Background: an optimization exercise with open tools, aiming at small area. Do not read the settings as production practice. Only simulation tests tie the RTL to the original design; equivalence was not proved. Some runs may be left out. An edit can pass the tests and still lose a function that they never use. In runs 7 and 8 the design's own scripts or RTL, not TritonCTS, make the clock network. The clock input has no modelled driver; a real chip could not lean on it and would need a root buffer or a full tree.

**Run 1: metal 3**

(3 px per µm)
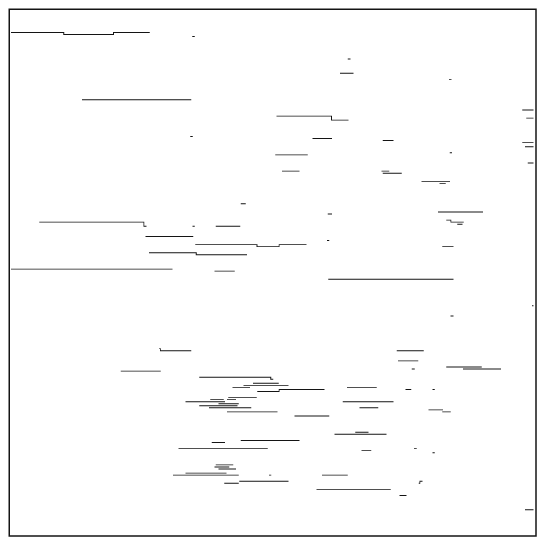
**Run 1: track usage over the die**

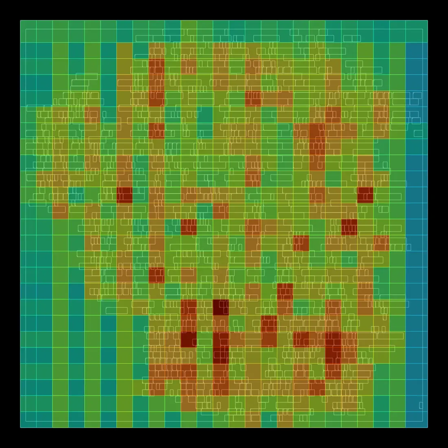
**Run 1: pin placement**

(3 px per µm) Pins as bars across the die edge, other pins in gray.
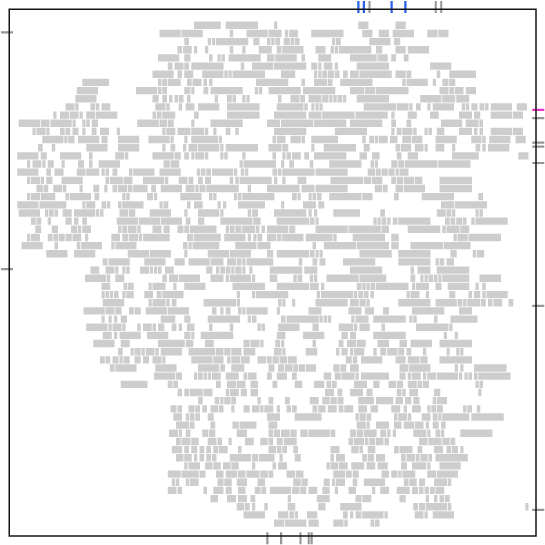
--- design/flow/config.mk ---
export PLATFORM = sky130hd
export DESIGN_NAME = kosarka
export DESIGN_NICKNAME = kosarka
export VERILOG_FILES = /design/flow/design.v
export SDC_FILE = /design/flow/constraint.sdc
export NUM_CORES = 4
export LEC_CHECK = 0
export CAP_MARGIN = 20
export CORE_MARGIN = 2
export CORE_UTILIZATION = 40
export SLEW_MARGIN = 20
--- design/flow/constraint.sdc ---
create_clock -name core_clock -period 10.0 [get_ports {clk}]
set_input_delay 2.0000 -clock core_clock [delete_from_list [all_inputs] [get_ports {clk}]]
set_output_delay 2.0000 -clock core_clock [all_outputs]
set_load 0.01 [all_outputs]
--- design/flow/design.v ---
`timescale 1ns / 1ps
module bcd(clk, rst, broj, desetice, jedinice);
   input clk;                                               
   input rst;                                               
   input  [7:0] broj;                                       
   output reg [3:0] desetice;                               
   output reg [3:0] jedinice;                               
   reg [15:0] shift;                                        
   reg [3:0] i;                                             
   reg [15:0] t;                                            
   always @(posedge clk)
   begin
      if (rst)
         i <= 4'd0;
      else
      begin
         t = shift;
         if (i == 0)                                        
         begin
            t[15:8] = 8'd0;
            t[7:0] = broj;
         end
         if (i < 8)                                         
         begin
            if (t[11:8] >= 5)                               
               t[11:8] = t[11:8] + 4'd3;                    
            if (t[15:12] >= 5)                              
               t[15:12] = t[15:12] + 4'd3;                  
            t = t << 1;                                     
            shift <= t;
            i <= i + 4'd1;
         end
         else                                               
         begin
            desetice <= shift[15:12];
            jedinice <= shift[11:8];
            i <= 4'd0;
         end
      end
   end
endmodule
`timescale 1ns / 1ps
module kosarka(
      input clk,                                            
      input rst,                                            
      input b0,b1,b2,b3,                                    
      input p0,p1,p2,                                       
      output a,b,c,d,e,f,g,dp,                              
      output [3:0] an                                       
    );
localparam [16:0] DIV_D = 17'd25;                           
localparam [28:0] DIV_V = 29'd500;                          
reg clkD,clkV;                                              
reg [16:0] brojacD;                                         
reg [28:0] brojacV;                                         
reg [7:0] vremeA,vremeB,rezulA,rezulB;                      
reg [3:0] displej;                                          
reg [6:0] s_seg;                                            
reg [3:0] cifra;                                            
reg stop;                                                   
wire [3:0] vremeAdesetice, vremeAjedinice, vremeBdesetice, vremeBjedinice;   
wire [3:0] rezulAdesetice, rezulAjedinice, rezulBdesetice, rezulBjedinice;   
reg stanjeB0, stanjeB1, stanjeB2, stanjeB3;                 
bcd bcd_vremeA(clk, rst, vremeA, vremeAdesetice, vremeAjedinice);
bcd bcd_vremeB(clk, rst, vremeB, vremeBdesetice, vremeBjedinice);            
bcd bcd_rezulA(clk, rst, rezulA, rezulAdesetice, rezulAjedinice);
bcd bcd_rezulB(clk, rst, rezulB, rezulBdesetice, rezulBjedinice);
wire tickD = (brojacD == DIV_D) && !clkD;                   
wire tickV = (brojacV == DIV_V) && !clkV;                   
reg n_stop, n_s0, n_s1, n_s2, n_s3;
reg [7:0] n_rezulA, n_rezulB;
reg [3:0] n_displej, n_cifra;
always @(*)
   begin
      n_stop = stop;
      n_s0 = stanjeB0; n_s1 = stanjeB1; n_s2 = stanjeB2; n_s3 = stanjeB3;
      n_rezulA = rezulA; n_rezulB = rezulB;
      n_displej = displej; n_cifra = cifra;
      if(vremeA==0 && vremeB==0)                            
         n_stop = 1'b1;                                     
      case({p2,cifra})
         5'b00111: begin n_displej = vremeBjedinice; n_cifra = 4'b1110; end
         5'b01110: begin n_displej = vremeBdesetice; n_cifra = 4'b1101; end   
         5'b01101: begin n_displej = vremeAjedinice; n_cifra = 4'b1011; end
         5'b01011: begin n_displej = vremeAdesetice; n_cifra = 4'b0111; end
         5'b10111: begin n_displej = rezulBjedinice; n_cifra = 4'b1110; end
         5'b11110: begin n_displej = rezulBdesetice; n_cifra = 4'b1101; end   
         5'b11101: begin n_displej = rezulAjedinice; n_cifra = 4'b1011; end
         5'b11011: begin n_displej = rezulAdesetice; n_cifra = 4'b0111; end
         default: ;
      endcase
      if(b0 == 1'b1)
         n_s0 = 1'b1;                                       
      if(n_s0==1'b1 && b0 == 1'b0)                          
      begin
         n_stop = ~n_stop;                                  
         n_s0 = 1'b0;
      end
      if(b1 == 1'b1)
         n_s1 = 1'b1;                                       
      if(n_s1==1'b1 && b1 == 1'b0)
      begin
         case({p1,p0})
            2'b00: n_rezulB = n_rezulB+8'd3;                
            2'b01: n_rezulB = n_rezulB-8'd3;
            2'b10: n_rezulA = n_rezulA+8'd3;
            2'b11: n_rezulA = n_rezulA-8'd3;
         endcase
         n_s1 = 1'b0;
      end
      if(b2 == 1'b1)
         n_s2 = 1'b1;                                       
      if(n_s2==1'b1 && b2 == 1'b0)
      begin
         case({p1,p0})
            2'b00: n_rezulB = n_rezulB+8'd2;                
            2'b01: n_rezulB = n_rezulB-8'd2;
            2'b10: n_rezulA = n_rezulA+8'd2;
            2'b11: n_rezulA = n_rezulA-8'd2;
         endcase
         n_s2 = 1'b0;
      end
      if(b3 == 1'b1)
         n_s3 = 1'b1;                                       
      if(n_s3==1'b1 && b3 == 1'b0)
      begin
         case({p1,p0})
            2'b00: n_rezulB = n_rezulB+8'd1;                
            2'b01: n_rezulB = n_rezulB-8'd1;
            2'b10: n_rezulA = n_rezulA+8'd1;
            2'b11: n_rezulA = n_rezulA-8'd1;
         endcase
         n_s3 = 1'b0;
      end
   end
always @(posedge clk)
   begin
      if (rst)
      begin
         clkD <= 1'b0; clkV <= 1'b0;
         brojacD <= 17'd0; brojacV <= 29'd0;
         vremeA <= 8'd40; vremeB <= 8'd0;                   
         rezulA <= 8'd0; rezulB <= 8'd0;
         displej <= 4'b0110;
         s_seg <= 7'd0;
         cifra <= 4'b1110;
         stop <= 1'b1;
         stanjeB0 <= 1'b0; stanjeB1 <= 1'b0; stanjeB2 <= 1'b0; stanjeB3 <= 1'b0;
      end
      else
      begin
         if(brojacD==DIV_D)                                 
         begin
            clkD <= ~clkD;
            brojacD <= 17'd1;
         end
         else
            brojacD <= brojacD+17'd1;
         if(brojacV==DIV_V)                                 
         begin
            clkV <= ~clkV;
            brojacV <= 29'd1;
         end
         else
            brojacV <= brojacV+29'd1;
         case(displej)
            4'd0 : s_seg <= 7'b1000000;                     
            4'd1 : s_seg <= 7'b1111001;                     
            4'd2 : s_seg <= 7'b0100100;                     
            4'd3 : s_seg <= 7'b0110000;                     
            4'd4 : s_seg <= 7'b0011001;                     
            4'd5 : s_seg <= 7'b0010010;                     
            4'd6 : s_seg <= 7'b0000010;                     
            4'd7 : s_seg <= 7'b1111000;                     
            4'd8 : s_seg <= 7'b0000000;                     
            4'd9 : s_seg <= 7'b0010000;                     
            default : s_seg <= 7'b1000000;                  
         endcase
         if (tickV)                                         
         begin
            if(stop==0)                                     
            begin
               if(vremeB==0)                                
               begin
                  vremeB <= 8'd59;                          
                  vremeA <= vremeA-8'd1;                    
               end
               else
                  vremeB <= vremeB-8'd1;
            end
         end
         if (tickD)                                         
         begin
            stop <= n_stop;
            stanjeB0 <= n_s0; stanjeB1 <= n_s1; stanjeB2 <= n_s2; stanjeB3 <= n_s3;
            rezulA <= n_rezulA; rezulB <= n_rezulB;
            displej <= n_displej;
            cifra <= n_cifra;
         end
      end
   end
assign an = cifra;
assign {g, f, e, d, c, b, a} = s_seg;                       
assign dp = 1'b1;                                           
endmodule
--- design/flow/run.sh ---
#!/bin/bash
# synth_recipe.tcl (not shown) runs the flow's synth.tcl, then flattens the netlist and writes it again
# the make line also repeats each setting of config.mk as NAME=value (left out here)
make -C /OpenROAD-flow-scripts/flow DESIGN_CONFIG=/design/flow/config.mk WORK_HOME=/design/flow/orfs CLKGATE_MAP_FILE= SYNTH_SCRIPT=/design/flow/synth_recipe.tcl finish
==> impl_metrics.yaml, run 1 <==
status:
  status: "timing/DRC/antenna clean"
timing:
  whs_ps: 451
  period_share_pct: 70.4
  hold_viol_final: 0
  setup_viol: 0
  fin_crit_ps: 7040
  relSlewSlack_pct: 46.0
  max_freq_mhz: 142
  rsz0062_at_grt: "false"
  finClkSkew_ps: 12.4
  slew_viol_final: 0
  worst_pin_slew_ps: 803
  setup_tns_ps: 0
worst_setup_path:
  critPathLaunchType: "input port"
  worst_ep_arrival_time_ps: 7430
  path_cells: "clkdlybuf4s50_1, buf_4, nand2b_1, inv_1, maj3_1, xnor2_1, nand2_1, xnor2_1, ha_1, nor2b_1, nand4_1, nand4b_1, o21bai_1, nand4_1, o311ai_4, or4_1, mux2i_1, mux2i_1, mux2_1"
  cpMaxStageDelayCell: "nand2b_1"
  cp_top_family: "simple AND/OR/NAND/NOR gates"
  reg2reg_from: "rezulB[1]"
  cp_max_fo: 29
  crit_path_max_incr_delay_ps: 670
  cp_num_buf_inv: 3
  critPathRequiredTime_ps: 10390
  worstSetupPathType: "input port to flop"
  crit_start: "p1"
  worstSetupEndpointType: "flop"
run:
  maxCapViolations: 0
worst_hold_path:
  hold_start: "stanjeB3"
  hp-class: "flop to flop"
global_routing:
  overflow: 0
  grt_max_degree: 54
  antenna_found_initial: 1
  grt_pass1_vias: 8387
  grt_pass1_wl_mm: 40.8
clock_tree:
  cts_buffers: 24
  cts_tree: "yes"
  cts.hold.buffers_added: 0
  clock-root-buffer: "clkbuf_16"
  clk_latency_ps: 510
  clk_pin_slew_ps: 60
  cts-resized-gates: 0
  h-tree-depth: 1
  cts_setup_buffers: 0
  numClockSinks: 208
  cts_buffer_depth: 3
floorplan:
  pin_count: 21
  core_area_um2: 28800
  dieArea_um2: 30700
  rows: 62
  initial_utilization_pct: 40.7
detailed_routing:
  drc: 0
  antenna_left: 0
  dr.pass1.iters: 5
  avgViaCountPerCell: 5.24
  drt-initial-drc-count: 436
final_layout:
  final_cell_mix: "176 x nand2_1, 153 x nor2_1, 116 x dfxtp_1"
  drive_above_1_share_pct: 6.02
  seq_area_um2: 5080
  fillers: 2692
  syn2layout_area_growth_pct: 10.8
  stdcell_count: 1698
  final_common_cell: "nand2_1"
  multi_input_area_um2: 6160
  final_nets: 1357
synthesis:
  synth_top_area_share_pct: 23.6
  netlist_area_um2: 11700
  synth_area_leader_cell: "edfxtp_1"
  yosysUniqueCellTypes: 88
  ys.flop_type: "dfxtp_1"
  yosys_warnings: 2
  syn_nets: 1365
  ys_seq_elements: 208
  ys_seq_area_share_pct: 43.4
  ys_async_sr_fraction_pct: 0
  syn_area_per_cell_um2: 8.99
  yosys-top-cells-area: "edfxtp_1 24%, dfxtp_1 20%, nand2_1 5.6%"
  synth-edff-count: 92
  synth_cells: 1303
placed_design:
  dp_hpwl_mm: 16.3
  finalWeightedCongestion: 0.850
  placedCellCount: 1653
About 'metal 3':
longest straight run: 53.6 µm
wire length on this layer: 894 µm
met3 Usage GRT: 2.15%
Total Wirelength: 24.0 mm
vias: 8893

About 'track usage over the die':
routed len/inst: 14.1 µm
M2 GR Usage: 25.9%
Tot GR Track Use: 15.7%

About 'pin placement':
legend:
  magenta:
    port: c
    pins: 1
    direction: output
    edge: right
  blue:
    port: an
    pins: 4
    direction: output
    edge: top
all pins by edge: 7 right, 7 top, 5 bottom, 2 left
die height: 175 µm
IO buf count: 19
die width: 175 µm

[run 1: worst paths after layout]
path | end | slack (ps) | depth (start not counted)
min reg2reg | stanjeB3 | 450 | 2
max reg2reg | rezulB[7] | 5590 | 17
min | stanjeB3 | 450 | 2
max | rezulB[7] | 2960 | 19
[run 1: layer usage]
| layer | vias up | GRT usage, % | wire length [µm] |
|---|---|---|---|
| met5 | - | 0 | 0 |
| met4 | 0 | 4.44 | 538 |
| met3 | 34 | 2.15 | 894 |
| met2 | 152 | 25.9 | 11000 |
| met1 | 4138 | 21.5 | 11600 |
| li1 | 4569 | - | - |
[run 1: per-stage QoR]
| step | setup WS [ps] | area, µm² | util (%) |
|---|---|---|---|
| finish | 2960 | 13000 | 45.1 |
| global route | 2550 | 13000 | 45.1 |
| CTS | 3030 | 13000 | 45.1 |
| detailed placement | 2490 | 12200 | 42.2 |
| global placement | 2560 | 12200 | 42.2 |
| floorplan | 3470 | 11700 | - |
[run 1: cells in the mapped netlist, types with 10 or more instances]
cell and number:
xor2_1 48, and3_1 15, nand3b_1 10, mux2i_1 21, ha_1 51, nand3_1 35
or3_1 18, nor4_1 11, inv_1 45, a211oi_1 12, xnor2_1 51, nand2_1 176
nand4_1 20, nor2_1 154, and2_1 14, a22oi_1 10, o21ai_0 47, a21oi_1 73
nor2b_1 19, clkbuf_1 41, edfxtp_1 92, nor3_1 46, buf_2 10, nand2b_1 27
dfxtp_1 116
[run 1: worst min-delay path: stages (launching register included)]
cell	delay [ps]
dfxtp_1	300
nand2_1	50
a21oi_1	50
[run 1: kinds of logic (layout without fill, tap and decap cells)]
family,after synthesis,count (layout),share of synthesized area (%)
AO/OA/AOI/OAI,218,218,12.3
XOR/XNOR,100,100,7.54
adder cells (fa/ha/maj),54,54,5.88
buffers and inverters,108,118,3.99
flip-flops,208,208,43.4
multiplexers,24,24,2.08
other,1,2,0.0320
AND/OR/NAND/NOR,590,590,24.8
[run 1: state kept, by name (all words and copies together), names as in the netlist, 7 cells and up]
| signal | cells |
|---|---|
| brojacV | 29 |
| rezulB | 8 |
| vremeB | 8 |
| bcd_vremeA.shift | 15 |
| brojacD | 17 |
| bcd_rezulB.shift | 15 |
| vremeA | 8 |
| bcd_vremeB.shift | 15 |
| bcd_rezulA.shift | 15 |
| rezulA | 8 |
| s_seg | 7 |
[run 1: layout make-up]
cell class / count / area share, %
multi-input cells: 987 / 47.5
flip-flops and latches: 208 / 39.2
well taps: 384 / 3.70
diodes: 1 / 0.0193
inverters: 45 / 1.30
clock inverters: 5 / 0.463
clock buffers: 39 / 5.85
repair buffers: 29 / 2.01
**Run 1: wires after detailed routing**

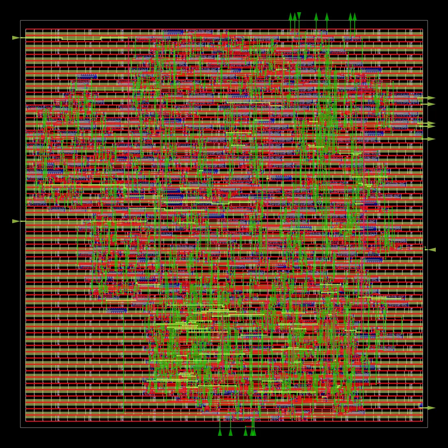

==> run 2: changes to the inputs <==
==> design/flow/design.v (replaced) <==
`timescale 1ns / 1ps
module bcd(broj, desetice, jedinice);
   input  [7:0] broj;
   output [3:0] desetice;
   output [3:0] jedinice;
   function [3:0] add3;                                     
      input [3:0] x;
      add3 = (x >= 4'd5) ? x + 4'd3 : x;
   endfunction
   wire [3:0] u1 = add3({1'b0, broj[7:5]});
   wire [3:0] u2 = add3({u1[2:0], broj[4]});
   wire [3:0] u3 = add3({u2[2:0], broj[3]});
   wire [3:0] u4 = add3({u3[2:0], broj[2]});
   wire [3:0] u5 = add3({u4[2:0], broj[1]});
   wire [3:0] t1 = add3({1'b0, u1[3], u2[3], u3[3]});
   wire [3:0] t2 = add3({t1[2:0], u4[3]});
   assign desetice = {t2[2:0], u5[3]};
   assign jedinice = {u5[2:0], broj[0]};
endmodule
`timescale 1ns / 1ps
module kosarka(
      input clk,                                            
      input rst,                                            
      input b0,b1,b2,b3,                                    
      input p0,p1,p2,                                       
      output a,b,c,d,e,f,g,dp,                              
      output [3:0] an                                       
    );
reg [4:0] brojac;                                           
reg       faza;                                             
reg [1:0] poz;                                              
reg [2:0] m5;                                               
reg [5:0] sek;                                              
reg [7:0] min;                                              
reg [7:0] rezulA, rezulB;                                   
reg stop;
reg [3:0] stanje;                                           
reg [3:0] displej;                                          
reg [3:0] prikaz;                                           
wire z     = (brojac == 5'd0);
wire tickD = z & faza;                                      
wire tickV = z & ~faza & poz[1] & poz[0] & ~m5[2] & ~m5[0];  
wire [7:0] v = p2 ? (poz[0] ? rezulA : rezulB)
                  : (poz[0] ? min : {2'b00, sek});
wire [3:0] vdes, vjed;
bcd konv(v, vdes, vjed);
wire [3:0] cifra_n = (poz[1] ^ poz[0]) ? vjed : vdes;
wire [3:0] tast = {b3, b2, b1, b0};
wire [3:0] akt  = stanje & ~tast;
wire [2:0] delta = {1'b0, akt[1], akt[1]} + {1'b0, akt[2], 1'b0} + {2'b00, akt[3]};
wire [7:0] rsel  = p1 ? rezulA : rezulB;
wire [7:0] rnov  = p0 ? rsel - {5'd0, delta} : rsel + {5'd0, delta};
wire kraj = (min == 8'd0) && (sek == 6'd0);
always @(posedge clk)
   begin
      if (rst)
      begin
         brojac <= 5'd0; faza <= 1'b0;
         poz <= 2'b00; m5 <= 3'b000;
         min <= 8'd40; sek <= 6'd0;
         rezulA <= 8'd0; rezulB <= 8'd0;
         stop <= 1'b1;
         stanje <= 4'b0000;
         displej <= 4'd6;
         prikaz <= 4'd8;
      end
      else
      begin
         brojac <= z ? 5'd24 : brojac - 5'd1;
         faza <= faza ^ z;
         prikaz <= displej;
         if (tickV & ~stop)
         begin
            if (sek == 6'd0)
            begin
               sek <= 6'd59;
               min <= min - 8'd1;
            end
            else
               sek <= sek - 6'd1;
         end
         if (tickD)
         begin
            poz <= {poz[0], ~poz[1]};
            m5 <= {m5[1], m5[0], ~(m5[2] | m5[1])};
            displej <= cifra_n;
            stanje <= tast;
            stop <= (stop | kraj) ^ akt[0];
            if (p1) rezulA <= rnov; else rezulB <= rnov;
         end
      end
   end
assign an = {~poz[1] | poz[0], ~(poz[1] & poz[0]), poz[1] | ~poz[0], poz[1] | poz[0]};
wire [6:0] s_seg = (prikaz == 4'd1) ? 7'b1111001 :
                   (prikaz == 4'd2) ? 7'b0100100 :
                   (prikaz == 4'd3) ? 7'b0110000 :
                   (prikaz == 4'd4) ? 7'b0011001 :
                   (prikaz == 4'd5) ? 7'b0010010 :
                   (prikaz == 4'd6) ? 7'b0000010 :
                   (prikaz == 4'd7) ? 7'b1111000 :
                   (prikaz == 4'd8) ? 7'b0000000 :
                   (prikaz == 4'd9) ? 7'b0010000 :
                                      7'b1000000;
assign {g, f, e, d, c, b, a} = s_seg;
assign dp = 1'b1;
endmodule
--- a/design/flow/config.mk
+++ b/design/flow/config.mk
@@ -7,5 +7,6 @@
 export LEC_CHECK = 0
+export ABC_AREA = 1
 export CAP_MARGIN = 20
 export CORE_MARGIN = 2
-export CORE_UTILIZATION = 40
+export CORE_UTILIZATION = 70
 export SLEW_MARGIN = 20
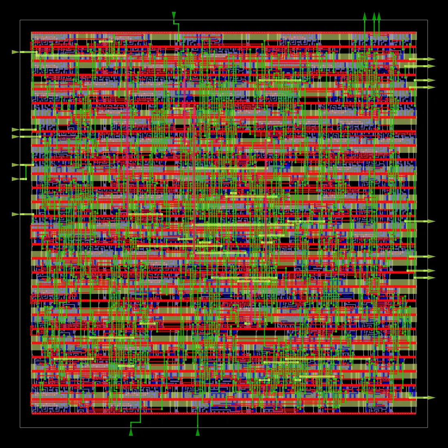
**Above:** run 2 (wires after detailed routing).
routed length on met2: 3.75 mm
Tot GR Track Use: 26.8%

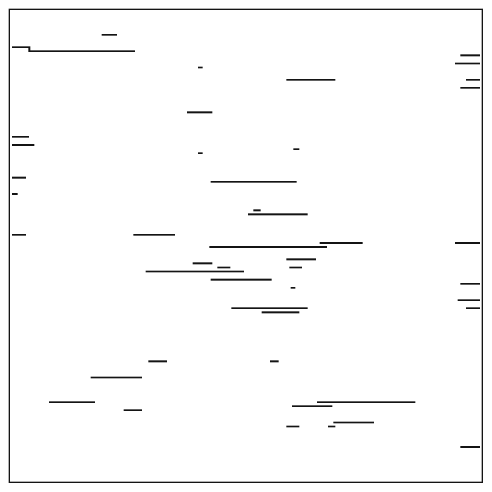
**Above:** run 2 (metal 3).
(6 px per µm)
longest straight run: 19.3 µm
main direction: horizontal
nets with wire on the layer: 38
wire length on this layer: 242 µm
vias: 3489
Total Wirelength: 7.76 mm
met3 Usage GRT: 2.76%

==> run 2 against run 1 <==
- still clean
- critical path depth increased by 21
- hold slack got worse by 29 ps
- synthesized area decreased by 67%
- register-to-register slack got worse by 1100 ps
- fmax increased by 0.88%
- die area decreased by 80%
- setup slack improved by 62 ps
- routed wire length decreased by 68%
- critical path type unchanged
==> impl_metrics.yaml, run 2 <==
timing:
  fin_crit_ps: 6980
  whs_ps: 422
  relSlewSlack_pct: 57.6
  max_freq_mhz: 143
  finClkSkew_ps: 4.43
  slew_viol_final: 0
  hold_viol_final: 0
clock_tree:
  cts_setup_buffers: 0
  h-tree-depth: 2
  clk_pin_slew_ps: 90
  clk_latency_ps: 310
  clock-root-buffer: "clkbuf_8"
  numClockSinks: 54
  cts-resized-gates: 0
  cts.hold.buffers_added: 0
  cts_buffer_depth: 2
  cts_buffers: 5
  cts_tree: "yes"
synthesis:
  synthTopCellsByCount: "104 x inv_1, 92 x nand2_1, 54 x dfxtp_1"
  synth-edff-count: 0
  ys_async_sr_fraction_pct: 0
  ys_seq_elements: 54
  syn_area_per_cell_um2: 6.85
  synth_area_leader_cell: "dfxtp_1"
  ys.flop_type: "dfxtp_1"
  ys_seq_area_share_pct: 27.7
  netlist_area_um2: 3900
  synth_most_common_cell: "inv_1"
  yosysUniqueCellTypes: 44
floorplan:
  rows: 27
  initial_utilization_pct: 71.6
  core_area_um2: 5440
  die_h_um: 78.6
  pin_count: 21
  dieArea_um2: 6180
worst_hold_path:
  hp-class: "flop to flop"
final_layout:
  drive_above_1_share_pct: 8.90
  syn2layout_area_growth_pct: 7.67
  final_nets: 629
  final_cell_mix: "104 x inv_1, 92 x nand2_1, 54 x dfxtp_1"
detailed_routing:
  drc: 0
  antenna_left: 0
  dr.pass1.iters: 5
  drt-wirelength-per-cell_um: 11.8
  avgViaCountPerCell: 5.32
  drt-initial-drc-count: 207
global_routing:
  overflow: 0
  grt_pass1_wl_mm: 13.6
  grt_max_degree: 30
  antenna_found_initial: 0
run:
  maxCapViolations: 0
worst_setup_path:
  worstSetupPathType: "input port to flop"
  worst_ep_arrival_time_ps: 7190
  cp_max_fo: 10
  worstSetupEndpointType: "flop"
  critPathLaunchType: "input port"
  crit_path_max_incr_delay_ps: 590
placed_design:
  finalWeightedCongestion: 0.904
  dp_hpwl_mm: 5.97
status:
  status: "timing/DRC/antenna clean"
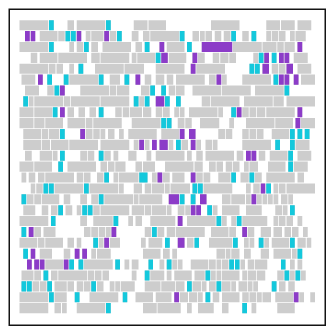
**Above:** run 2 (gate-type map).
(4 px per µm)
legend:
  purple:
    family: NOR gates
    cells: 59
    where: spread over the die
  cyan:
    family: inverters
    cells: 108
    where: spread over the die
non-filler cells, final: 656
most common cell after layout, fill and taps aside: inv_1
share of cell area taken by multi-input logic gates: 55.5%

==> run 2: worst max-delay path, delay by kind of cell <==
family                   cells  cell delay (ps)
XOR/XNOR                     1              240
adder cells (fa/ha/maj)      5             1010
buffers and inverters        9             1220
AND/OR/NAND/NOR             25             2710
==> run 2: final timing paths <==
kind                                   end  slack (ps)  depth (start not counted)  startpoint
worst max-delay path            displej[2]        3020                         40          p2
worst min-delay path             brojac[0]         420                          1   brojac[0]
worst max register to register  displej[2]        4480                         41      poz[0]
worst min register to register   brojac[0]         420                          1   brojac[0]
==> run 2: kinds of logic (layout without fill, tap and decap cells) <==
kind of cell | count (synthesis) | after routing | synth area share (%)
AOI/OAI and AO/OA | 116 | 116 | 16.4
buffers and inverters | 121 | 136 | 12.5
xor gates and xnor gates | 11 | 11 | 2.67
adders and majority gates | 36 | 36 | 11.9
and+or+nand+nor | 230 | 230 | 28.6
DFF | 54 | 54 | 27.7
other | 1 | 1 | 0.0962
==> run 2: metrics by stage <==
| stage | cell area [µm²] | cells | util, % |
|---|---|---|---|
| 5_1_grt | 4200 | 656 | 77.1 |
| 2_1_floorplan | 3900 | 569 | - |
| 3_3_place_gp | 4110 | 649 | 75.6 |
| 4_1_cts | 4200 | 656 | 77.1 |
| 6_report | 4200 | 656 | 77.1 |
| 3_5_place_dp | 4110 | 649 | 75.6 |
==> run 2: area by class of cell <==
| cell class | instances | area (µm²) | share of cell area [%] |
|---|---|---|---|
| Tap cell | 72 | 90.1 | 2.15 |
| Multi-Input combinational cell | 394 | 2330 | 55.5 |
| Clock buffer | 5 | 68.8 | 1.64 |
| Sequential cell | 54 | 1080 | 25.8 |
| Inverter | 108 | 408 | 9.72 |
| Clock inverter | 2 | 13.8 | 0.328 |
| Timing Repair Buffer | 21 | 205 | 4.89 |
==> run 2: layer usage <==
layer  GRT usage, %  part of all wire (%)  wire [µm]  up-vias
li1               -                     -          -     1842
met1           34.1                    47       3660     1568
met2           47.5                    48       3750       67
met3           2.76                   3.1        241       12
met4           8.60                   1.3        104        0
met5              0                     0          0        -
**Run 2: clock distribution**

(6 px per µm)
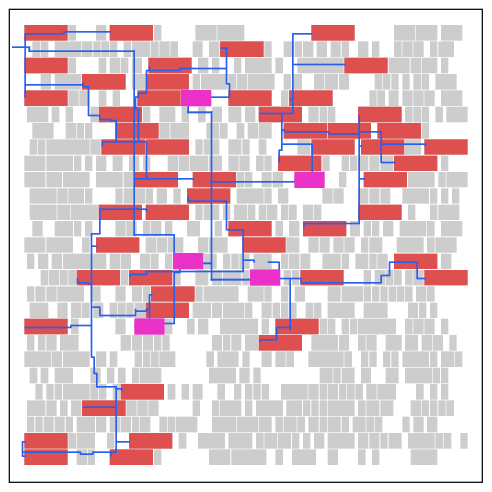

==> run 3: changes to the inputs <==
==> design/flow/flow/run.sh (new file) <==
#!/bin/bash
# Own flow: the standard layout (standard.sh) with two synthesis changes
# that only change how the combinational logic is mapped; the registers come
# out of synthesis exactly as in the standard synthesis:
#  - adders are not extracted into full/half-adder cells (left to abc),
#  - abc maps for area (flow/area.abc) instead of with ORFS's delay script.
# Port buffers are buf_1. Logs: flow.log here, per-step logs in orfs/logs.
set -euo pipefail
W=$(pwd)
F=$W/flow
{
  head -n 1 synth_recipe.tcl
  echo 'set ::env(ADDER_MAP_FILE) ""'
  echo 'proc abc {args} {'
  echo '  set i [lsearch -exact $args -script]'
  echo "  if {\$i >= 0} { lset args [expr {\$i + 1}] $F/area.abc }"
  echo '  yosys abc {*}$args'
  echo '}'
  tail -n +2 synth_recipe.tcl
} > my_synth.tcl
sed -e 's|synth_recipe\.tcl|my_synth.tcl|' \
    -e 's|"\${@:-finish}"|BUFFER_PORTS_ARGS="-buffer_cell sky130_fd_sc_hd__buf_1" "${@:-finish}"|' \
    standard.sh > my_standard.sh
grep -q my_synth.tcl my_standard.sh
grep -q BUFFER_PORTS_ARGS my_standard.sh
bash my_standard.sh > flow.log 2>&1
==> design/flow/flow/area.abc (new file) <==
strash; dch -f; amap; mfs2; strash; dch -f; amap
==> design/flow/standard.sh (new file) <==
#!/bin/bash
# synth_recipe.tcl (not shown) runs the flow's synth.tcl, then flattens the netlist and writes it again
# the make line also repeats each setting of config.mk as NAME=value (left out here)
make -C /OpenROAD-flow-scripts/flow DESIGN_CONFIG=/design/flow/config.mk WORK_HOME=/design/flow/orfs CLKGATE_MAP_FILE= SYNTH_SCRIPT=/design/flow/synth_recipe.tcl "${@:-finish}"
removed: design/flow/run.sh
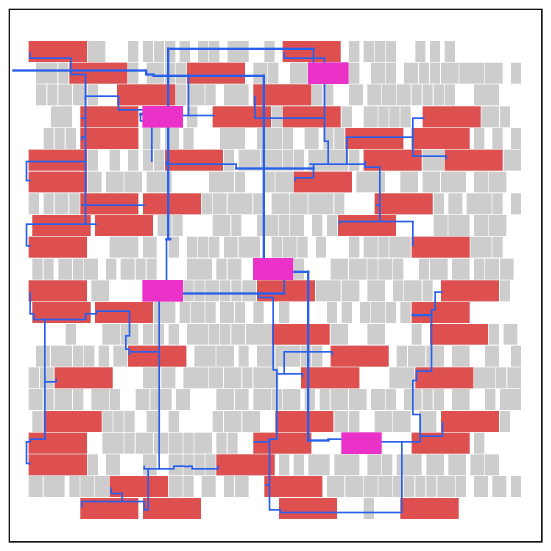
**Above:** run 3 (clock distribution).
(8 px per µm)
legend:
  blue:
    item: clock wires
    length: 570 µm
  magenta:
    item: cells driving clock nets
    count: 5
  red:
    item: flip-flops
    count: 54
flops lie: spread over the die
routed clock nets: 6

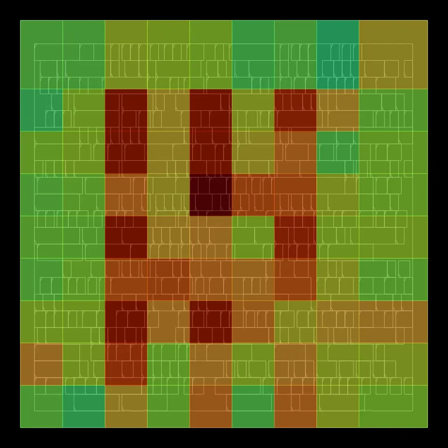
**Above:** run 3 (track usage over the die).
Tot GR Track Use: 31.0%
fin util: 80.3%
met3 Usage GRT: 7.50%
routed len/inst: 14.0 µm
global route hottest layer: met2

==> run 3 against run 2 <==
- final cell count decreased by 30%
- fmax decreased by 1.5%
- highest routed layer unchanged
- critical path type unchanged
- die area decreased by 29%
- final area decreased by 29%
- synthesized cell count decreased by 33%
- register-to-register slack got worse by 570 ps
- clock skew increased by 2.5 ps
- routed wire length decreased by 18%
- count of clock-buffer cells in the layout increased by 2
- via count decreased by 19%
==> impl_metrics.yaml, run 3 <==
detailed_routing:
  dr.pass1.iters: 5
  wl_met1_mm: 2.77
  top_layer: "met4"
  met3_wirelength_um: 364
  drc: 0
  vias: 2830
  drt-initial-drc-count: 287
  avgViaCountPerCell: 6.19
  met2WireLength_mm: 3.09
  antenna_left: 0
clock_tree:
  cts_buffers: 5
  cts_tree: "yes"
  clk_pin_slew_ps: 90
  clk_latency_ps: 310
  cts_buffer_depth: 2
  h-tree-depth: 2
  cts-resized-gates: 0
  cts.hold.buffers_added: 0
  numClockSinks: 54
synthesis:
  ys_seq_area_share_pct: 39.7
  ys_async_sr_fraction_pct: 0
  synthTopCellsByCount: "86 x nor2_1, 54 x dfxtp_1, 42 x clkinv_1"
  ys.flop_type: "dfxtp_1"
  synth_top_area_share_pct: 39.7
  synth_most_common_cell: "nor2_1"
  ys_seq_elements: 54
  synth_area_leader_cell: "dfxtp_1"
  synth-edff-count: 0
  netlist_area_um2: 2720
  syn_area_per_cell_um2: 7.17
floorplan:
  dieArea_um2: 4410
  pin_count: 21
  initial_utilization_pct: 73.8
  core_area_um2: 3690
  rows: 22
global_routing:
  grt_max_degree: 41
  antenna_found_initial: 0
  grt_pass1_wl_mm: 10.4
  overflow: 0
timing:
  relSlewSlack_pct: 54.1
  max_freq_mhz: 141
  slew_viol_final: 0
  whs_ps: 426
  finClkSkew_ps: 6.98
  fin_crit_ps: 7090
  hold_viol_final: 0
final_layout:
  drive_above_1_share_pct: 2.44
  final_common_cell: "nor2_1"
  stdcell_count: 457
  final_area_um2: 2960
  syn2layout_area_growth_pct: 8.73
  final_nets: 417
  final_cell_mix: "86 x nor2_1, 54 x dfxtp_1, 42 x clkinv_1"
worst_setup_path:
  crit_path_max_incr_delay_ps: 320
  worstSetupEndpointType: "flop"
  worstSetupPathType: "input port to flop"
  critPathLaunchType: "input port"
  cp_max_fo: 10
  worst_ep_arrival_time_ps: 7320
run:
  maxCapViolations: 0
status:
  status: "timing/DRC/antenna clean"
placed_design:
  placed_cell_area_um2: 2870
  dp_hpwl_mm: 4.62
  placedCellCount: 449
worst_hold_path:
  hp-class: "flop to flop"
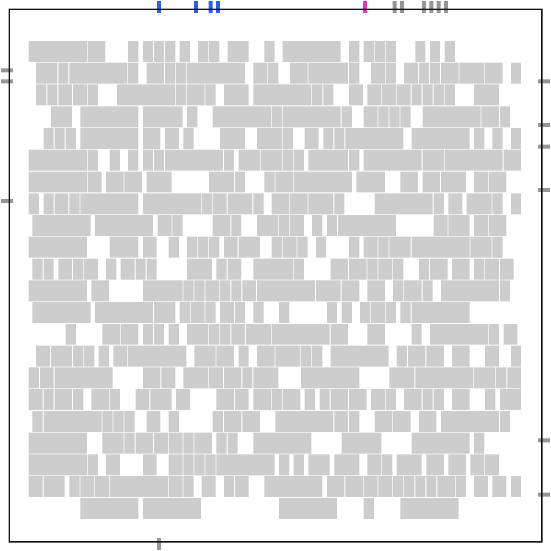
**Above:** run 3 (pin placement).
(8 px per µm) Pins as bars across the die edge, other pins in gray.
legend:
  magenta:
    port: c
    pins: 1
    direction: output
    edge: top
  blue:
    port: an
    pins: 4
    direction: output
    edge: top
all pins by edge: 11 top, 6 right, 3 left, 1 bottom
die width: 66.4 µm
die height: 66.4 µm

==> run 3: final timing paths <==
| path | to | cells after the start | slack, ps | from |
|---|---|---|---|---|
| max reg2reg | displej[2] | 30 | 3910 | poz[0] |
| min | prikaz[1] | 2 | 430 | displej[1] |
| min reg2reg | prikaz[1] | 2 | 430 | displej[1] |
| max | displej[2] | 30 | 2910 | p2 |
==> run 3: through the flow <==
step	util, %
3_3_place_gp	77.8
5_1_grt	80.3
2_1_floorplan	-
3_5_place_dp	77.8
4_1_cts	80.3
6_report	80.3
==> run 3: metal layers <==
| metal | vias to the layer above | GRT usage [%] |
|---|---|---|
| met5 | - | 0 |
| met4 | 0 | 14.3 |
| met3 | 20 | 7.50 |
| met2 | 108 | 54.0 |
| met1 | 1281 | 35.5 |
| li1 | 1421 | - |
==> run 3: cells by family (layout without fill, tap and decap cells) <==
family	after synthesis	after routing	synth area share (%)
buffers and inverters	43	72	6.06
other	1	1	0.138
AND/OR/NAND/NOR	144	144	22.2
AO/OA/AOI/OAI	136	136	31.2
XOR/XNOR	2	2	0.643
flip-flops	54	54	39.7
==> run 3: cell type report <==
type | instances | area [µm²] | area share, %
clock inverter | 1 | 5.00 | 0.169
inverter | 42 | 158 | 5.32
timing repair buffer | 22 | 93.8 | 3.17
sequential | 54 | 1080 | 36.5
clock buffer | 7 | 86.3 | 2.92
multi-input combinational | 283 | 1480 | 49.9
tap | 48 | 60.1 | 2.03
==> run 3: critical path: cells and delay by family <==
kind	cells	cell delay [ps]
AND/OR/NAND/NOR	10	1670
AO/OA/AOI/OAI	12	2270
buffers and inverters	8	1390
==> run 4: changes to the inputs <==
--- a/design/flow/flow/run.sh
+++ b/design/flow/flow/run.sh
@@ -6,3 +6,4 @@
 #  - abc maps for area (flow/area.abc) instead of with ORFS's delay script.
-# Port buffers are buf_1. Logs: flow.log here, per-step logs in orfs/logs.
+# Port buffers are buf_1, and the clock tree is one clkbuf_8 cluster without
+# dummy loads (CTS_ARGS). Logs: flow.log here, per-step logs in orfs/logs.
 set -euo pipefail
@@ -10,2 +11,3 @@
 F=$W/flow
+export CTS="-sink_clustering_enable -repair_clock_nets -sink_clustering_size 64 -sink_clustering_max_diameter 200 -buf_list sky130_fd_sc_hd__clkbuf_8 -root_buf sky130_fd_sc_hd__clkbuf_8 -dont_use_dummy_load"
 {
@@ -21,3 +23,3 @@
 sed -e 's|synth_recipe\.tcl|my_synth.tcl|' \
-    -e 's|"\${@:-finish}"|BUFFER_PORTS_ARGS="-buffer_cell sky130_fd_sc_hd__buf_1" "${@:-finish}"|' \
+    -e 's|"\${@:-finish}"|BUFFER_PORTS_ARGS="-buffer_cell sky130_fd_sc_hd__buf_1" CTS_ARGS="$CTS" "${@:-finish}"|' \
     standard.sh > my_standard.sh
--- a/design/flow/config.mk
+++ b/design/flow/config.mk
@@ -10,3 +10,3 @@
 export CORE_MARGIN = 2
-export CORE_UTILIZATION = 70
+export CORE_UTILIZATION = 85
 export SLEW_MARGIN = 20
==> run 4 against run 3 <==
- the flow now stops in global placement without I/O (3_1_place_gp_skip_io)
- synthesized cell count stayed put
- synthesized area is the same
==> impl_metrics.yaml, run 4 <==
status:
  status: "aborted with a tool error"
  failing_step: "global placement without I/O (3_1_place_gp_skip_io)"
  error: "[ERROR GPL-0301] Utilization 105.413 % exceeds 100%."
synthesis:
  synth_top_area_share_pct: 39.7
  netlist_area_um2: 2720
  synth_most_common_cell: "nor2_1"
  syn_area_per_cell_um2: 7.17
  yosys_warnings: 2
  synth_cells: 380
  synthTopCellsByCount: "86 x nor2_1, 54 x dfxtp_1, 42 x clkinv_1"
  yosys-top-cells-area: "dfxtp_1 40%, nor2_1 12%, o22ai_1 9.2%"
  ys_seq_elements: 54
  ys.flop_type: "dfxtp_1"
  synth-edff-count: 0
  yosysUniqueCellTypes: 35
  syn_nets: 389
  synth_area_leader_cell: "dfxtp_1"
  ys_seq_area_share_pct: 39.7
  ys_async_sr_fraction_pct: 0
floorplan:
  dieWidth_um: 60.6
  rows: 20
  initial_utilization_pct: 89.2
  die_h_um: 60.6
-- run 4: cell counts after synthesis --
No cell type changed its count.
-- run 4: kinds of logic after synthesis --
group / count (synthesis) / share of synthesized area (%)
AO/OA/AOI/OAI: 136 / 31.2
XOR/XNOR: 2 / 0.643
buffers and inverters: 43 / 6.06
flip-flops: 54 / 39.7
other: 1 / 0.138
AND/OR/NAND/NOR: 144 / 22.2
==> run 5: changes to the inputs <==
--- a/design/flow/config.mk
+++ b/design/flow/config.mk
@@ -10,3 +10,3 @@
 export CORE_MARGIN = 2
-export CORE_UTILIZATION = 85
+export CORE_UTILIZATION = 70
 export SLEW_MARGIN = 20
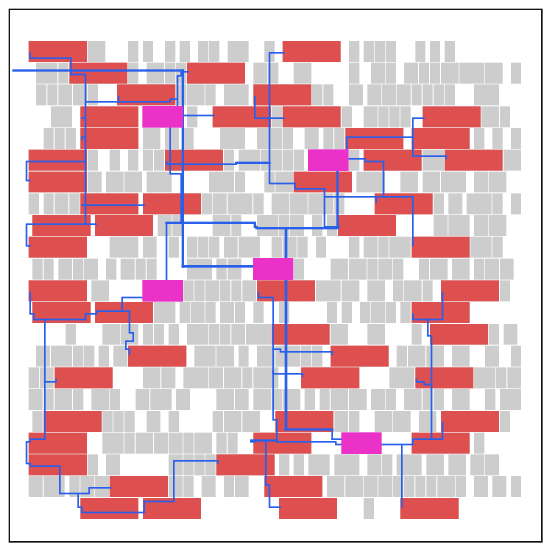
**Above:** run 5 (clock distribution).
(8 px per µm)
legend:
  magenta:
    item: cells driving clock nets
    count: 5
  blue:
    item: clock wires
    length: 537 µm
  red:
    item: flip-flops
    count: 54
routed clock nets: 6
flops lie: spread over the die
skew final: 8.87 ps
Clk Latency, worst-skew pair: 300 ps

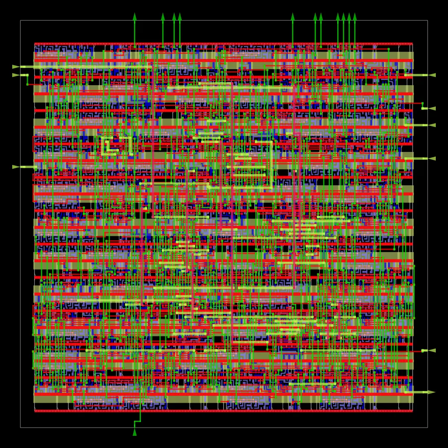
**Above:** run 5 (wires after detailed routing).
Tot GR Track Use: 30.7%
Total Wirelength: 6.32 mm
routed len/inst: 13.9 µm
met1 WL: 2.72 mm
met3 WL: 398 µm

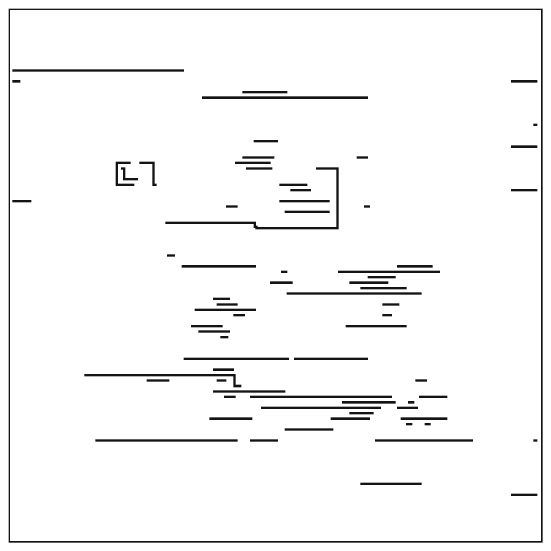
**Above:** run 5 (metal 3).
(8 px per µm)
main direction: horizontal
wire length on this layer: 399 µm
longest straight run: 21.2 µm
met3 Usage GRT: 6.47%
vias: 2790

==> run 5 against run 4 <==
- the run now finishes clean
- synthesized area did not move
- synthesized cell count did not move
==> impl_metrics.yaml, run 5 <==
status:
  status: "timing/DRC/antenna clean"
detailed_routing:
  dr.pass1.iters: 5
  drc: 0
  antenna_left: 0
  avgViaCountPerCell: 6.15
  drt-initial-drc-count: 237
synthesis:
  synth_top_area_share_pct: 39.7
  ys_seq_area_share_pct: 39.7
  ys.flop_type: "dfxtp_1"
  synth-edff-count: 0
  yosys-top-cells-area: "dfxtp_1 40%, nor2_1 12%, o22ai_1 9.2%"
  yosys_warnings: 2
  syn_area_per_cell_um2: 7.17
  yosysUniqueCellTypes: 35
  ys_seq_elements: 54
  synth_most_common_cell: "nor2_1"
  syn_nets: 389
  synthTopCellsByCount: "86 x nor2_1, 54 x dfxtp_1, 42 x clkinv_1"
  netlist_area_um2: 2720
  synth_area_leader_cell: "dfxtp_1"
  ys_async_sr_fraction_pct: 0
  synth_cells: 380
worst_setup_path:
  critPathRequiredTime_ps: 10230
  r2r_slack_ps: 3900
  worst_ep_arrival_time_ps: 7310
  crit_path_max_incr_delay_ps: 320
  cpMaxStageDelayCell: "nor2_1"
  worstSetupEndpointType: "flop"
  crit_start: "p2"
  r2r_cells: 30
  critPathLaunchType: "input port"
  cp_max_fo: 10
  worstReg2RegEnd: "displej[2]"
  worstSetupPathType: "input port to flop"
worst_hold_path:
  min_path_cells: 2
  hold_start: "displej[1]"
  hp-class: "flop to flop"
clock_tree:
  cts.hold.buffers_added: 0
  cts-resized-gates: 0
  h-tree-depth: 2
  clock-root-buffer: "clkbuf_8"
  cts_buffer_depth: 2
  cts_tree: "yes"
  cts_setup_buffers: 0
  numClockSinks: 54
  clk_pin_slew_ps: 80
timing:
  setup_viol: 0
  setup_tns_ps: 0
  relSlewSlack_pct: 55.5
  period_share_pct: 70.9
  rsz0062_at_grt: "false"
  hold_viol_final: 0
  fin_crit_ps: 7090
  worst_pin_slew_ps: 665
  max_freq_mhz: 141
  slew_viol_final: 0
final_layout:
  final_nets: 417
  syn2layout_area_growth_pct: 7.90
  utilization_pct: 79.7
  reg_top3: "min: 8 flops, rezulA: 8 flops, rezulB: 8 flops"
  n_antenna_cell: 0
  final_common_cell: "nor2_1"
  drive_above_1_share_pct: 1.97
  final_cell_mix: "86 x nor2_1, 54 x dfxtp_1, 42 x clkinv_1"
  fillers: 264
floorplan:
  pin_count: 21
  dieWidth_um: 66.4
  dieArea_um2: 4410
  core_area_um2: 3690
  initial_utilization_pct: 73.8
  rows: 22
  die_h_um: 66.4
placed_design:
  finalWeightedCongestion: 0.911
  dp_hpwl_mm: 4.62
  io_buffers: 19
global_routing:
  grt_pass1_wl_mm: 10.4
  grt_pass1_vias: 2488
  grt_max_degree: 41
  antenna_found_initial: 0
run:
  maxCapViolations: 0
run 5: layout make-up:
| cell class | count | area [µm²] | share of cell area [%] |
|---|---|---|---|
| flip-flops and latches | 54 | 1080 | 36.8 |
| inverters | 42 | 158 | 5.36 |
| repair buffers | 22 | 93.8 | 3.19 |
| clock buffers | 5 | 68.8 | 2.34 |
| multi-input cells | 283 | 1480 | 50.3 |
| well taps | 48 | 60.1 | 2.04 |
run 5: worst max-delay path by stage:
stage                  to
2_1_floorplan  displej[2]
6_report       displej[2]
3_3_place_gp   displej[2]
5_1_grt        displej[2]
3_5_place_dp   displej[2]
4_1_cts        displej[2]
run 5: cells by family (layout without fill, tap and decap cells):
| family | Yosys count | after routing | synth area share [%] |
|---|---|---|---|
| other | 1 | 1 | 0.138 |
| buffers and inverters | 43 | 69 | 6.06 |
| AND/OR/NAND/NOR | 144 | 144 | 22.2 |
| AO/OA/AOI/OAI | 136 | 136 | 31.2 |
| XOR/XNOR | 2 | 2 | 0.643 |
| flip-flops | 54 | 54 | 39.7 |
run 5: stage by stage:
| stage | std cells | area [µm²] | hold slack, ps | setup WS [ps] |
|---|---|---|---|---|
| after detailed placement | 449 | 2870 | 418 | 2840 |
| after floorplan | 380 | 2720 | 401 | 3930 |
| final | 454 | 2940 | 429 | 2910 |
| after CTS | 454 | 2940 | 430 | 3100 |
| after global placement | 449 | 2870 | 414 | 3320 |
| after global routing | 454 | 2940 | 449 | 2210 |
run 5: worst max-delay path, delay by kind of cell:
family / cells / cell delay (ps)
AND/OR/NAND/NOR: 10 / 1700
buffers and inverters: 8 / 1360
AO/OA/AOI/OAI: 12 / 2230
run 5: metal layers:
metal | global-route usage [%] | share of wire [%] | up-vias
met5 | 0 | 0 | -
met1 | 35.2 | 43 | 1229
li1 | - | - | 1415
met3 | 6.47 | 6.3 | 24
met4 | 15.1 | 2.7 | 0
met2 | 53.8 | 48 | 122
**Run 5: pin placement**

(8 px per µm) Pins as bars across the die edge, other pins in gray.
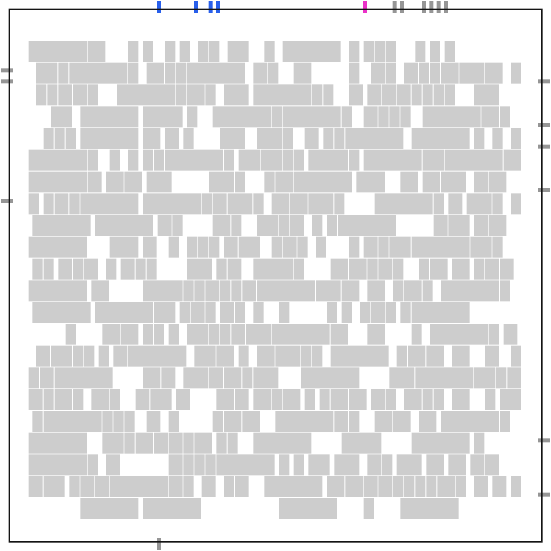

==> run 6: changes to the inputs <==
==> design/flow/flow/area.abc (replaced) <==
strash; dch -f; amap; mfs2; strash; dch -f; amap; mfs2; strash; dch -f; amap
--- a/design/flow/config.mk
+++ b/design/flow/config.mk
@@ -10,3 +10,4 @@
 export CORE_MARGIN = 2
-export CORE_UTILIZATION = 70
+export CORE_UTILIZATION = 75
+export GPL_TIMING_DRIVEN = 0
 export SLEW_MARGIN = 20
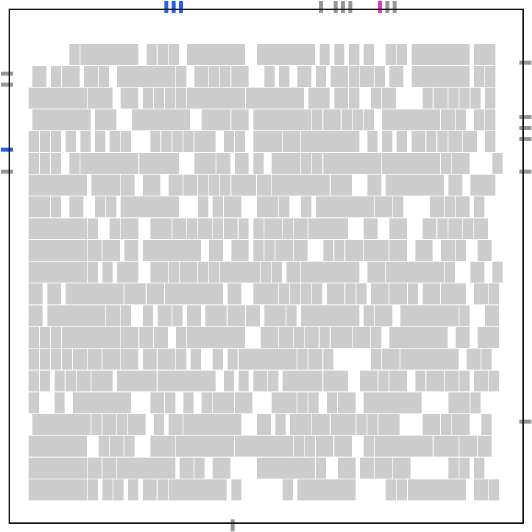
**Above:** run 6 (pin placement).
(8 px per µm) Pins as bars across the die edge, other pins in gray.
legend:
  magenta:
    port: c
    pins: 1
    direction: output
    edge: top
  blue:
    port: an
    pins: 4
    direction: output
    edge: 3 top, 1 left
die height: 64.1 µm
die width: 64.1 µm

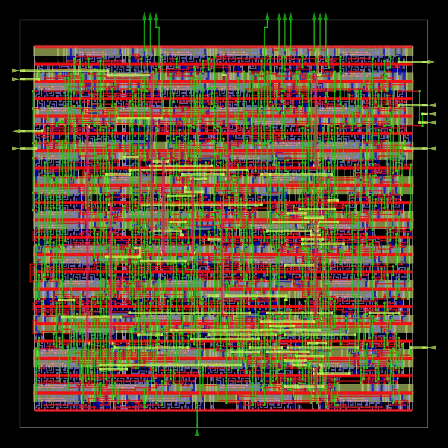
**Above:** run 6 (wires after detailed routing).
vias: 2807
routed length on met2: 2.95 mm

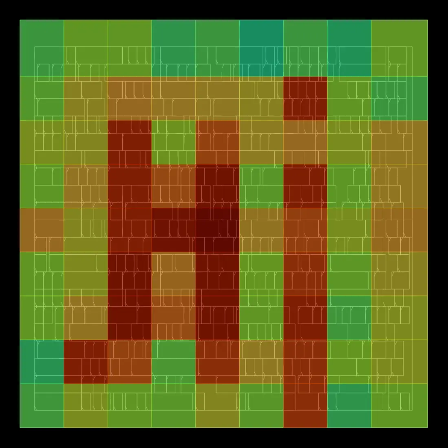
**Above:** run 6 (track usage over the die).
met1 Usage GRT: 38.6%
Tot GR Track Use: 32.3%
met3 Usage GRT: 5.81%
routed len/inst: 13.4 µm

==> run 6 against run 5 <==
- final cell count grew 0.22%
- critical path depth decreased by 2
- register-to-register slack better by 250 ps
- sequential cell count did not move
- non-clock buffer count fell by 2
- hold slack better by 14 ps
- count of clock-buffer cells in the layout unchanged
- still clean on timing, DRC and antenna
- clock skew up 3.3 ps
- synthesized area down 0.69%
==> impl_metrics.yaml, run 6 <==
status:
  status: "timing/DRC/antenna clean"
clock_tree:
  cts-resized-gates: 0
  h-tree-depth: 2
  cts_buffer_depth: 2
  clock-root-buffer: "clkbuf_8"
  cts.hold.buffers_added: 0
  clk_pin_slew_ps: 90
  cts_setup_buffers: 0
  cts_tree: "yes"
  cts_buffers: 5
  numClockSinks: 54
  clk_latency_ps: 300
final_layout:
  reg_top3: "min: 8 flops, rezulA: 8 flops, rezulB: 8 flops"
  final_common_cell: "nor2_1"
  final_nets: 420
  syn2layout_area_growth_pct: 7.35
  multi_input_area_um2: 1460
  final_cell_mix: "91 x nor2_1, 54 x dfxtp_1, 42 x clkinv_1"
  n_antenna_cell: 0
  seq_area_um2: 1080
  final_area_um2: 2900
  utilization_pct: 85.7
  drive_above_1_share_pct: 1.71
  stdcell_count: 455
  fillers: 222
synthesis:
  synth_cells: 385
  ys_seq_area_share_pct: 40.0
  synth_most_common_cell: "nor2_1"
  synth-edff-count: 0
  syn_area_per_cell_um2: 7.03
  yosys_warnings: 2
  synthTopCellsByCount: "91 x nor2_1, 54 x dfxtp_1, 42 x clkinv_1"
  syn_nets: 394
  yosys-top-cells-area: "dfxtp_1 40%, nor2_1 13%, o22ai_1 8.6%"
  ys_async_sr_fraction_pct: 0
  ys_seq_elements: 54
  yosysUniqueCellTypes: 30
  synth_top_area_share_pct: 40.0
  synth_area_leader_cell: "dfxtp_1"
  netlist_area_um2: 2710
  ys.flop_type: "dfxtp_1"
detailed_routing:
  dr.pass1.iters: 5
  avgViaCountPerCell: 6.17
  drc: 0
  wl_mm: 6.11
  drt-initial-drc-count: 361
  antenna_left: 0
floorplan:
  pin_count: 21
  dieArea_um2: 4100
  initial_utilization_pct: 79.8
  rows: 21
  core_area_um2: 3390
global_routing:
  grt_pass1_vias: 2656
  grt_pass1_wl_mm: 10.7
  overflow: 0
  antenna_found_initial: 0
  grt_max_degree: 40
worst_setup_path:
  critPathLaunchType: "input port"
  worst_ep_arrival_time_ps: 6910
  cp_max_fo: 11
  critPathRequiredTime_ps: 10190
  crit_path_max_incr_delay_ps: 410
  cpMostUsedCell: "nor2_1"
  cpMaxStageDelayCell: "o32ai_1"
  worstSetupPathType: "input port to flop"
  worstSetupEndpointType: "flop"
timing:
  max_freq_mhz: 149
  setup_viol: 0
  hold_viol_final: 0
  period_share_pct: 67.2
  rsz0062_at_grt: "false"
  setup_tns_ps: 0
  worst_pin_slew_ps: 761
  setup_slack_ps: 3280
  finClkSkew_ps: 12.1
  fin_crit_ps: 6720
  slew_viol_final: 0
  whs_ps: 443
  relSlewSlack_pct: 48.8
placed_design:
  dp_hpwl_mm: 4.44
  placedCellCount: 450
  io_buffers: 19
  finalWeightedCongestion: 0.874
  dp_slack_ps: 3250
  placed_cell_area_um2: 2840
run:
  maxCapViolations: 0
worst_hold_path:
  hp-class: "flop to flop"
run 6: final cells by class:
class                   count  area share, %
plain buffers               1          0.259
inverters                  42           5.43
repair buffers             19           2.50
multi-input cells         288           50.2
clock buffers               5           2.37
well taps                  46           1.98
flip-flops and latches     54           37.2
run 6: worst paths after layout:
path / start / to / slack, ps / depth (start not counted)
worst max-delay path: p2 / displej[2] / 3280 / 28
worst min-delay path: brojac[0] / brojac[0] / 440 / 1
worst max register to register: poz[0] / displej[2] / 4150 / 27
worst min register to register: brojac[0] / brojac[0] / 440 / 1
run 6: cell families (layout without fill, tap and decap cells):
logic type	after synthesis	after routing	synth area share, %
simple gates	153	153	23.4
compound gates	133	133	30.1
flops	54	54	40.0
buf+inv	43	67	6.11
other cells	1	1	0.139
xor+xnor	1	1	0.324
run 6: metal layers:
metal	wire, µm	part of all wire [%]	track usage [%]	up-vias
met5	0	0	0	-
met4	178	2.9	15.2	0
met3	424	6.9	5.81	24
met2	2950	48	55.9	136
met1	2560	42	38.6	1231
li1	-	-	-	1416
run 6: worst max-delay path: cells and delay by family:
| family | cells | cell delay (ps) |
|---|---|---|
| compound gates | 10 | 1840 |
| buf+inv | 3 | 630 |
| simple gates | 15 | 2440 |
**Run 6: gate-type map**

(6 px per µm)
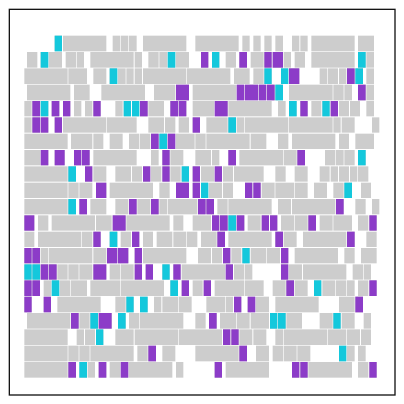

==> run 7: changes to the inputs <==
--- a/design/flow/flow/run.sh
+++ b/design/flow/flow/run.sh
@@ -6,4 +6,4 @@
 #  - abc maps for area (flow/area.abc) instead of with ORFS's delay script.
-# Port buffers are buf_1, and the clock tree is one clkbuf_8 cluster without
-# dummy loads (CTS_ARGS). Logs: flow.log here, per-step logs in orfs/logs.
+# Port buffers are buf_1, and the clock tree is one clock buffer per sector of
+# the registers (flow/onebuf.tcl, run as the CTS step's PRE hook). Logs: flow.log here, per-step logs in orfs/logs.
 set -euo pipefail
@@ -11,3 +11,6 @@
 F=$W/flow
-export CTS="-sink_clustering_enable -repair_clock_nets -sink_clustering_size 64 -sink_clustering_max_diameter 200 -buf_list sky130_fd_sc_hd__clkbuf_8 -root_buf sky130_fd_sc_hd__clkbuf_8 -dont_use_dummy_load"
+export PRE_CTS_TCL=$F/onebuf.tcl
+export CLK_NET=clk
+export CLK_LEAF_BUF=sky130_fd_sc_hd__clkbuf_8
+export CLK_LEAVES=3
 {
@@ -23,3 +26,3 @@
 sed -e 's|synth_recipe\.tcl|my_synth.tcl|' \
-    -e 's|"\${@:-finish}"|BUFFER_PORTS_ARGS="-buffer_cell sky130_fd_sc_hd__buf_1" CTS_ARGS="$CTS" "${@:-finish}"|' \
+    -e 's|"\${@:-finish}"|BUFFER_PORTS_ARGS="-buffer_cell sky130_fd_sc_hd__buf_1" "${@:-finish}"|' \
     standard.sh > my_standard.sh
==> design/flow/flow/onebuf.tcl (new file) <==
# Clock tree of a few leaf buffers: the registers are split into CLK_LEAVES
# sectors around their centre, and the clock port drives one clock buffer
# (CLK_LEAF_BUF) per sector, placed at the centre of its registers.
rename clock_tree_synthesis orfs_clock_tree_synthesis
proc clock_tree_synthesis {args} {
  set block [ord::get_db_block]
  set dbu [$block getDbUnitsPerMicron]
  set net [$block findNet $::env(CLK_NET)]
  set pins {}
  set xs 0.0; set ys 0.0
  foreach pin [get_pins -of_objects [get_nets $::env(CLK_NET)]] {
    if {[get_property $pin direction] ne "input"} { continue }
    set box [[[sta::sta_to_db_pin $pin] getInst] getBBox]
    set x [expr {([$box xMin] + [$box xMax]) / 2.0 / $dbu}]
    set y [expr {([$box yMin] + [$box yMax]) / 2.0 / $dbu}]
    lappend pins [list $pin $x $y]
    set xs [expr {$xs + $x}]; set ys [expr {$ys + $y}]
  }
  set cx [expr {$xs / [llength $pins]}]
  set cy [expr {$ys / [llength $pins]}]
  array set grp {}
  foreach p $pins {
    lassign $p pin x y
    set a [expr {atan2($y - $cy, $x - $cx) + 3.14159265358979}]
    set q [expr {int($a / (6.28318530717959 / $::env(CLK_LEAVES))) % $::env(CLK_LEAVES)}]
    lappend grp($q) $p
  }
  set k 0
  foreach q [lsort [array names grp]] {
    set sx 0.0; set sy 0.0; set loads {}
    foreach p $grp($q) {
      lassign $p pin x y
      set sx [expr {$sx + $x}]; set sy [expr {$sy + $y}]
      lappend loads $pin
    }
    set n [llength $loads]
    puts "clock leaf $k: $n registers"
    insert_buffer -net $::env(CLK_NET) -load_pins $loads -buffer_cell $::env(CLK_LEAF_BUF) \
      -location [list [expr {$sx / $n}] [expr {$sy / $n}]] -buffer_name clkleaf_$k -net_name clknet_leaf_$k
    incr k
  }
  foreach it [$net getITerms] {
    foreach ot [[$it getInst] getITerms] {
      if {[$ot isOutputSignal]} { [$ot getNet] setSigType CLOCK }
    }
  }
  $net setSigType CLOCK
  set_propagated_clock [all_clocks]
}
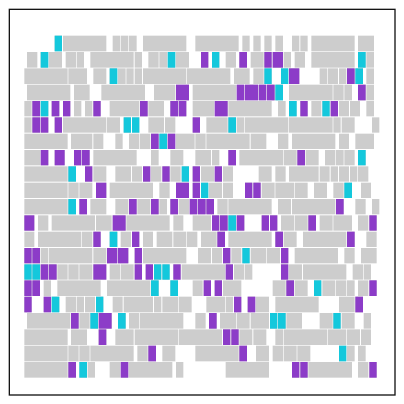
**Above:** run 7 (gate-type map).
(6 px per µm)
legend:
  purple:
    family: NOR gates
    cells: 105
  cyan:
    family: inverters
    cells: 42
    where: spread over the die
non-filler cells, final: 453
share of cell area taken by multi-input logic gates: 50.7%
most common cell after layout, fill and taps aside: nor2_1

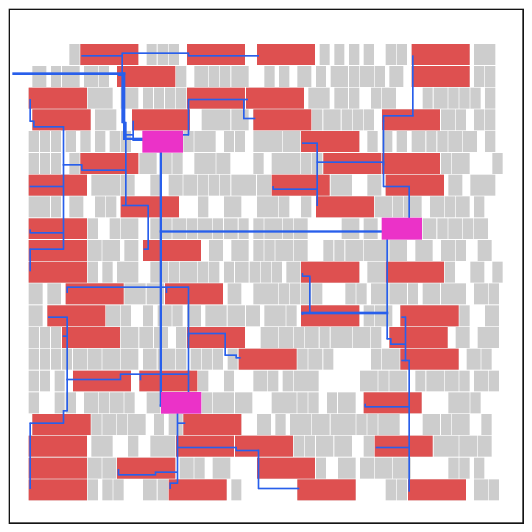
**Above:** run 7 (clock distribution).
(8 px per µm)
legend:
  magenta:
    item: cells driving clock nets
    count: 3
  red:
    item: flip-flops
    count: 54
  blue:
    item: clock wires
    length: 466 µm
flops lie: spread over the die
skew final: 8.11 ps
Clk Latency, worst-skew pair: 160 ps

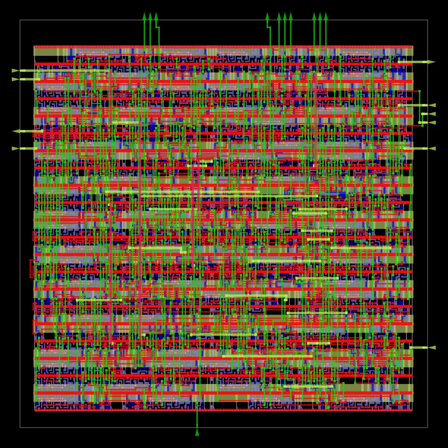
**Above:** run 7 (wires after detailed routing).
vias: 2705
routed len/inst: 12.8 µm
routed length on met2: 2.84 mm

==> run 7 against run 6 <==
- die area unchanged
- highest routed layer unchanged
- global-route usage decreased by 2.6 points
- critical endpoint unchanged
- largest cell class unchanged
- routed wire length fell by 4.8%
- final cell count fell by 0.44%
- still clean
==> impl_metrics.yaml, run 7 <==
synthesis:
  ys_async_sr_fraction_pct: 0
  yosys_warnings: 2
  syn_area_per_cell_um2: 7.03
  synth_top_area_share_pct: 40.0
  synth_area_leader_cell: "dfxtp_1"
  ys_seq_elements: 54
  synth-edff-count: 0
  synth_most_common_cell: "nor2_1"
  yosysUniqueCellTypes: 30
  syn_nets: 394
  ys.flop_type: "dfxtp_1"
  synth_cells: 385
  netlist_area_um2: 2710
  ys_seq_area_share_pct: 40.0
  synthTopCellsByCount: "91 x nor2_1, 54 x dfxtp_1, 42 x clkinv_1"
  yosys-top-cells-area: "dfxtp_1 40%, nor2_1 13%, o22ai_1 8.6%"
timing:
  worst_pin_slew_ps: 755
  max_freq_mhz: 149
  fin_crit_ps: 6700
  relSlewSlack_pct: 49.1
  setup_tns_ps: 0
  rsz0062_at_grt: "false"
  setup_viol: 0
  period_share_pct: 67.0
  hold_viol_final: 0
  slew_viol_final: 0
placed_design:
  placed_cell_area_um2: 2840
  dp_hpwl_mm: 4.44
  io_buffers: 19
  finalWeightedCongestion: 0.874
final_layout:
  drive_above_1_share_pct: 1.23
  final_area_um2: 2880
  n_antenna_cell: 0
  final_cell_mix: "91 x nor2_1, 54 x dfxtp_1, 42 x clkinv_1"
  reg_top3: "min: 8 flops, rezulA: 8 flops, rezulB: 8 flops"
  syn2layout_area_growth_pct: 6.34
  final_nets: 418
floorplan:
  dieWidth_um: 64.1
  initial_utilization_pct: 79.8
  die_h_um: 64.1
  core_area_um2: 3390
  dieArea_um2: 4100
  pin_count: 21
  rows: 21
worst_setup_path:
  r2r_slack_ps: 4270
  cp_max_fo: 11
  worstReg2RegEnd: "displej[2]"
  critPathLaunchType: "input port"
  critPathRequiredTime_ps: 10050
  cp_top_family: "simple AND/OR/NAND/NOR gates"
  reg2reg_from: "poz[0]"
  worst_ep_arrival_time_ps: 6760
  worstSetupPathType: "input port to flop"
  crit_path_max_incr_delay_ps: 390
  cp_num_buf_inv: 3
  worstSetupEndpointType: "flop"
  cpMostUsedCell: "nor2_1"
  cpMaxStageDelayCell: "o32ai_1"
  r2r_cells: 27
global_routing:
  overflow: 0
  gr-usage-met1_pct: 38.0
  met2_usage_pct: 54.6
  grt_max_degree: 40
  grt_pass1_vias: 2563
  grt_use_total_pct: 29.7
  grt_pass1_wl_mm: 10.4
  grt_util_met3_pct: 2.11
  antenna_found_initial: 0
  top_usage_layer: "met2"
detailed_routing:
  wl_mm: 5.81
  avgViaCountPerCell: 5.97
  dr.pass1.iters: 4
  drt-initial-drc-count: 322
  antenna_left: 0
  drc: 0
clock_tree:
  cts.hold.buffers_added: 0
  cts-resized-gates: 0
  clk_pin_slew_ps: 110
  cts_setup_buffers: 0
worst_hold_path:
  hold_end: "brojac[0]"
  hold_start: "brojac[0]"
  min_path_cells: 1
  hp-class: "flop to flop"
status:
  status: "timing/DRC/antenna clean"
run:
  maxCapViolations: 0
-- run 7: changes by cell type in the layout (fill, tap and decap cells not counted) --
cell	delta
clkbuf_8	-2
-- run 7: worst max path at each step --
stage / start / to / slack (ps) / depth (start not counted)
detailed placement: p2 / displej[2] / 3250 / 28
global placement: p2 / displej[1] / 3500 / 26
floorplan: p2 / displej[2] / 4190 / 27
finish: p2 / displej[2] / 3300 / 28
global route: p2 / displej[2] / 2640 / 28
CTS: p2 / displej[2] / 3420 / 28
-- run 7: kinds of logic after synthesis --
| group | share of synthesized area, % |
|---|---|
| AND/OR/NAND/NOR | 23.4 |
| AO/OA/AOI/OAI | 30.1 |
| flip-flops | 40.0 |
| buffers and inverters | 6.11 |
| XOR/XNOR | 0.324 |
| other | 0.139 |
-- run 7: final cells by class, without the clock buffers --
cell class	count	area, µm²
sequential	54	1080
tap	46	57.6
timing repair buffer	19	72.6
multi-input combinational	288	1460
inverter	42	158
buffer	1	7.51
fill	220	513
-- run 7: per-stage QoR --
step | utilization (%) | hold slack, ps | std cells | setup WS, ps
final | 84.9 | 445 | 453 | 3300
after global routing | 84.9 | 486 | 453 | 2640
after CTS | 84.9 | 447 | 453 | 3420
after detailed placement | 83.6 | 433 | 450 | 3250
after global placement | 83.6 | 415 | 450 | 3500
after floorplan | - | 408 | 385 | 4190
-- run 7: metal layers --
metal | routed length (µm) | up-vias
met1 | 2650 | 1231
li1 | - | 1406
met4 | 100 | 0
met2 | 2840 | 55
met3 | 224 | 13
met5 | 0 | -
**Run 7: metal 3**

(8 px per µm)
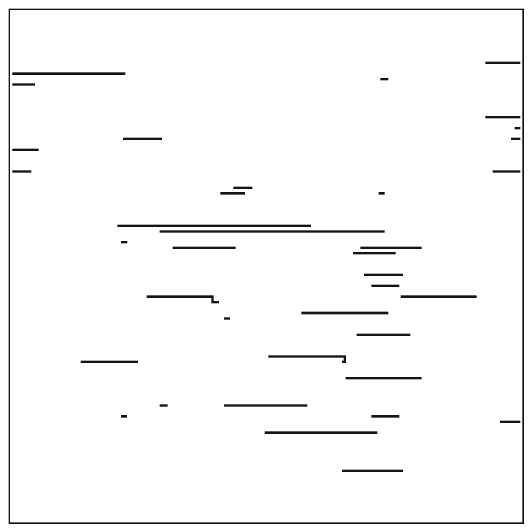

==> run 8: changes to the inputs <==
--- a/design/flow/design.v
+++ b/design/flow/design.v
@@ -93,12 +93,11 @@
 assign an = {~poz[1] | poz[0], ~(poz[1] & poz[0]), poz[1] | ~poz[0], poz[1] | poz[0]};
-wire [6:0] s_seg = (prikaz == 4'd1) ? 7'b1111001 :
-                   (prikaz == 4'd2) ? 7'b0100100 :
-                   (prikaz == 4'd3) ? 7'b0110000 :
-                   (prikaz == 4'd4) ? 7'b0011001 :
-                   (prikaz == 4'd5) ? 7'b0010010 :
-                   (prikaz == 4'd6) ? 7'b0000010 :
-                   (prikaz == 4'd7) ? 7'b1111000 :
-                   (prikaz == 4'd8) ? 7'b0000000 :
-                   (prikaz == 4'd9) ? 7'b0010000 :
-                                      7'b1000000;
+wire [3:0] q = prikaz;
+wire [6:0] s_seg;
+assign s_seg[6] = ~q[3] & ~q[2] & ~q[1] | q[2] & q[1] & q[0];                
+assign s_seg[5] = ~q[3] & ~q[2] & q[0] | ~q[2] & q[1] | q[1] & q[0];         
+assign s_seg[4] = q[2] & ~q[1] | q[0];                                        
+assign s_seg[3] = ~q[3] & ~q[2] & ~q[1] & q[0] | q[2] & ~q[1] & ~q[0] | q[2] & q[1] & q[0];  
+assign s_seg[2] = ~q[2] & q[1] & ~q[0];                                       
+assign s_seg[1] = q[2] & ~q[1] & q[0] | q[2] & q[1] & ~q[0];                  
+assign s_seg[0] = ~q[3] & ~q[2] & ~q[1] & q[0] | q[2] & ~q[1] & ~q[0];        
 assign {g, f, e, d, c, b, a} = s_seg;
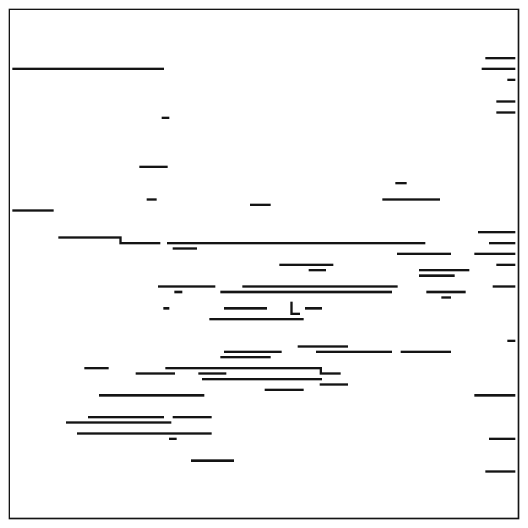
**Above:** run 8 (metal 3).
(8 px per µm)
nets with wire on the layer: 49
share of all routed wire: 6.4%
main direction: horizontal
wire length on this layer: 378 µm
longest straight run: 32.0 µm
Total Wirelength: 5.92 mm
met3 Usage GRT: 2.50%
vias: 2684

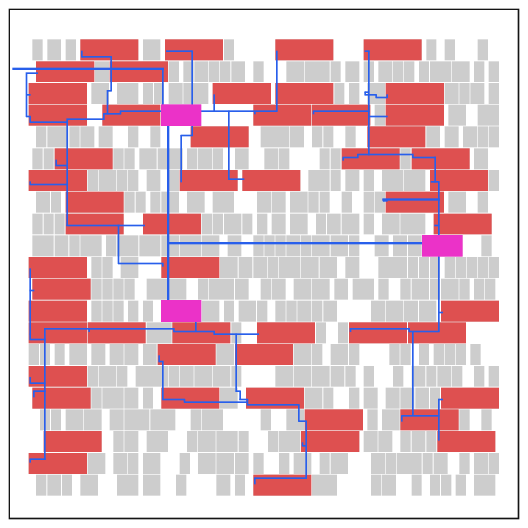
**Above:** run 8 (clock distribution).
(8 px per µm)
legend:
  blue:
    item: clock wires
    length: 438 µm
  red:
    item: flip-flops
    count: 54
  magenta:
    item: cells driving clock nets
    count: 3
flops lie: spread over the die
routed clock nets: 4
skew final: 12.7 ps

==> run 8 against run 7 <==
- sequential cell count stayed put
- setup slack worse by 190 ps
- utilization is 0.90 points lower
- clock skew is 4.6 ps higher
- synthesized cell count is 3.6% lower
- critical endpoint unchanged
- die area is 1.8% lower
- highest routed layer unchanged
==> impl_metrics.yaml, run 8 <==
final_layout:
  seq_area_um2: 1080
  final_nets: 404
  syn2layout_area_growth_pct: 6.46
  final_common_cell: "nor2_1"
  n_antenna_cell: 0
  final_cell_mix: "84 x nor2_1, 54 x dfxtp_1, 42 x o22ai_1"
  reg_top3: "min: 8 flops, rezulA: 8 flops, rezulB: 8 flops"
  drive_above_1_share_pct: 1.27
  multi_input_area_um2: 1410
  fillers: 227
status:
  status: "timing/DRC/antenna clean"
placed_design:
  dp_slack_ps: 3120
  finalWeightedCongestion: 0.864
  dp_hpwl_mm: 4.33
  io_buffers: 19
floorplan:
  core_area_um2: 3360
  initial_utilization_pct: 78.9
  die_h_um: 63.5
  pin_count: 21
  dieWidth_um: 63.5
  dieArea_um2: 4030
  rows: 21
synthesis:
  ys_async_sr_fraction_pct: 0
  synth-edff-count: 0
  syn_area_per_cell_um2: 7.15
  synthTopCellsByCount: "84 x nor2_1, 54 x dfxtp_1, 42 x o22ai_1"
  yosys_warnings: 2
  synth_cells: 371
  synth_top_area_share_pct: 40.8
  ys_seq_area_share_pct: 40.8
  syn_nets: 380
  yosysUniqueCellTypes: 31
  yosys-top-cells-area: "dfxtp_1 41%, nor2_1 12%, o22ai_1 9.9%"
  synth_most_common_cell: "nor2_1"
  netlist_area_um2: 2650
  ys_seq_elements: 54
  ys.flop_type: "dfxtp_1"
  synth_area_leader_cell: "dfxtp_1"
worst_setup_path:
  cp_max_fo: 10
  cpMaxStageDelayCell: "a21oi_1"
  critPathRequiredTime_ps: 10040
  worst_ep_arrival_time_ps: 6940
  worstSetupPathType: "input port to flop"
  crit_path_max_incr_delay_ps: 430
  worstSetupEndpointType: "flop"
  cpMostUsedCell: "nor2_1"
  critPathLaunchType: "input port"
timing:
  worst_pin_slew_ps: 890
  hold_viol_final: 0
  slew_viol_final: 0
  setup_tns_ps: 0
  max_freq_mhz: 145
  rsz0062_at_grt: "false"
  period_share_pct: 68.9
  relSlewSlack_pct: 40.7
  setup_slack_ps: 3110
  setup_viol: 0
  fin_crit_ps: 6890
detailed_routing:
  avgViaCountPerCell: 6.11
  dr.pass1.iters: 4
  antenna_left: 0
  drt-initial-drc-count: 176
  drc: 0
  drt-wirelength-per-cell_um: 13.5
global_routing:
  overflow: 0
  met2_usage_pct: 53.7
  top_usage_layer: "met2"
  grt_pass1_vias: 2459
  antenna_found_initial: 0
  grt_max_degree: 40
  grt_pass1_wl_mm: 10.3
  gr-usage-met1_pct: 41.4
  grt_use_total_pct: 30.5
clock_tree:
  clk_pin_slew_ps: 90
  cts_setup_buffers: 0
  cts-resized-gates: 0
  clk_latency_ps: 160
  cts.hold.buffers_added: 0
worst_hold_path:
  hp-class: "flop to flop"
run:
  maxCapViolations: 0
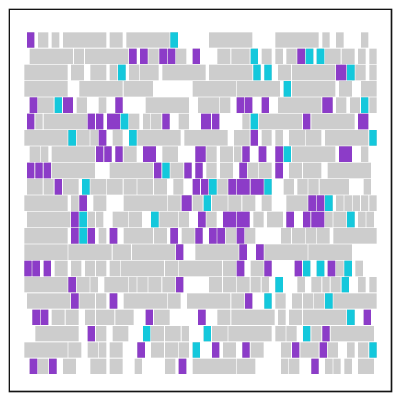
**Above:** run 8 (gate-type map).
(6 px per µm)
legend:
  cyan:
    family: inverters
    cells: 40
    where: spread over the die
  purple:
    family: NOR gates
    cells: 99
share of cell area taken by multi-input logic gates: 50.1%
non-filler cells, final: 439

[run 8: changes by cell type in the layout (fill, tap and decap cells not counted), sizes merged, moves of 3 or more]
cell / change
a22o: -3
a22oi: -3
nand2: -3
or2: -4
o21a: +4
o22ai: +5
o21ai: -4
nor2: -7
nand3: -3
[run 8: layer usage]
layer,up-vias,part of all wire (%)
met3,7,6.4
met2,104,47
met1,1201,46
met5,-,0
li1,1372,-
met4,0,0.93
[run 8: final timing paths]
kind / startpoint / endpoint / slack [ps] / cells after the start
max: p2 / displej[2] / 3110 / 29
min: displej[2] / prikaz[2] / 420 / 2
max reg2reg: poz[0] / displej[2] / 3940 / 28
min reg2reg: displej[2] / prikaz[2] / 420 / 2
[run 8: kinds of logic (layout without fill, tap and decap cells)]
| group | after synthesis | after routing | synth area share, % |
|---|---|---|---|
| compound gates | 137 | 137 | 31.7 |
| buf+inv | 41 | 63 | 5.94 |
| flops | 54 | 54 | 40.8 |
| other cells | 1 | 1 | 0.141 |
| simple gates | 138 | 138 | 21.4 |
[run 8: through the flow]
stage / utilization [%] / cells / hold slack, ps / area, µm²
2_1_floorplan: - / 371 / 401 / 2650
3_3_place_gp: 82.7 / 436 / 411 / 2780
3_5_place_dp: 82.7 / 436 / 412 / 2780
4_1_cts: 84.0 / 439 / 426 / 2820
5_1_grt: 84.0 / 439 / 469 / 2820
6_report: 84.0 / 439 / 425 / 2820
[run 8: cell type report, without the clock buffers]
class	count	share of cell area, %
Tap cell	46	2.04
Timing Repair Buffer	19	2.57
Sequential cell	54	38.3
Multi-Input combinational cell	276	50.1
Buffer	1	0.266
Inverter	40	5.32
[run 8: critical path: cells and delay by family]
kind | cells | cell delay [ps]
AO/OA/AOI/OAI | 11 | 1980
AND/OR/NAND/NOR | 13 | 1830
buffers and inverters | 5 | 1110

==> notes/layouts.md <==
Pictures saved along the way, in no particular order.

Pin placement.
shot_01.png
(6 px per µm) Pins as bars across the die edge, other pins in gray.
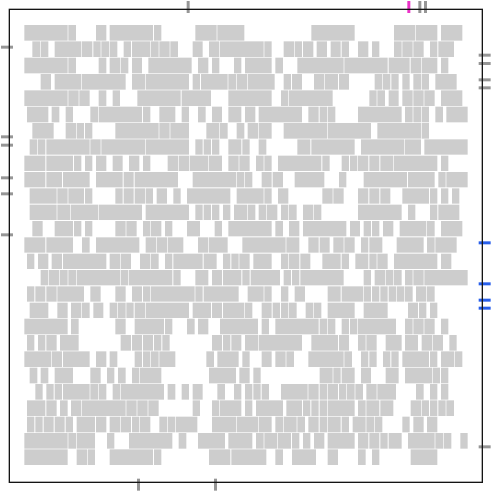
shot_02.png
(8 px per µm) Pins as bars across the die edge, other pins in gray.
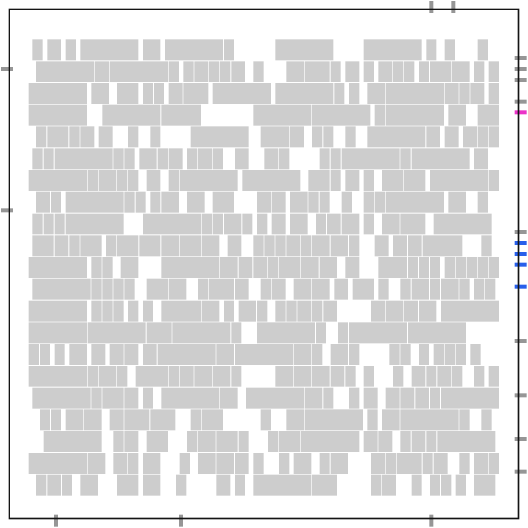
shot_03.png
(8 px per µm) Pins as bars across the die edge, other pins in gray.
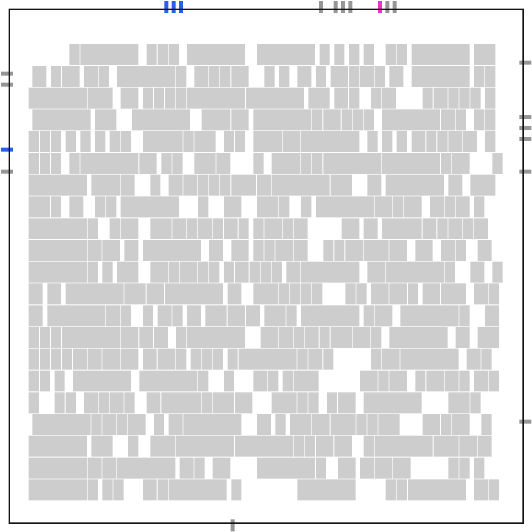
- shot_02.png = run 8
- shot_01.png = run 2
- shot_03.png = run 7


==> layout pictures side by side <==
Gate-type map.
image #1
(6 px per µm)
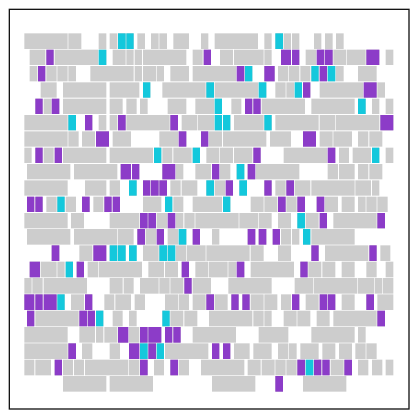
image #2
(2 px per µm)
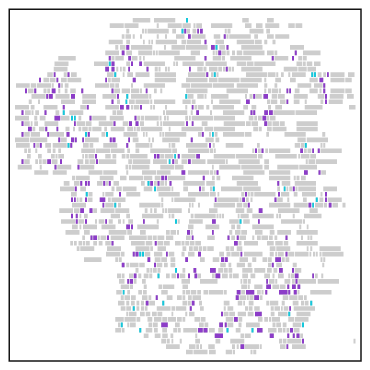
image #1 -> run 3
image #2 -> run 1
- most cells: image #2
- largest die: image #2

Key to image #1:
legend:
  purple:
    family: NOR gates
    cells: 102
    where: spread over the die
  cyan:
    family: inverters
    cells: 42

==> separate check: timing with driven ports <==
Ports are ideal in the flow. The routed layouts listed here were re-timed in OpenROAD. Step 1, drivers: a clkbuf_16 drives clk and a buf_2 each remaining input, both assumed. Step 2 adds t to the input delays and takes it off the output delays; t is the mean of the earliest and latest rising clock arrival at the registers after step 1. Input paths then give back, and output paths get back, about the clock's delay inside the block. Three values: ideal, step 1, step 2; two values: the first two.
| run | t, ns | slack for setup (ns) | slew at the worst register clock pin (ns) |
|---|---|---|---|
| run 1 | 0.546 | 2.963 / 2.987 / 2.441 | 0.06 / 0.06 |
| run 2 | 0.336 | 3.024 / 3.032 / 2.697 | 0.10 / 0.10 |
| run 3 | 0.335 | 2.915 / 2.910 / 2.575 | 0.09 / 0.09 |
| run 5 | 0.328 | 2.912 / 2.907 / 2.580 | 0.09 / 0.09 |
| run 6 | 0.325 | 3.283 / 3.290 / 2.965 | 0.09 / 0.09 |
| run 7 | 0.207 | 3.297 / 3.325 / 3.118 | 0.11 / 0.11 |
| run 8 | 0.202 | 3.108 / 3.130 / 2.928 | 0.11 / 0.11 |
After both steps every run listed still meets setup and hold. For run 1, which loses most, drivers alone change the setup slack by +0.024 ns; drivers and shift together by -0.522 ns.
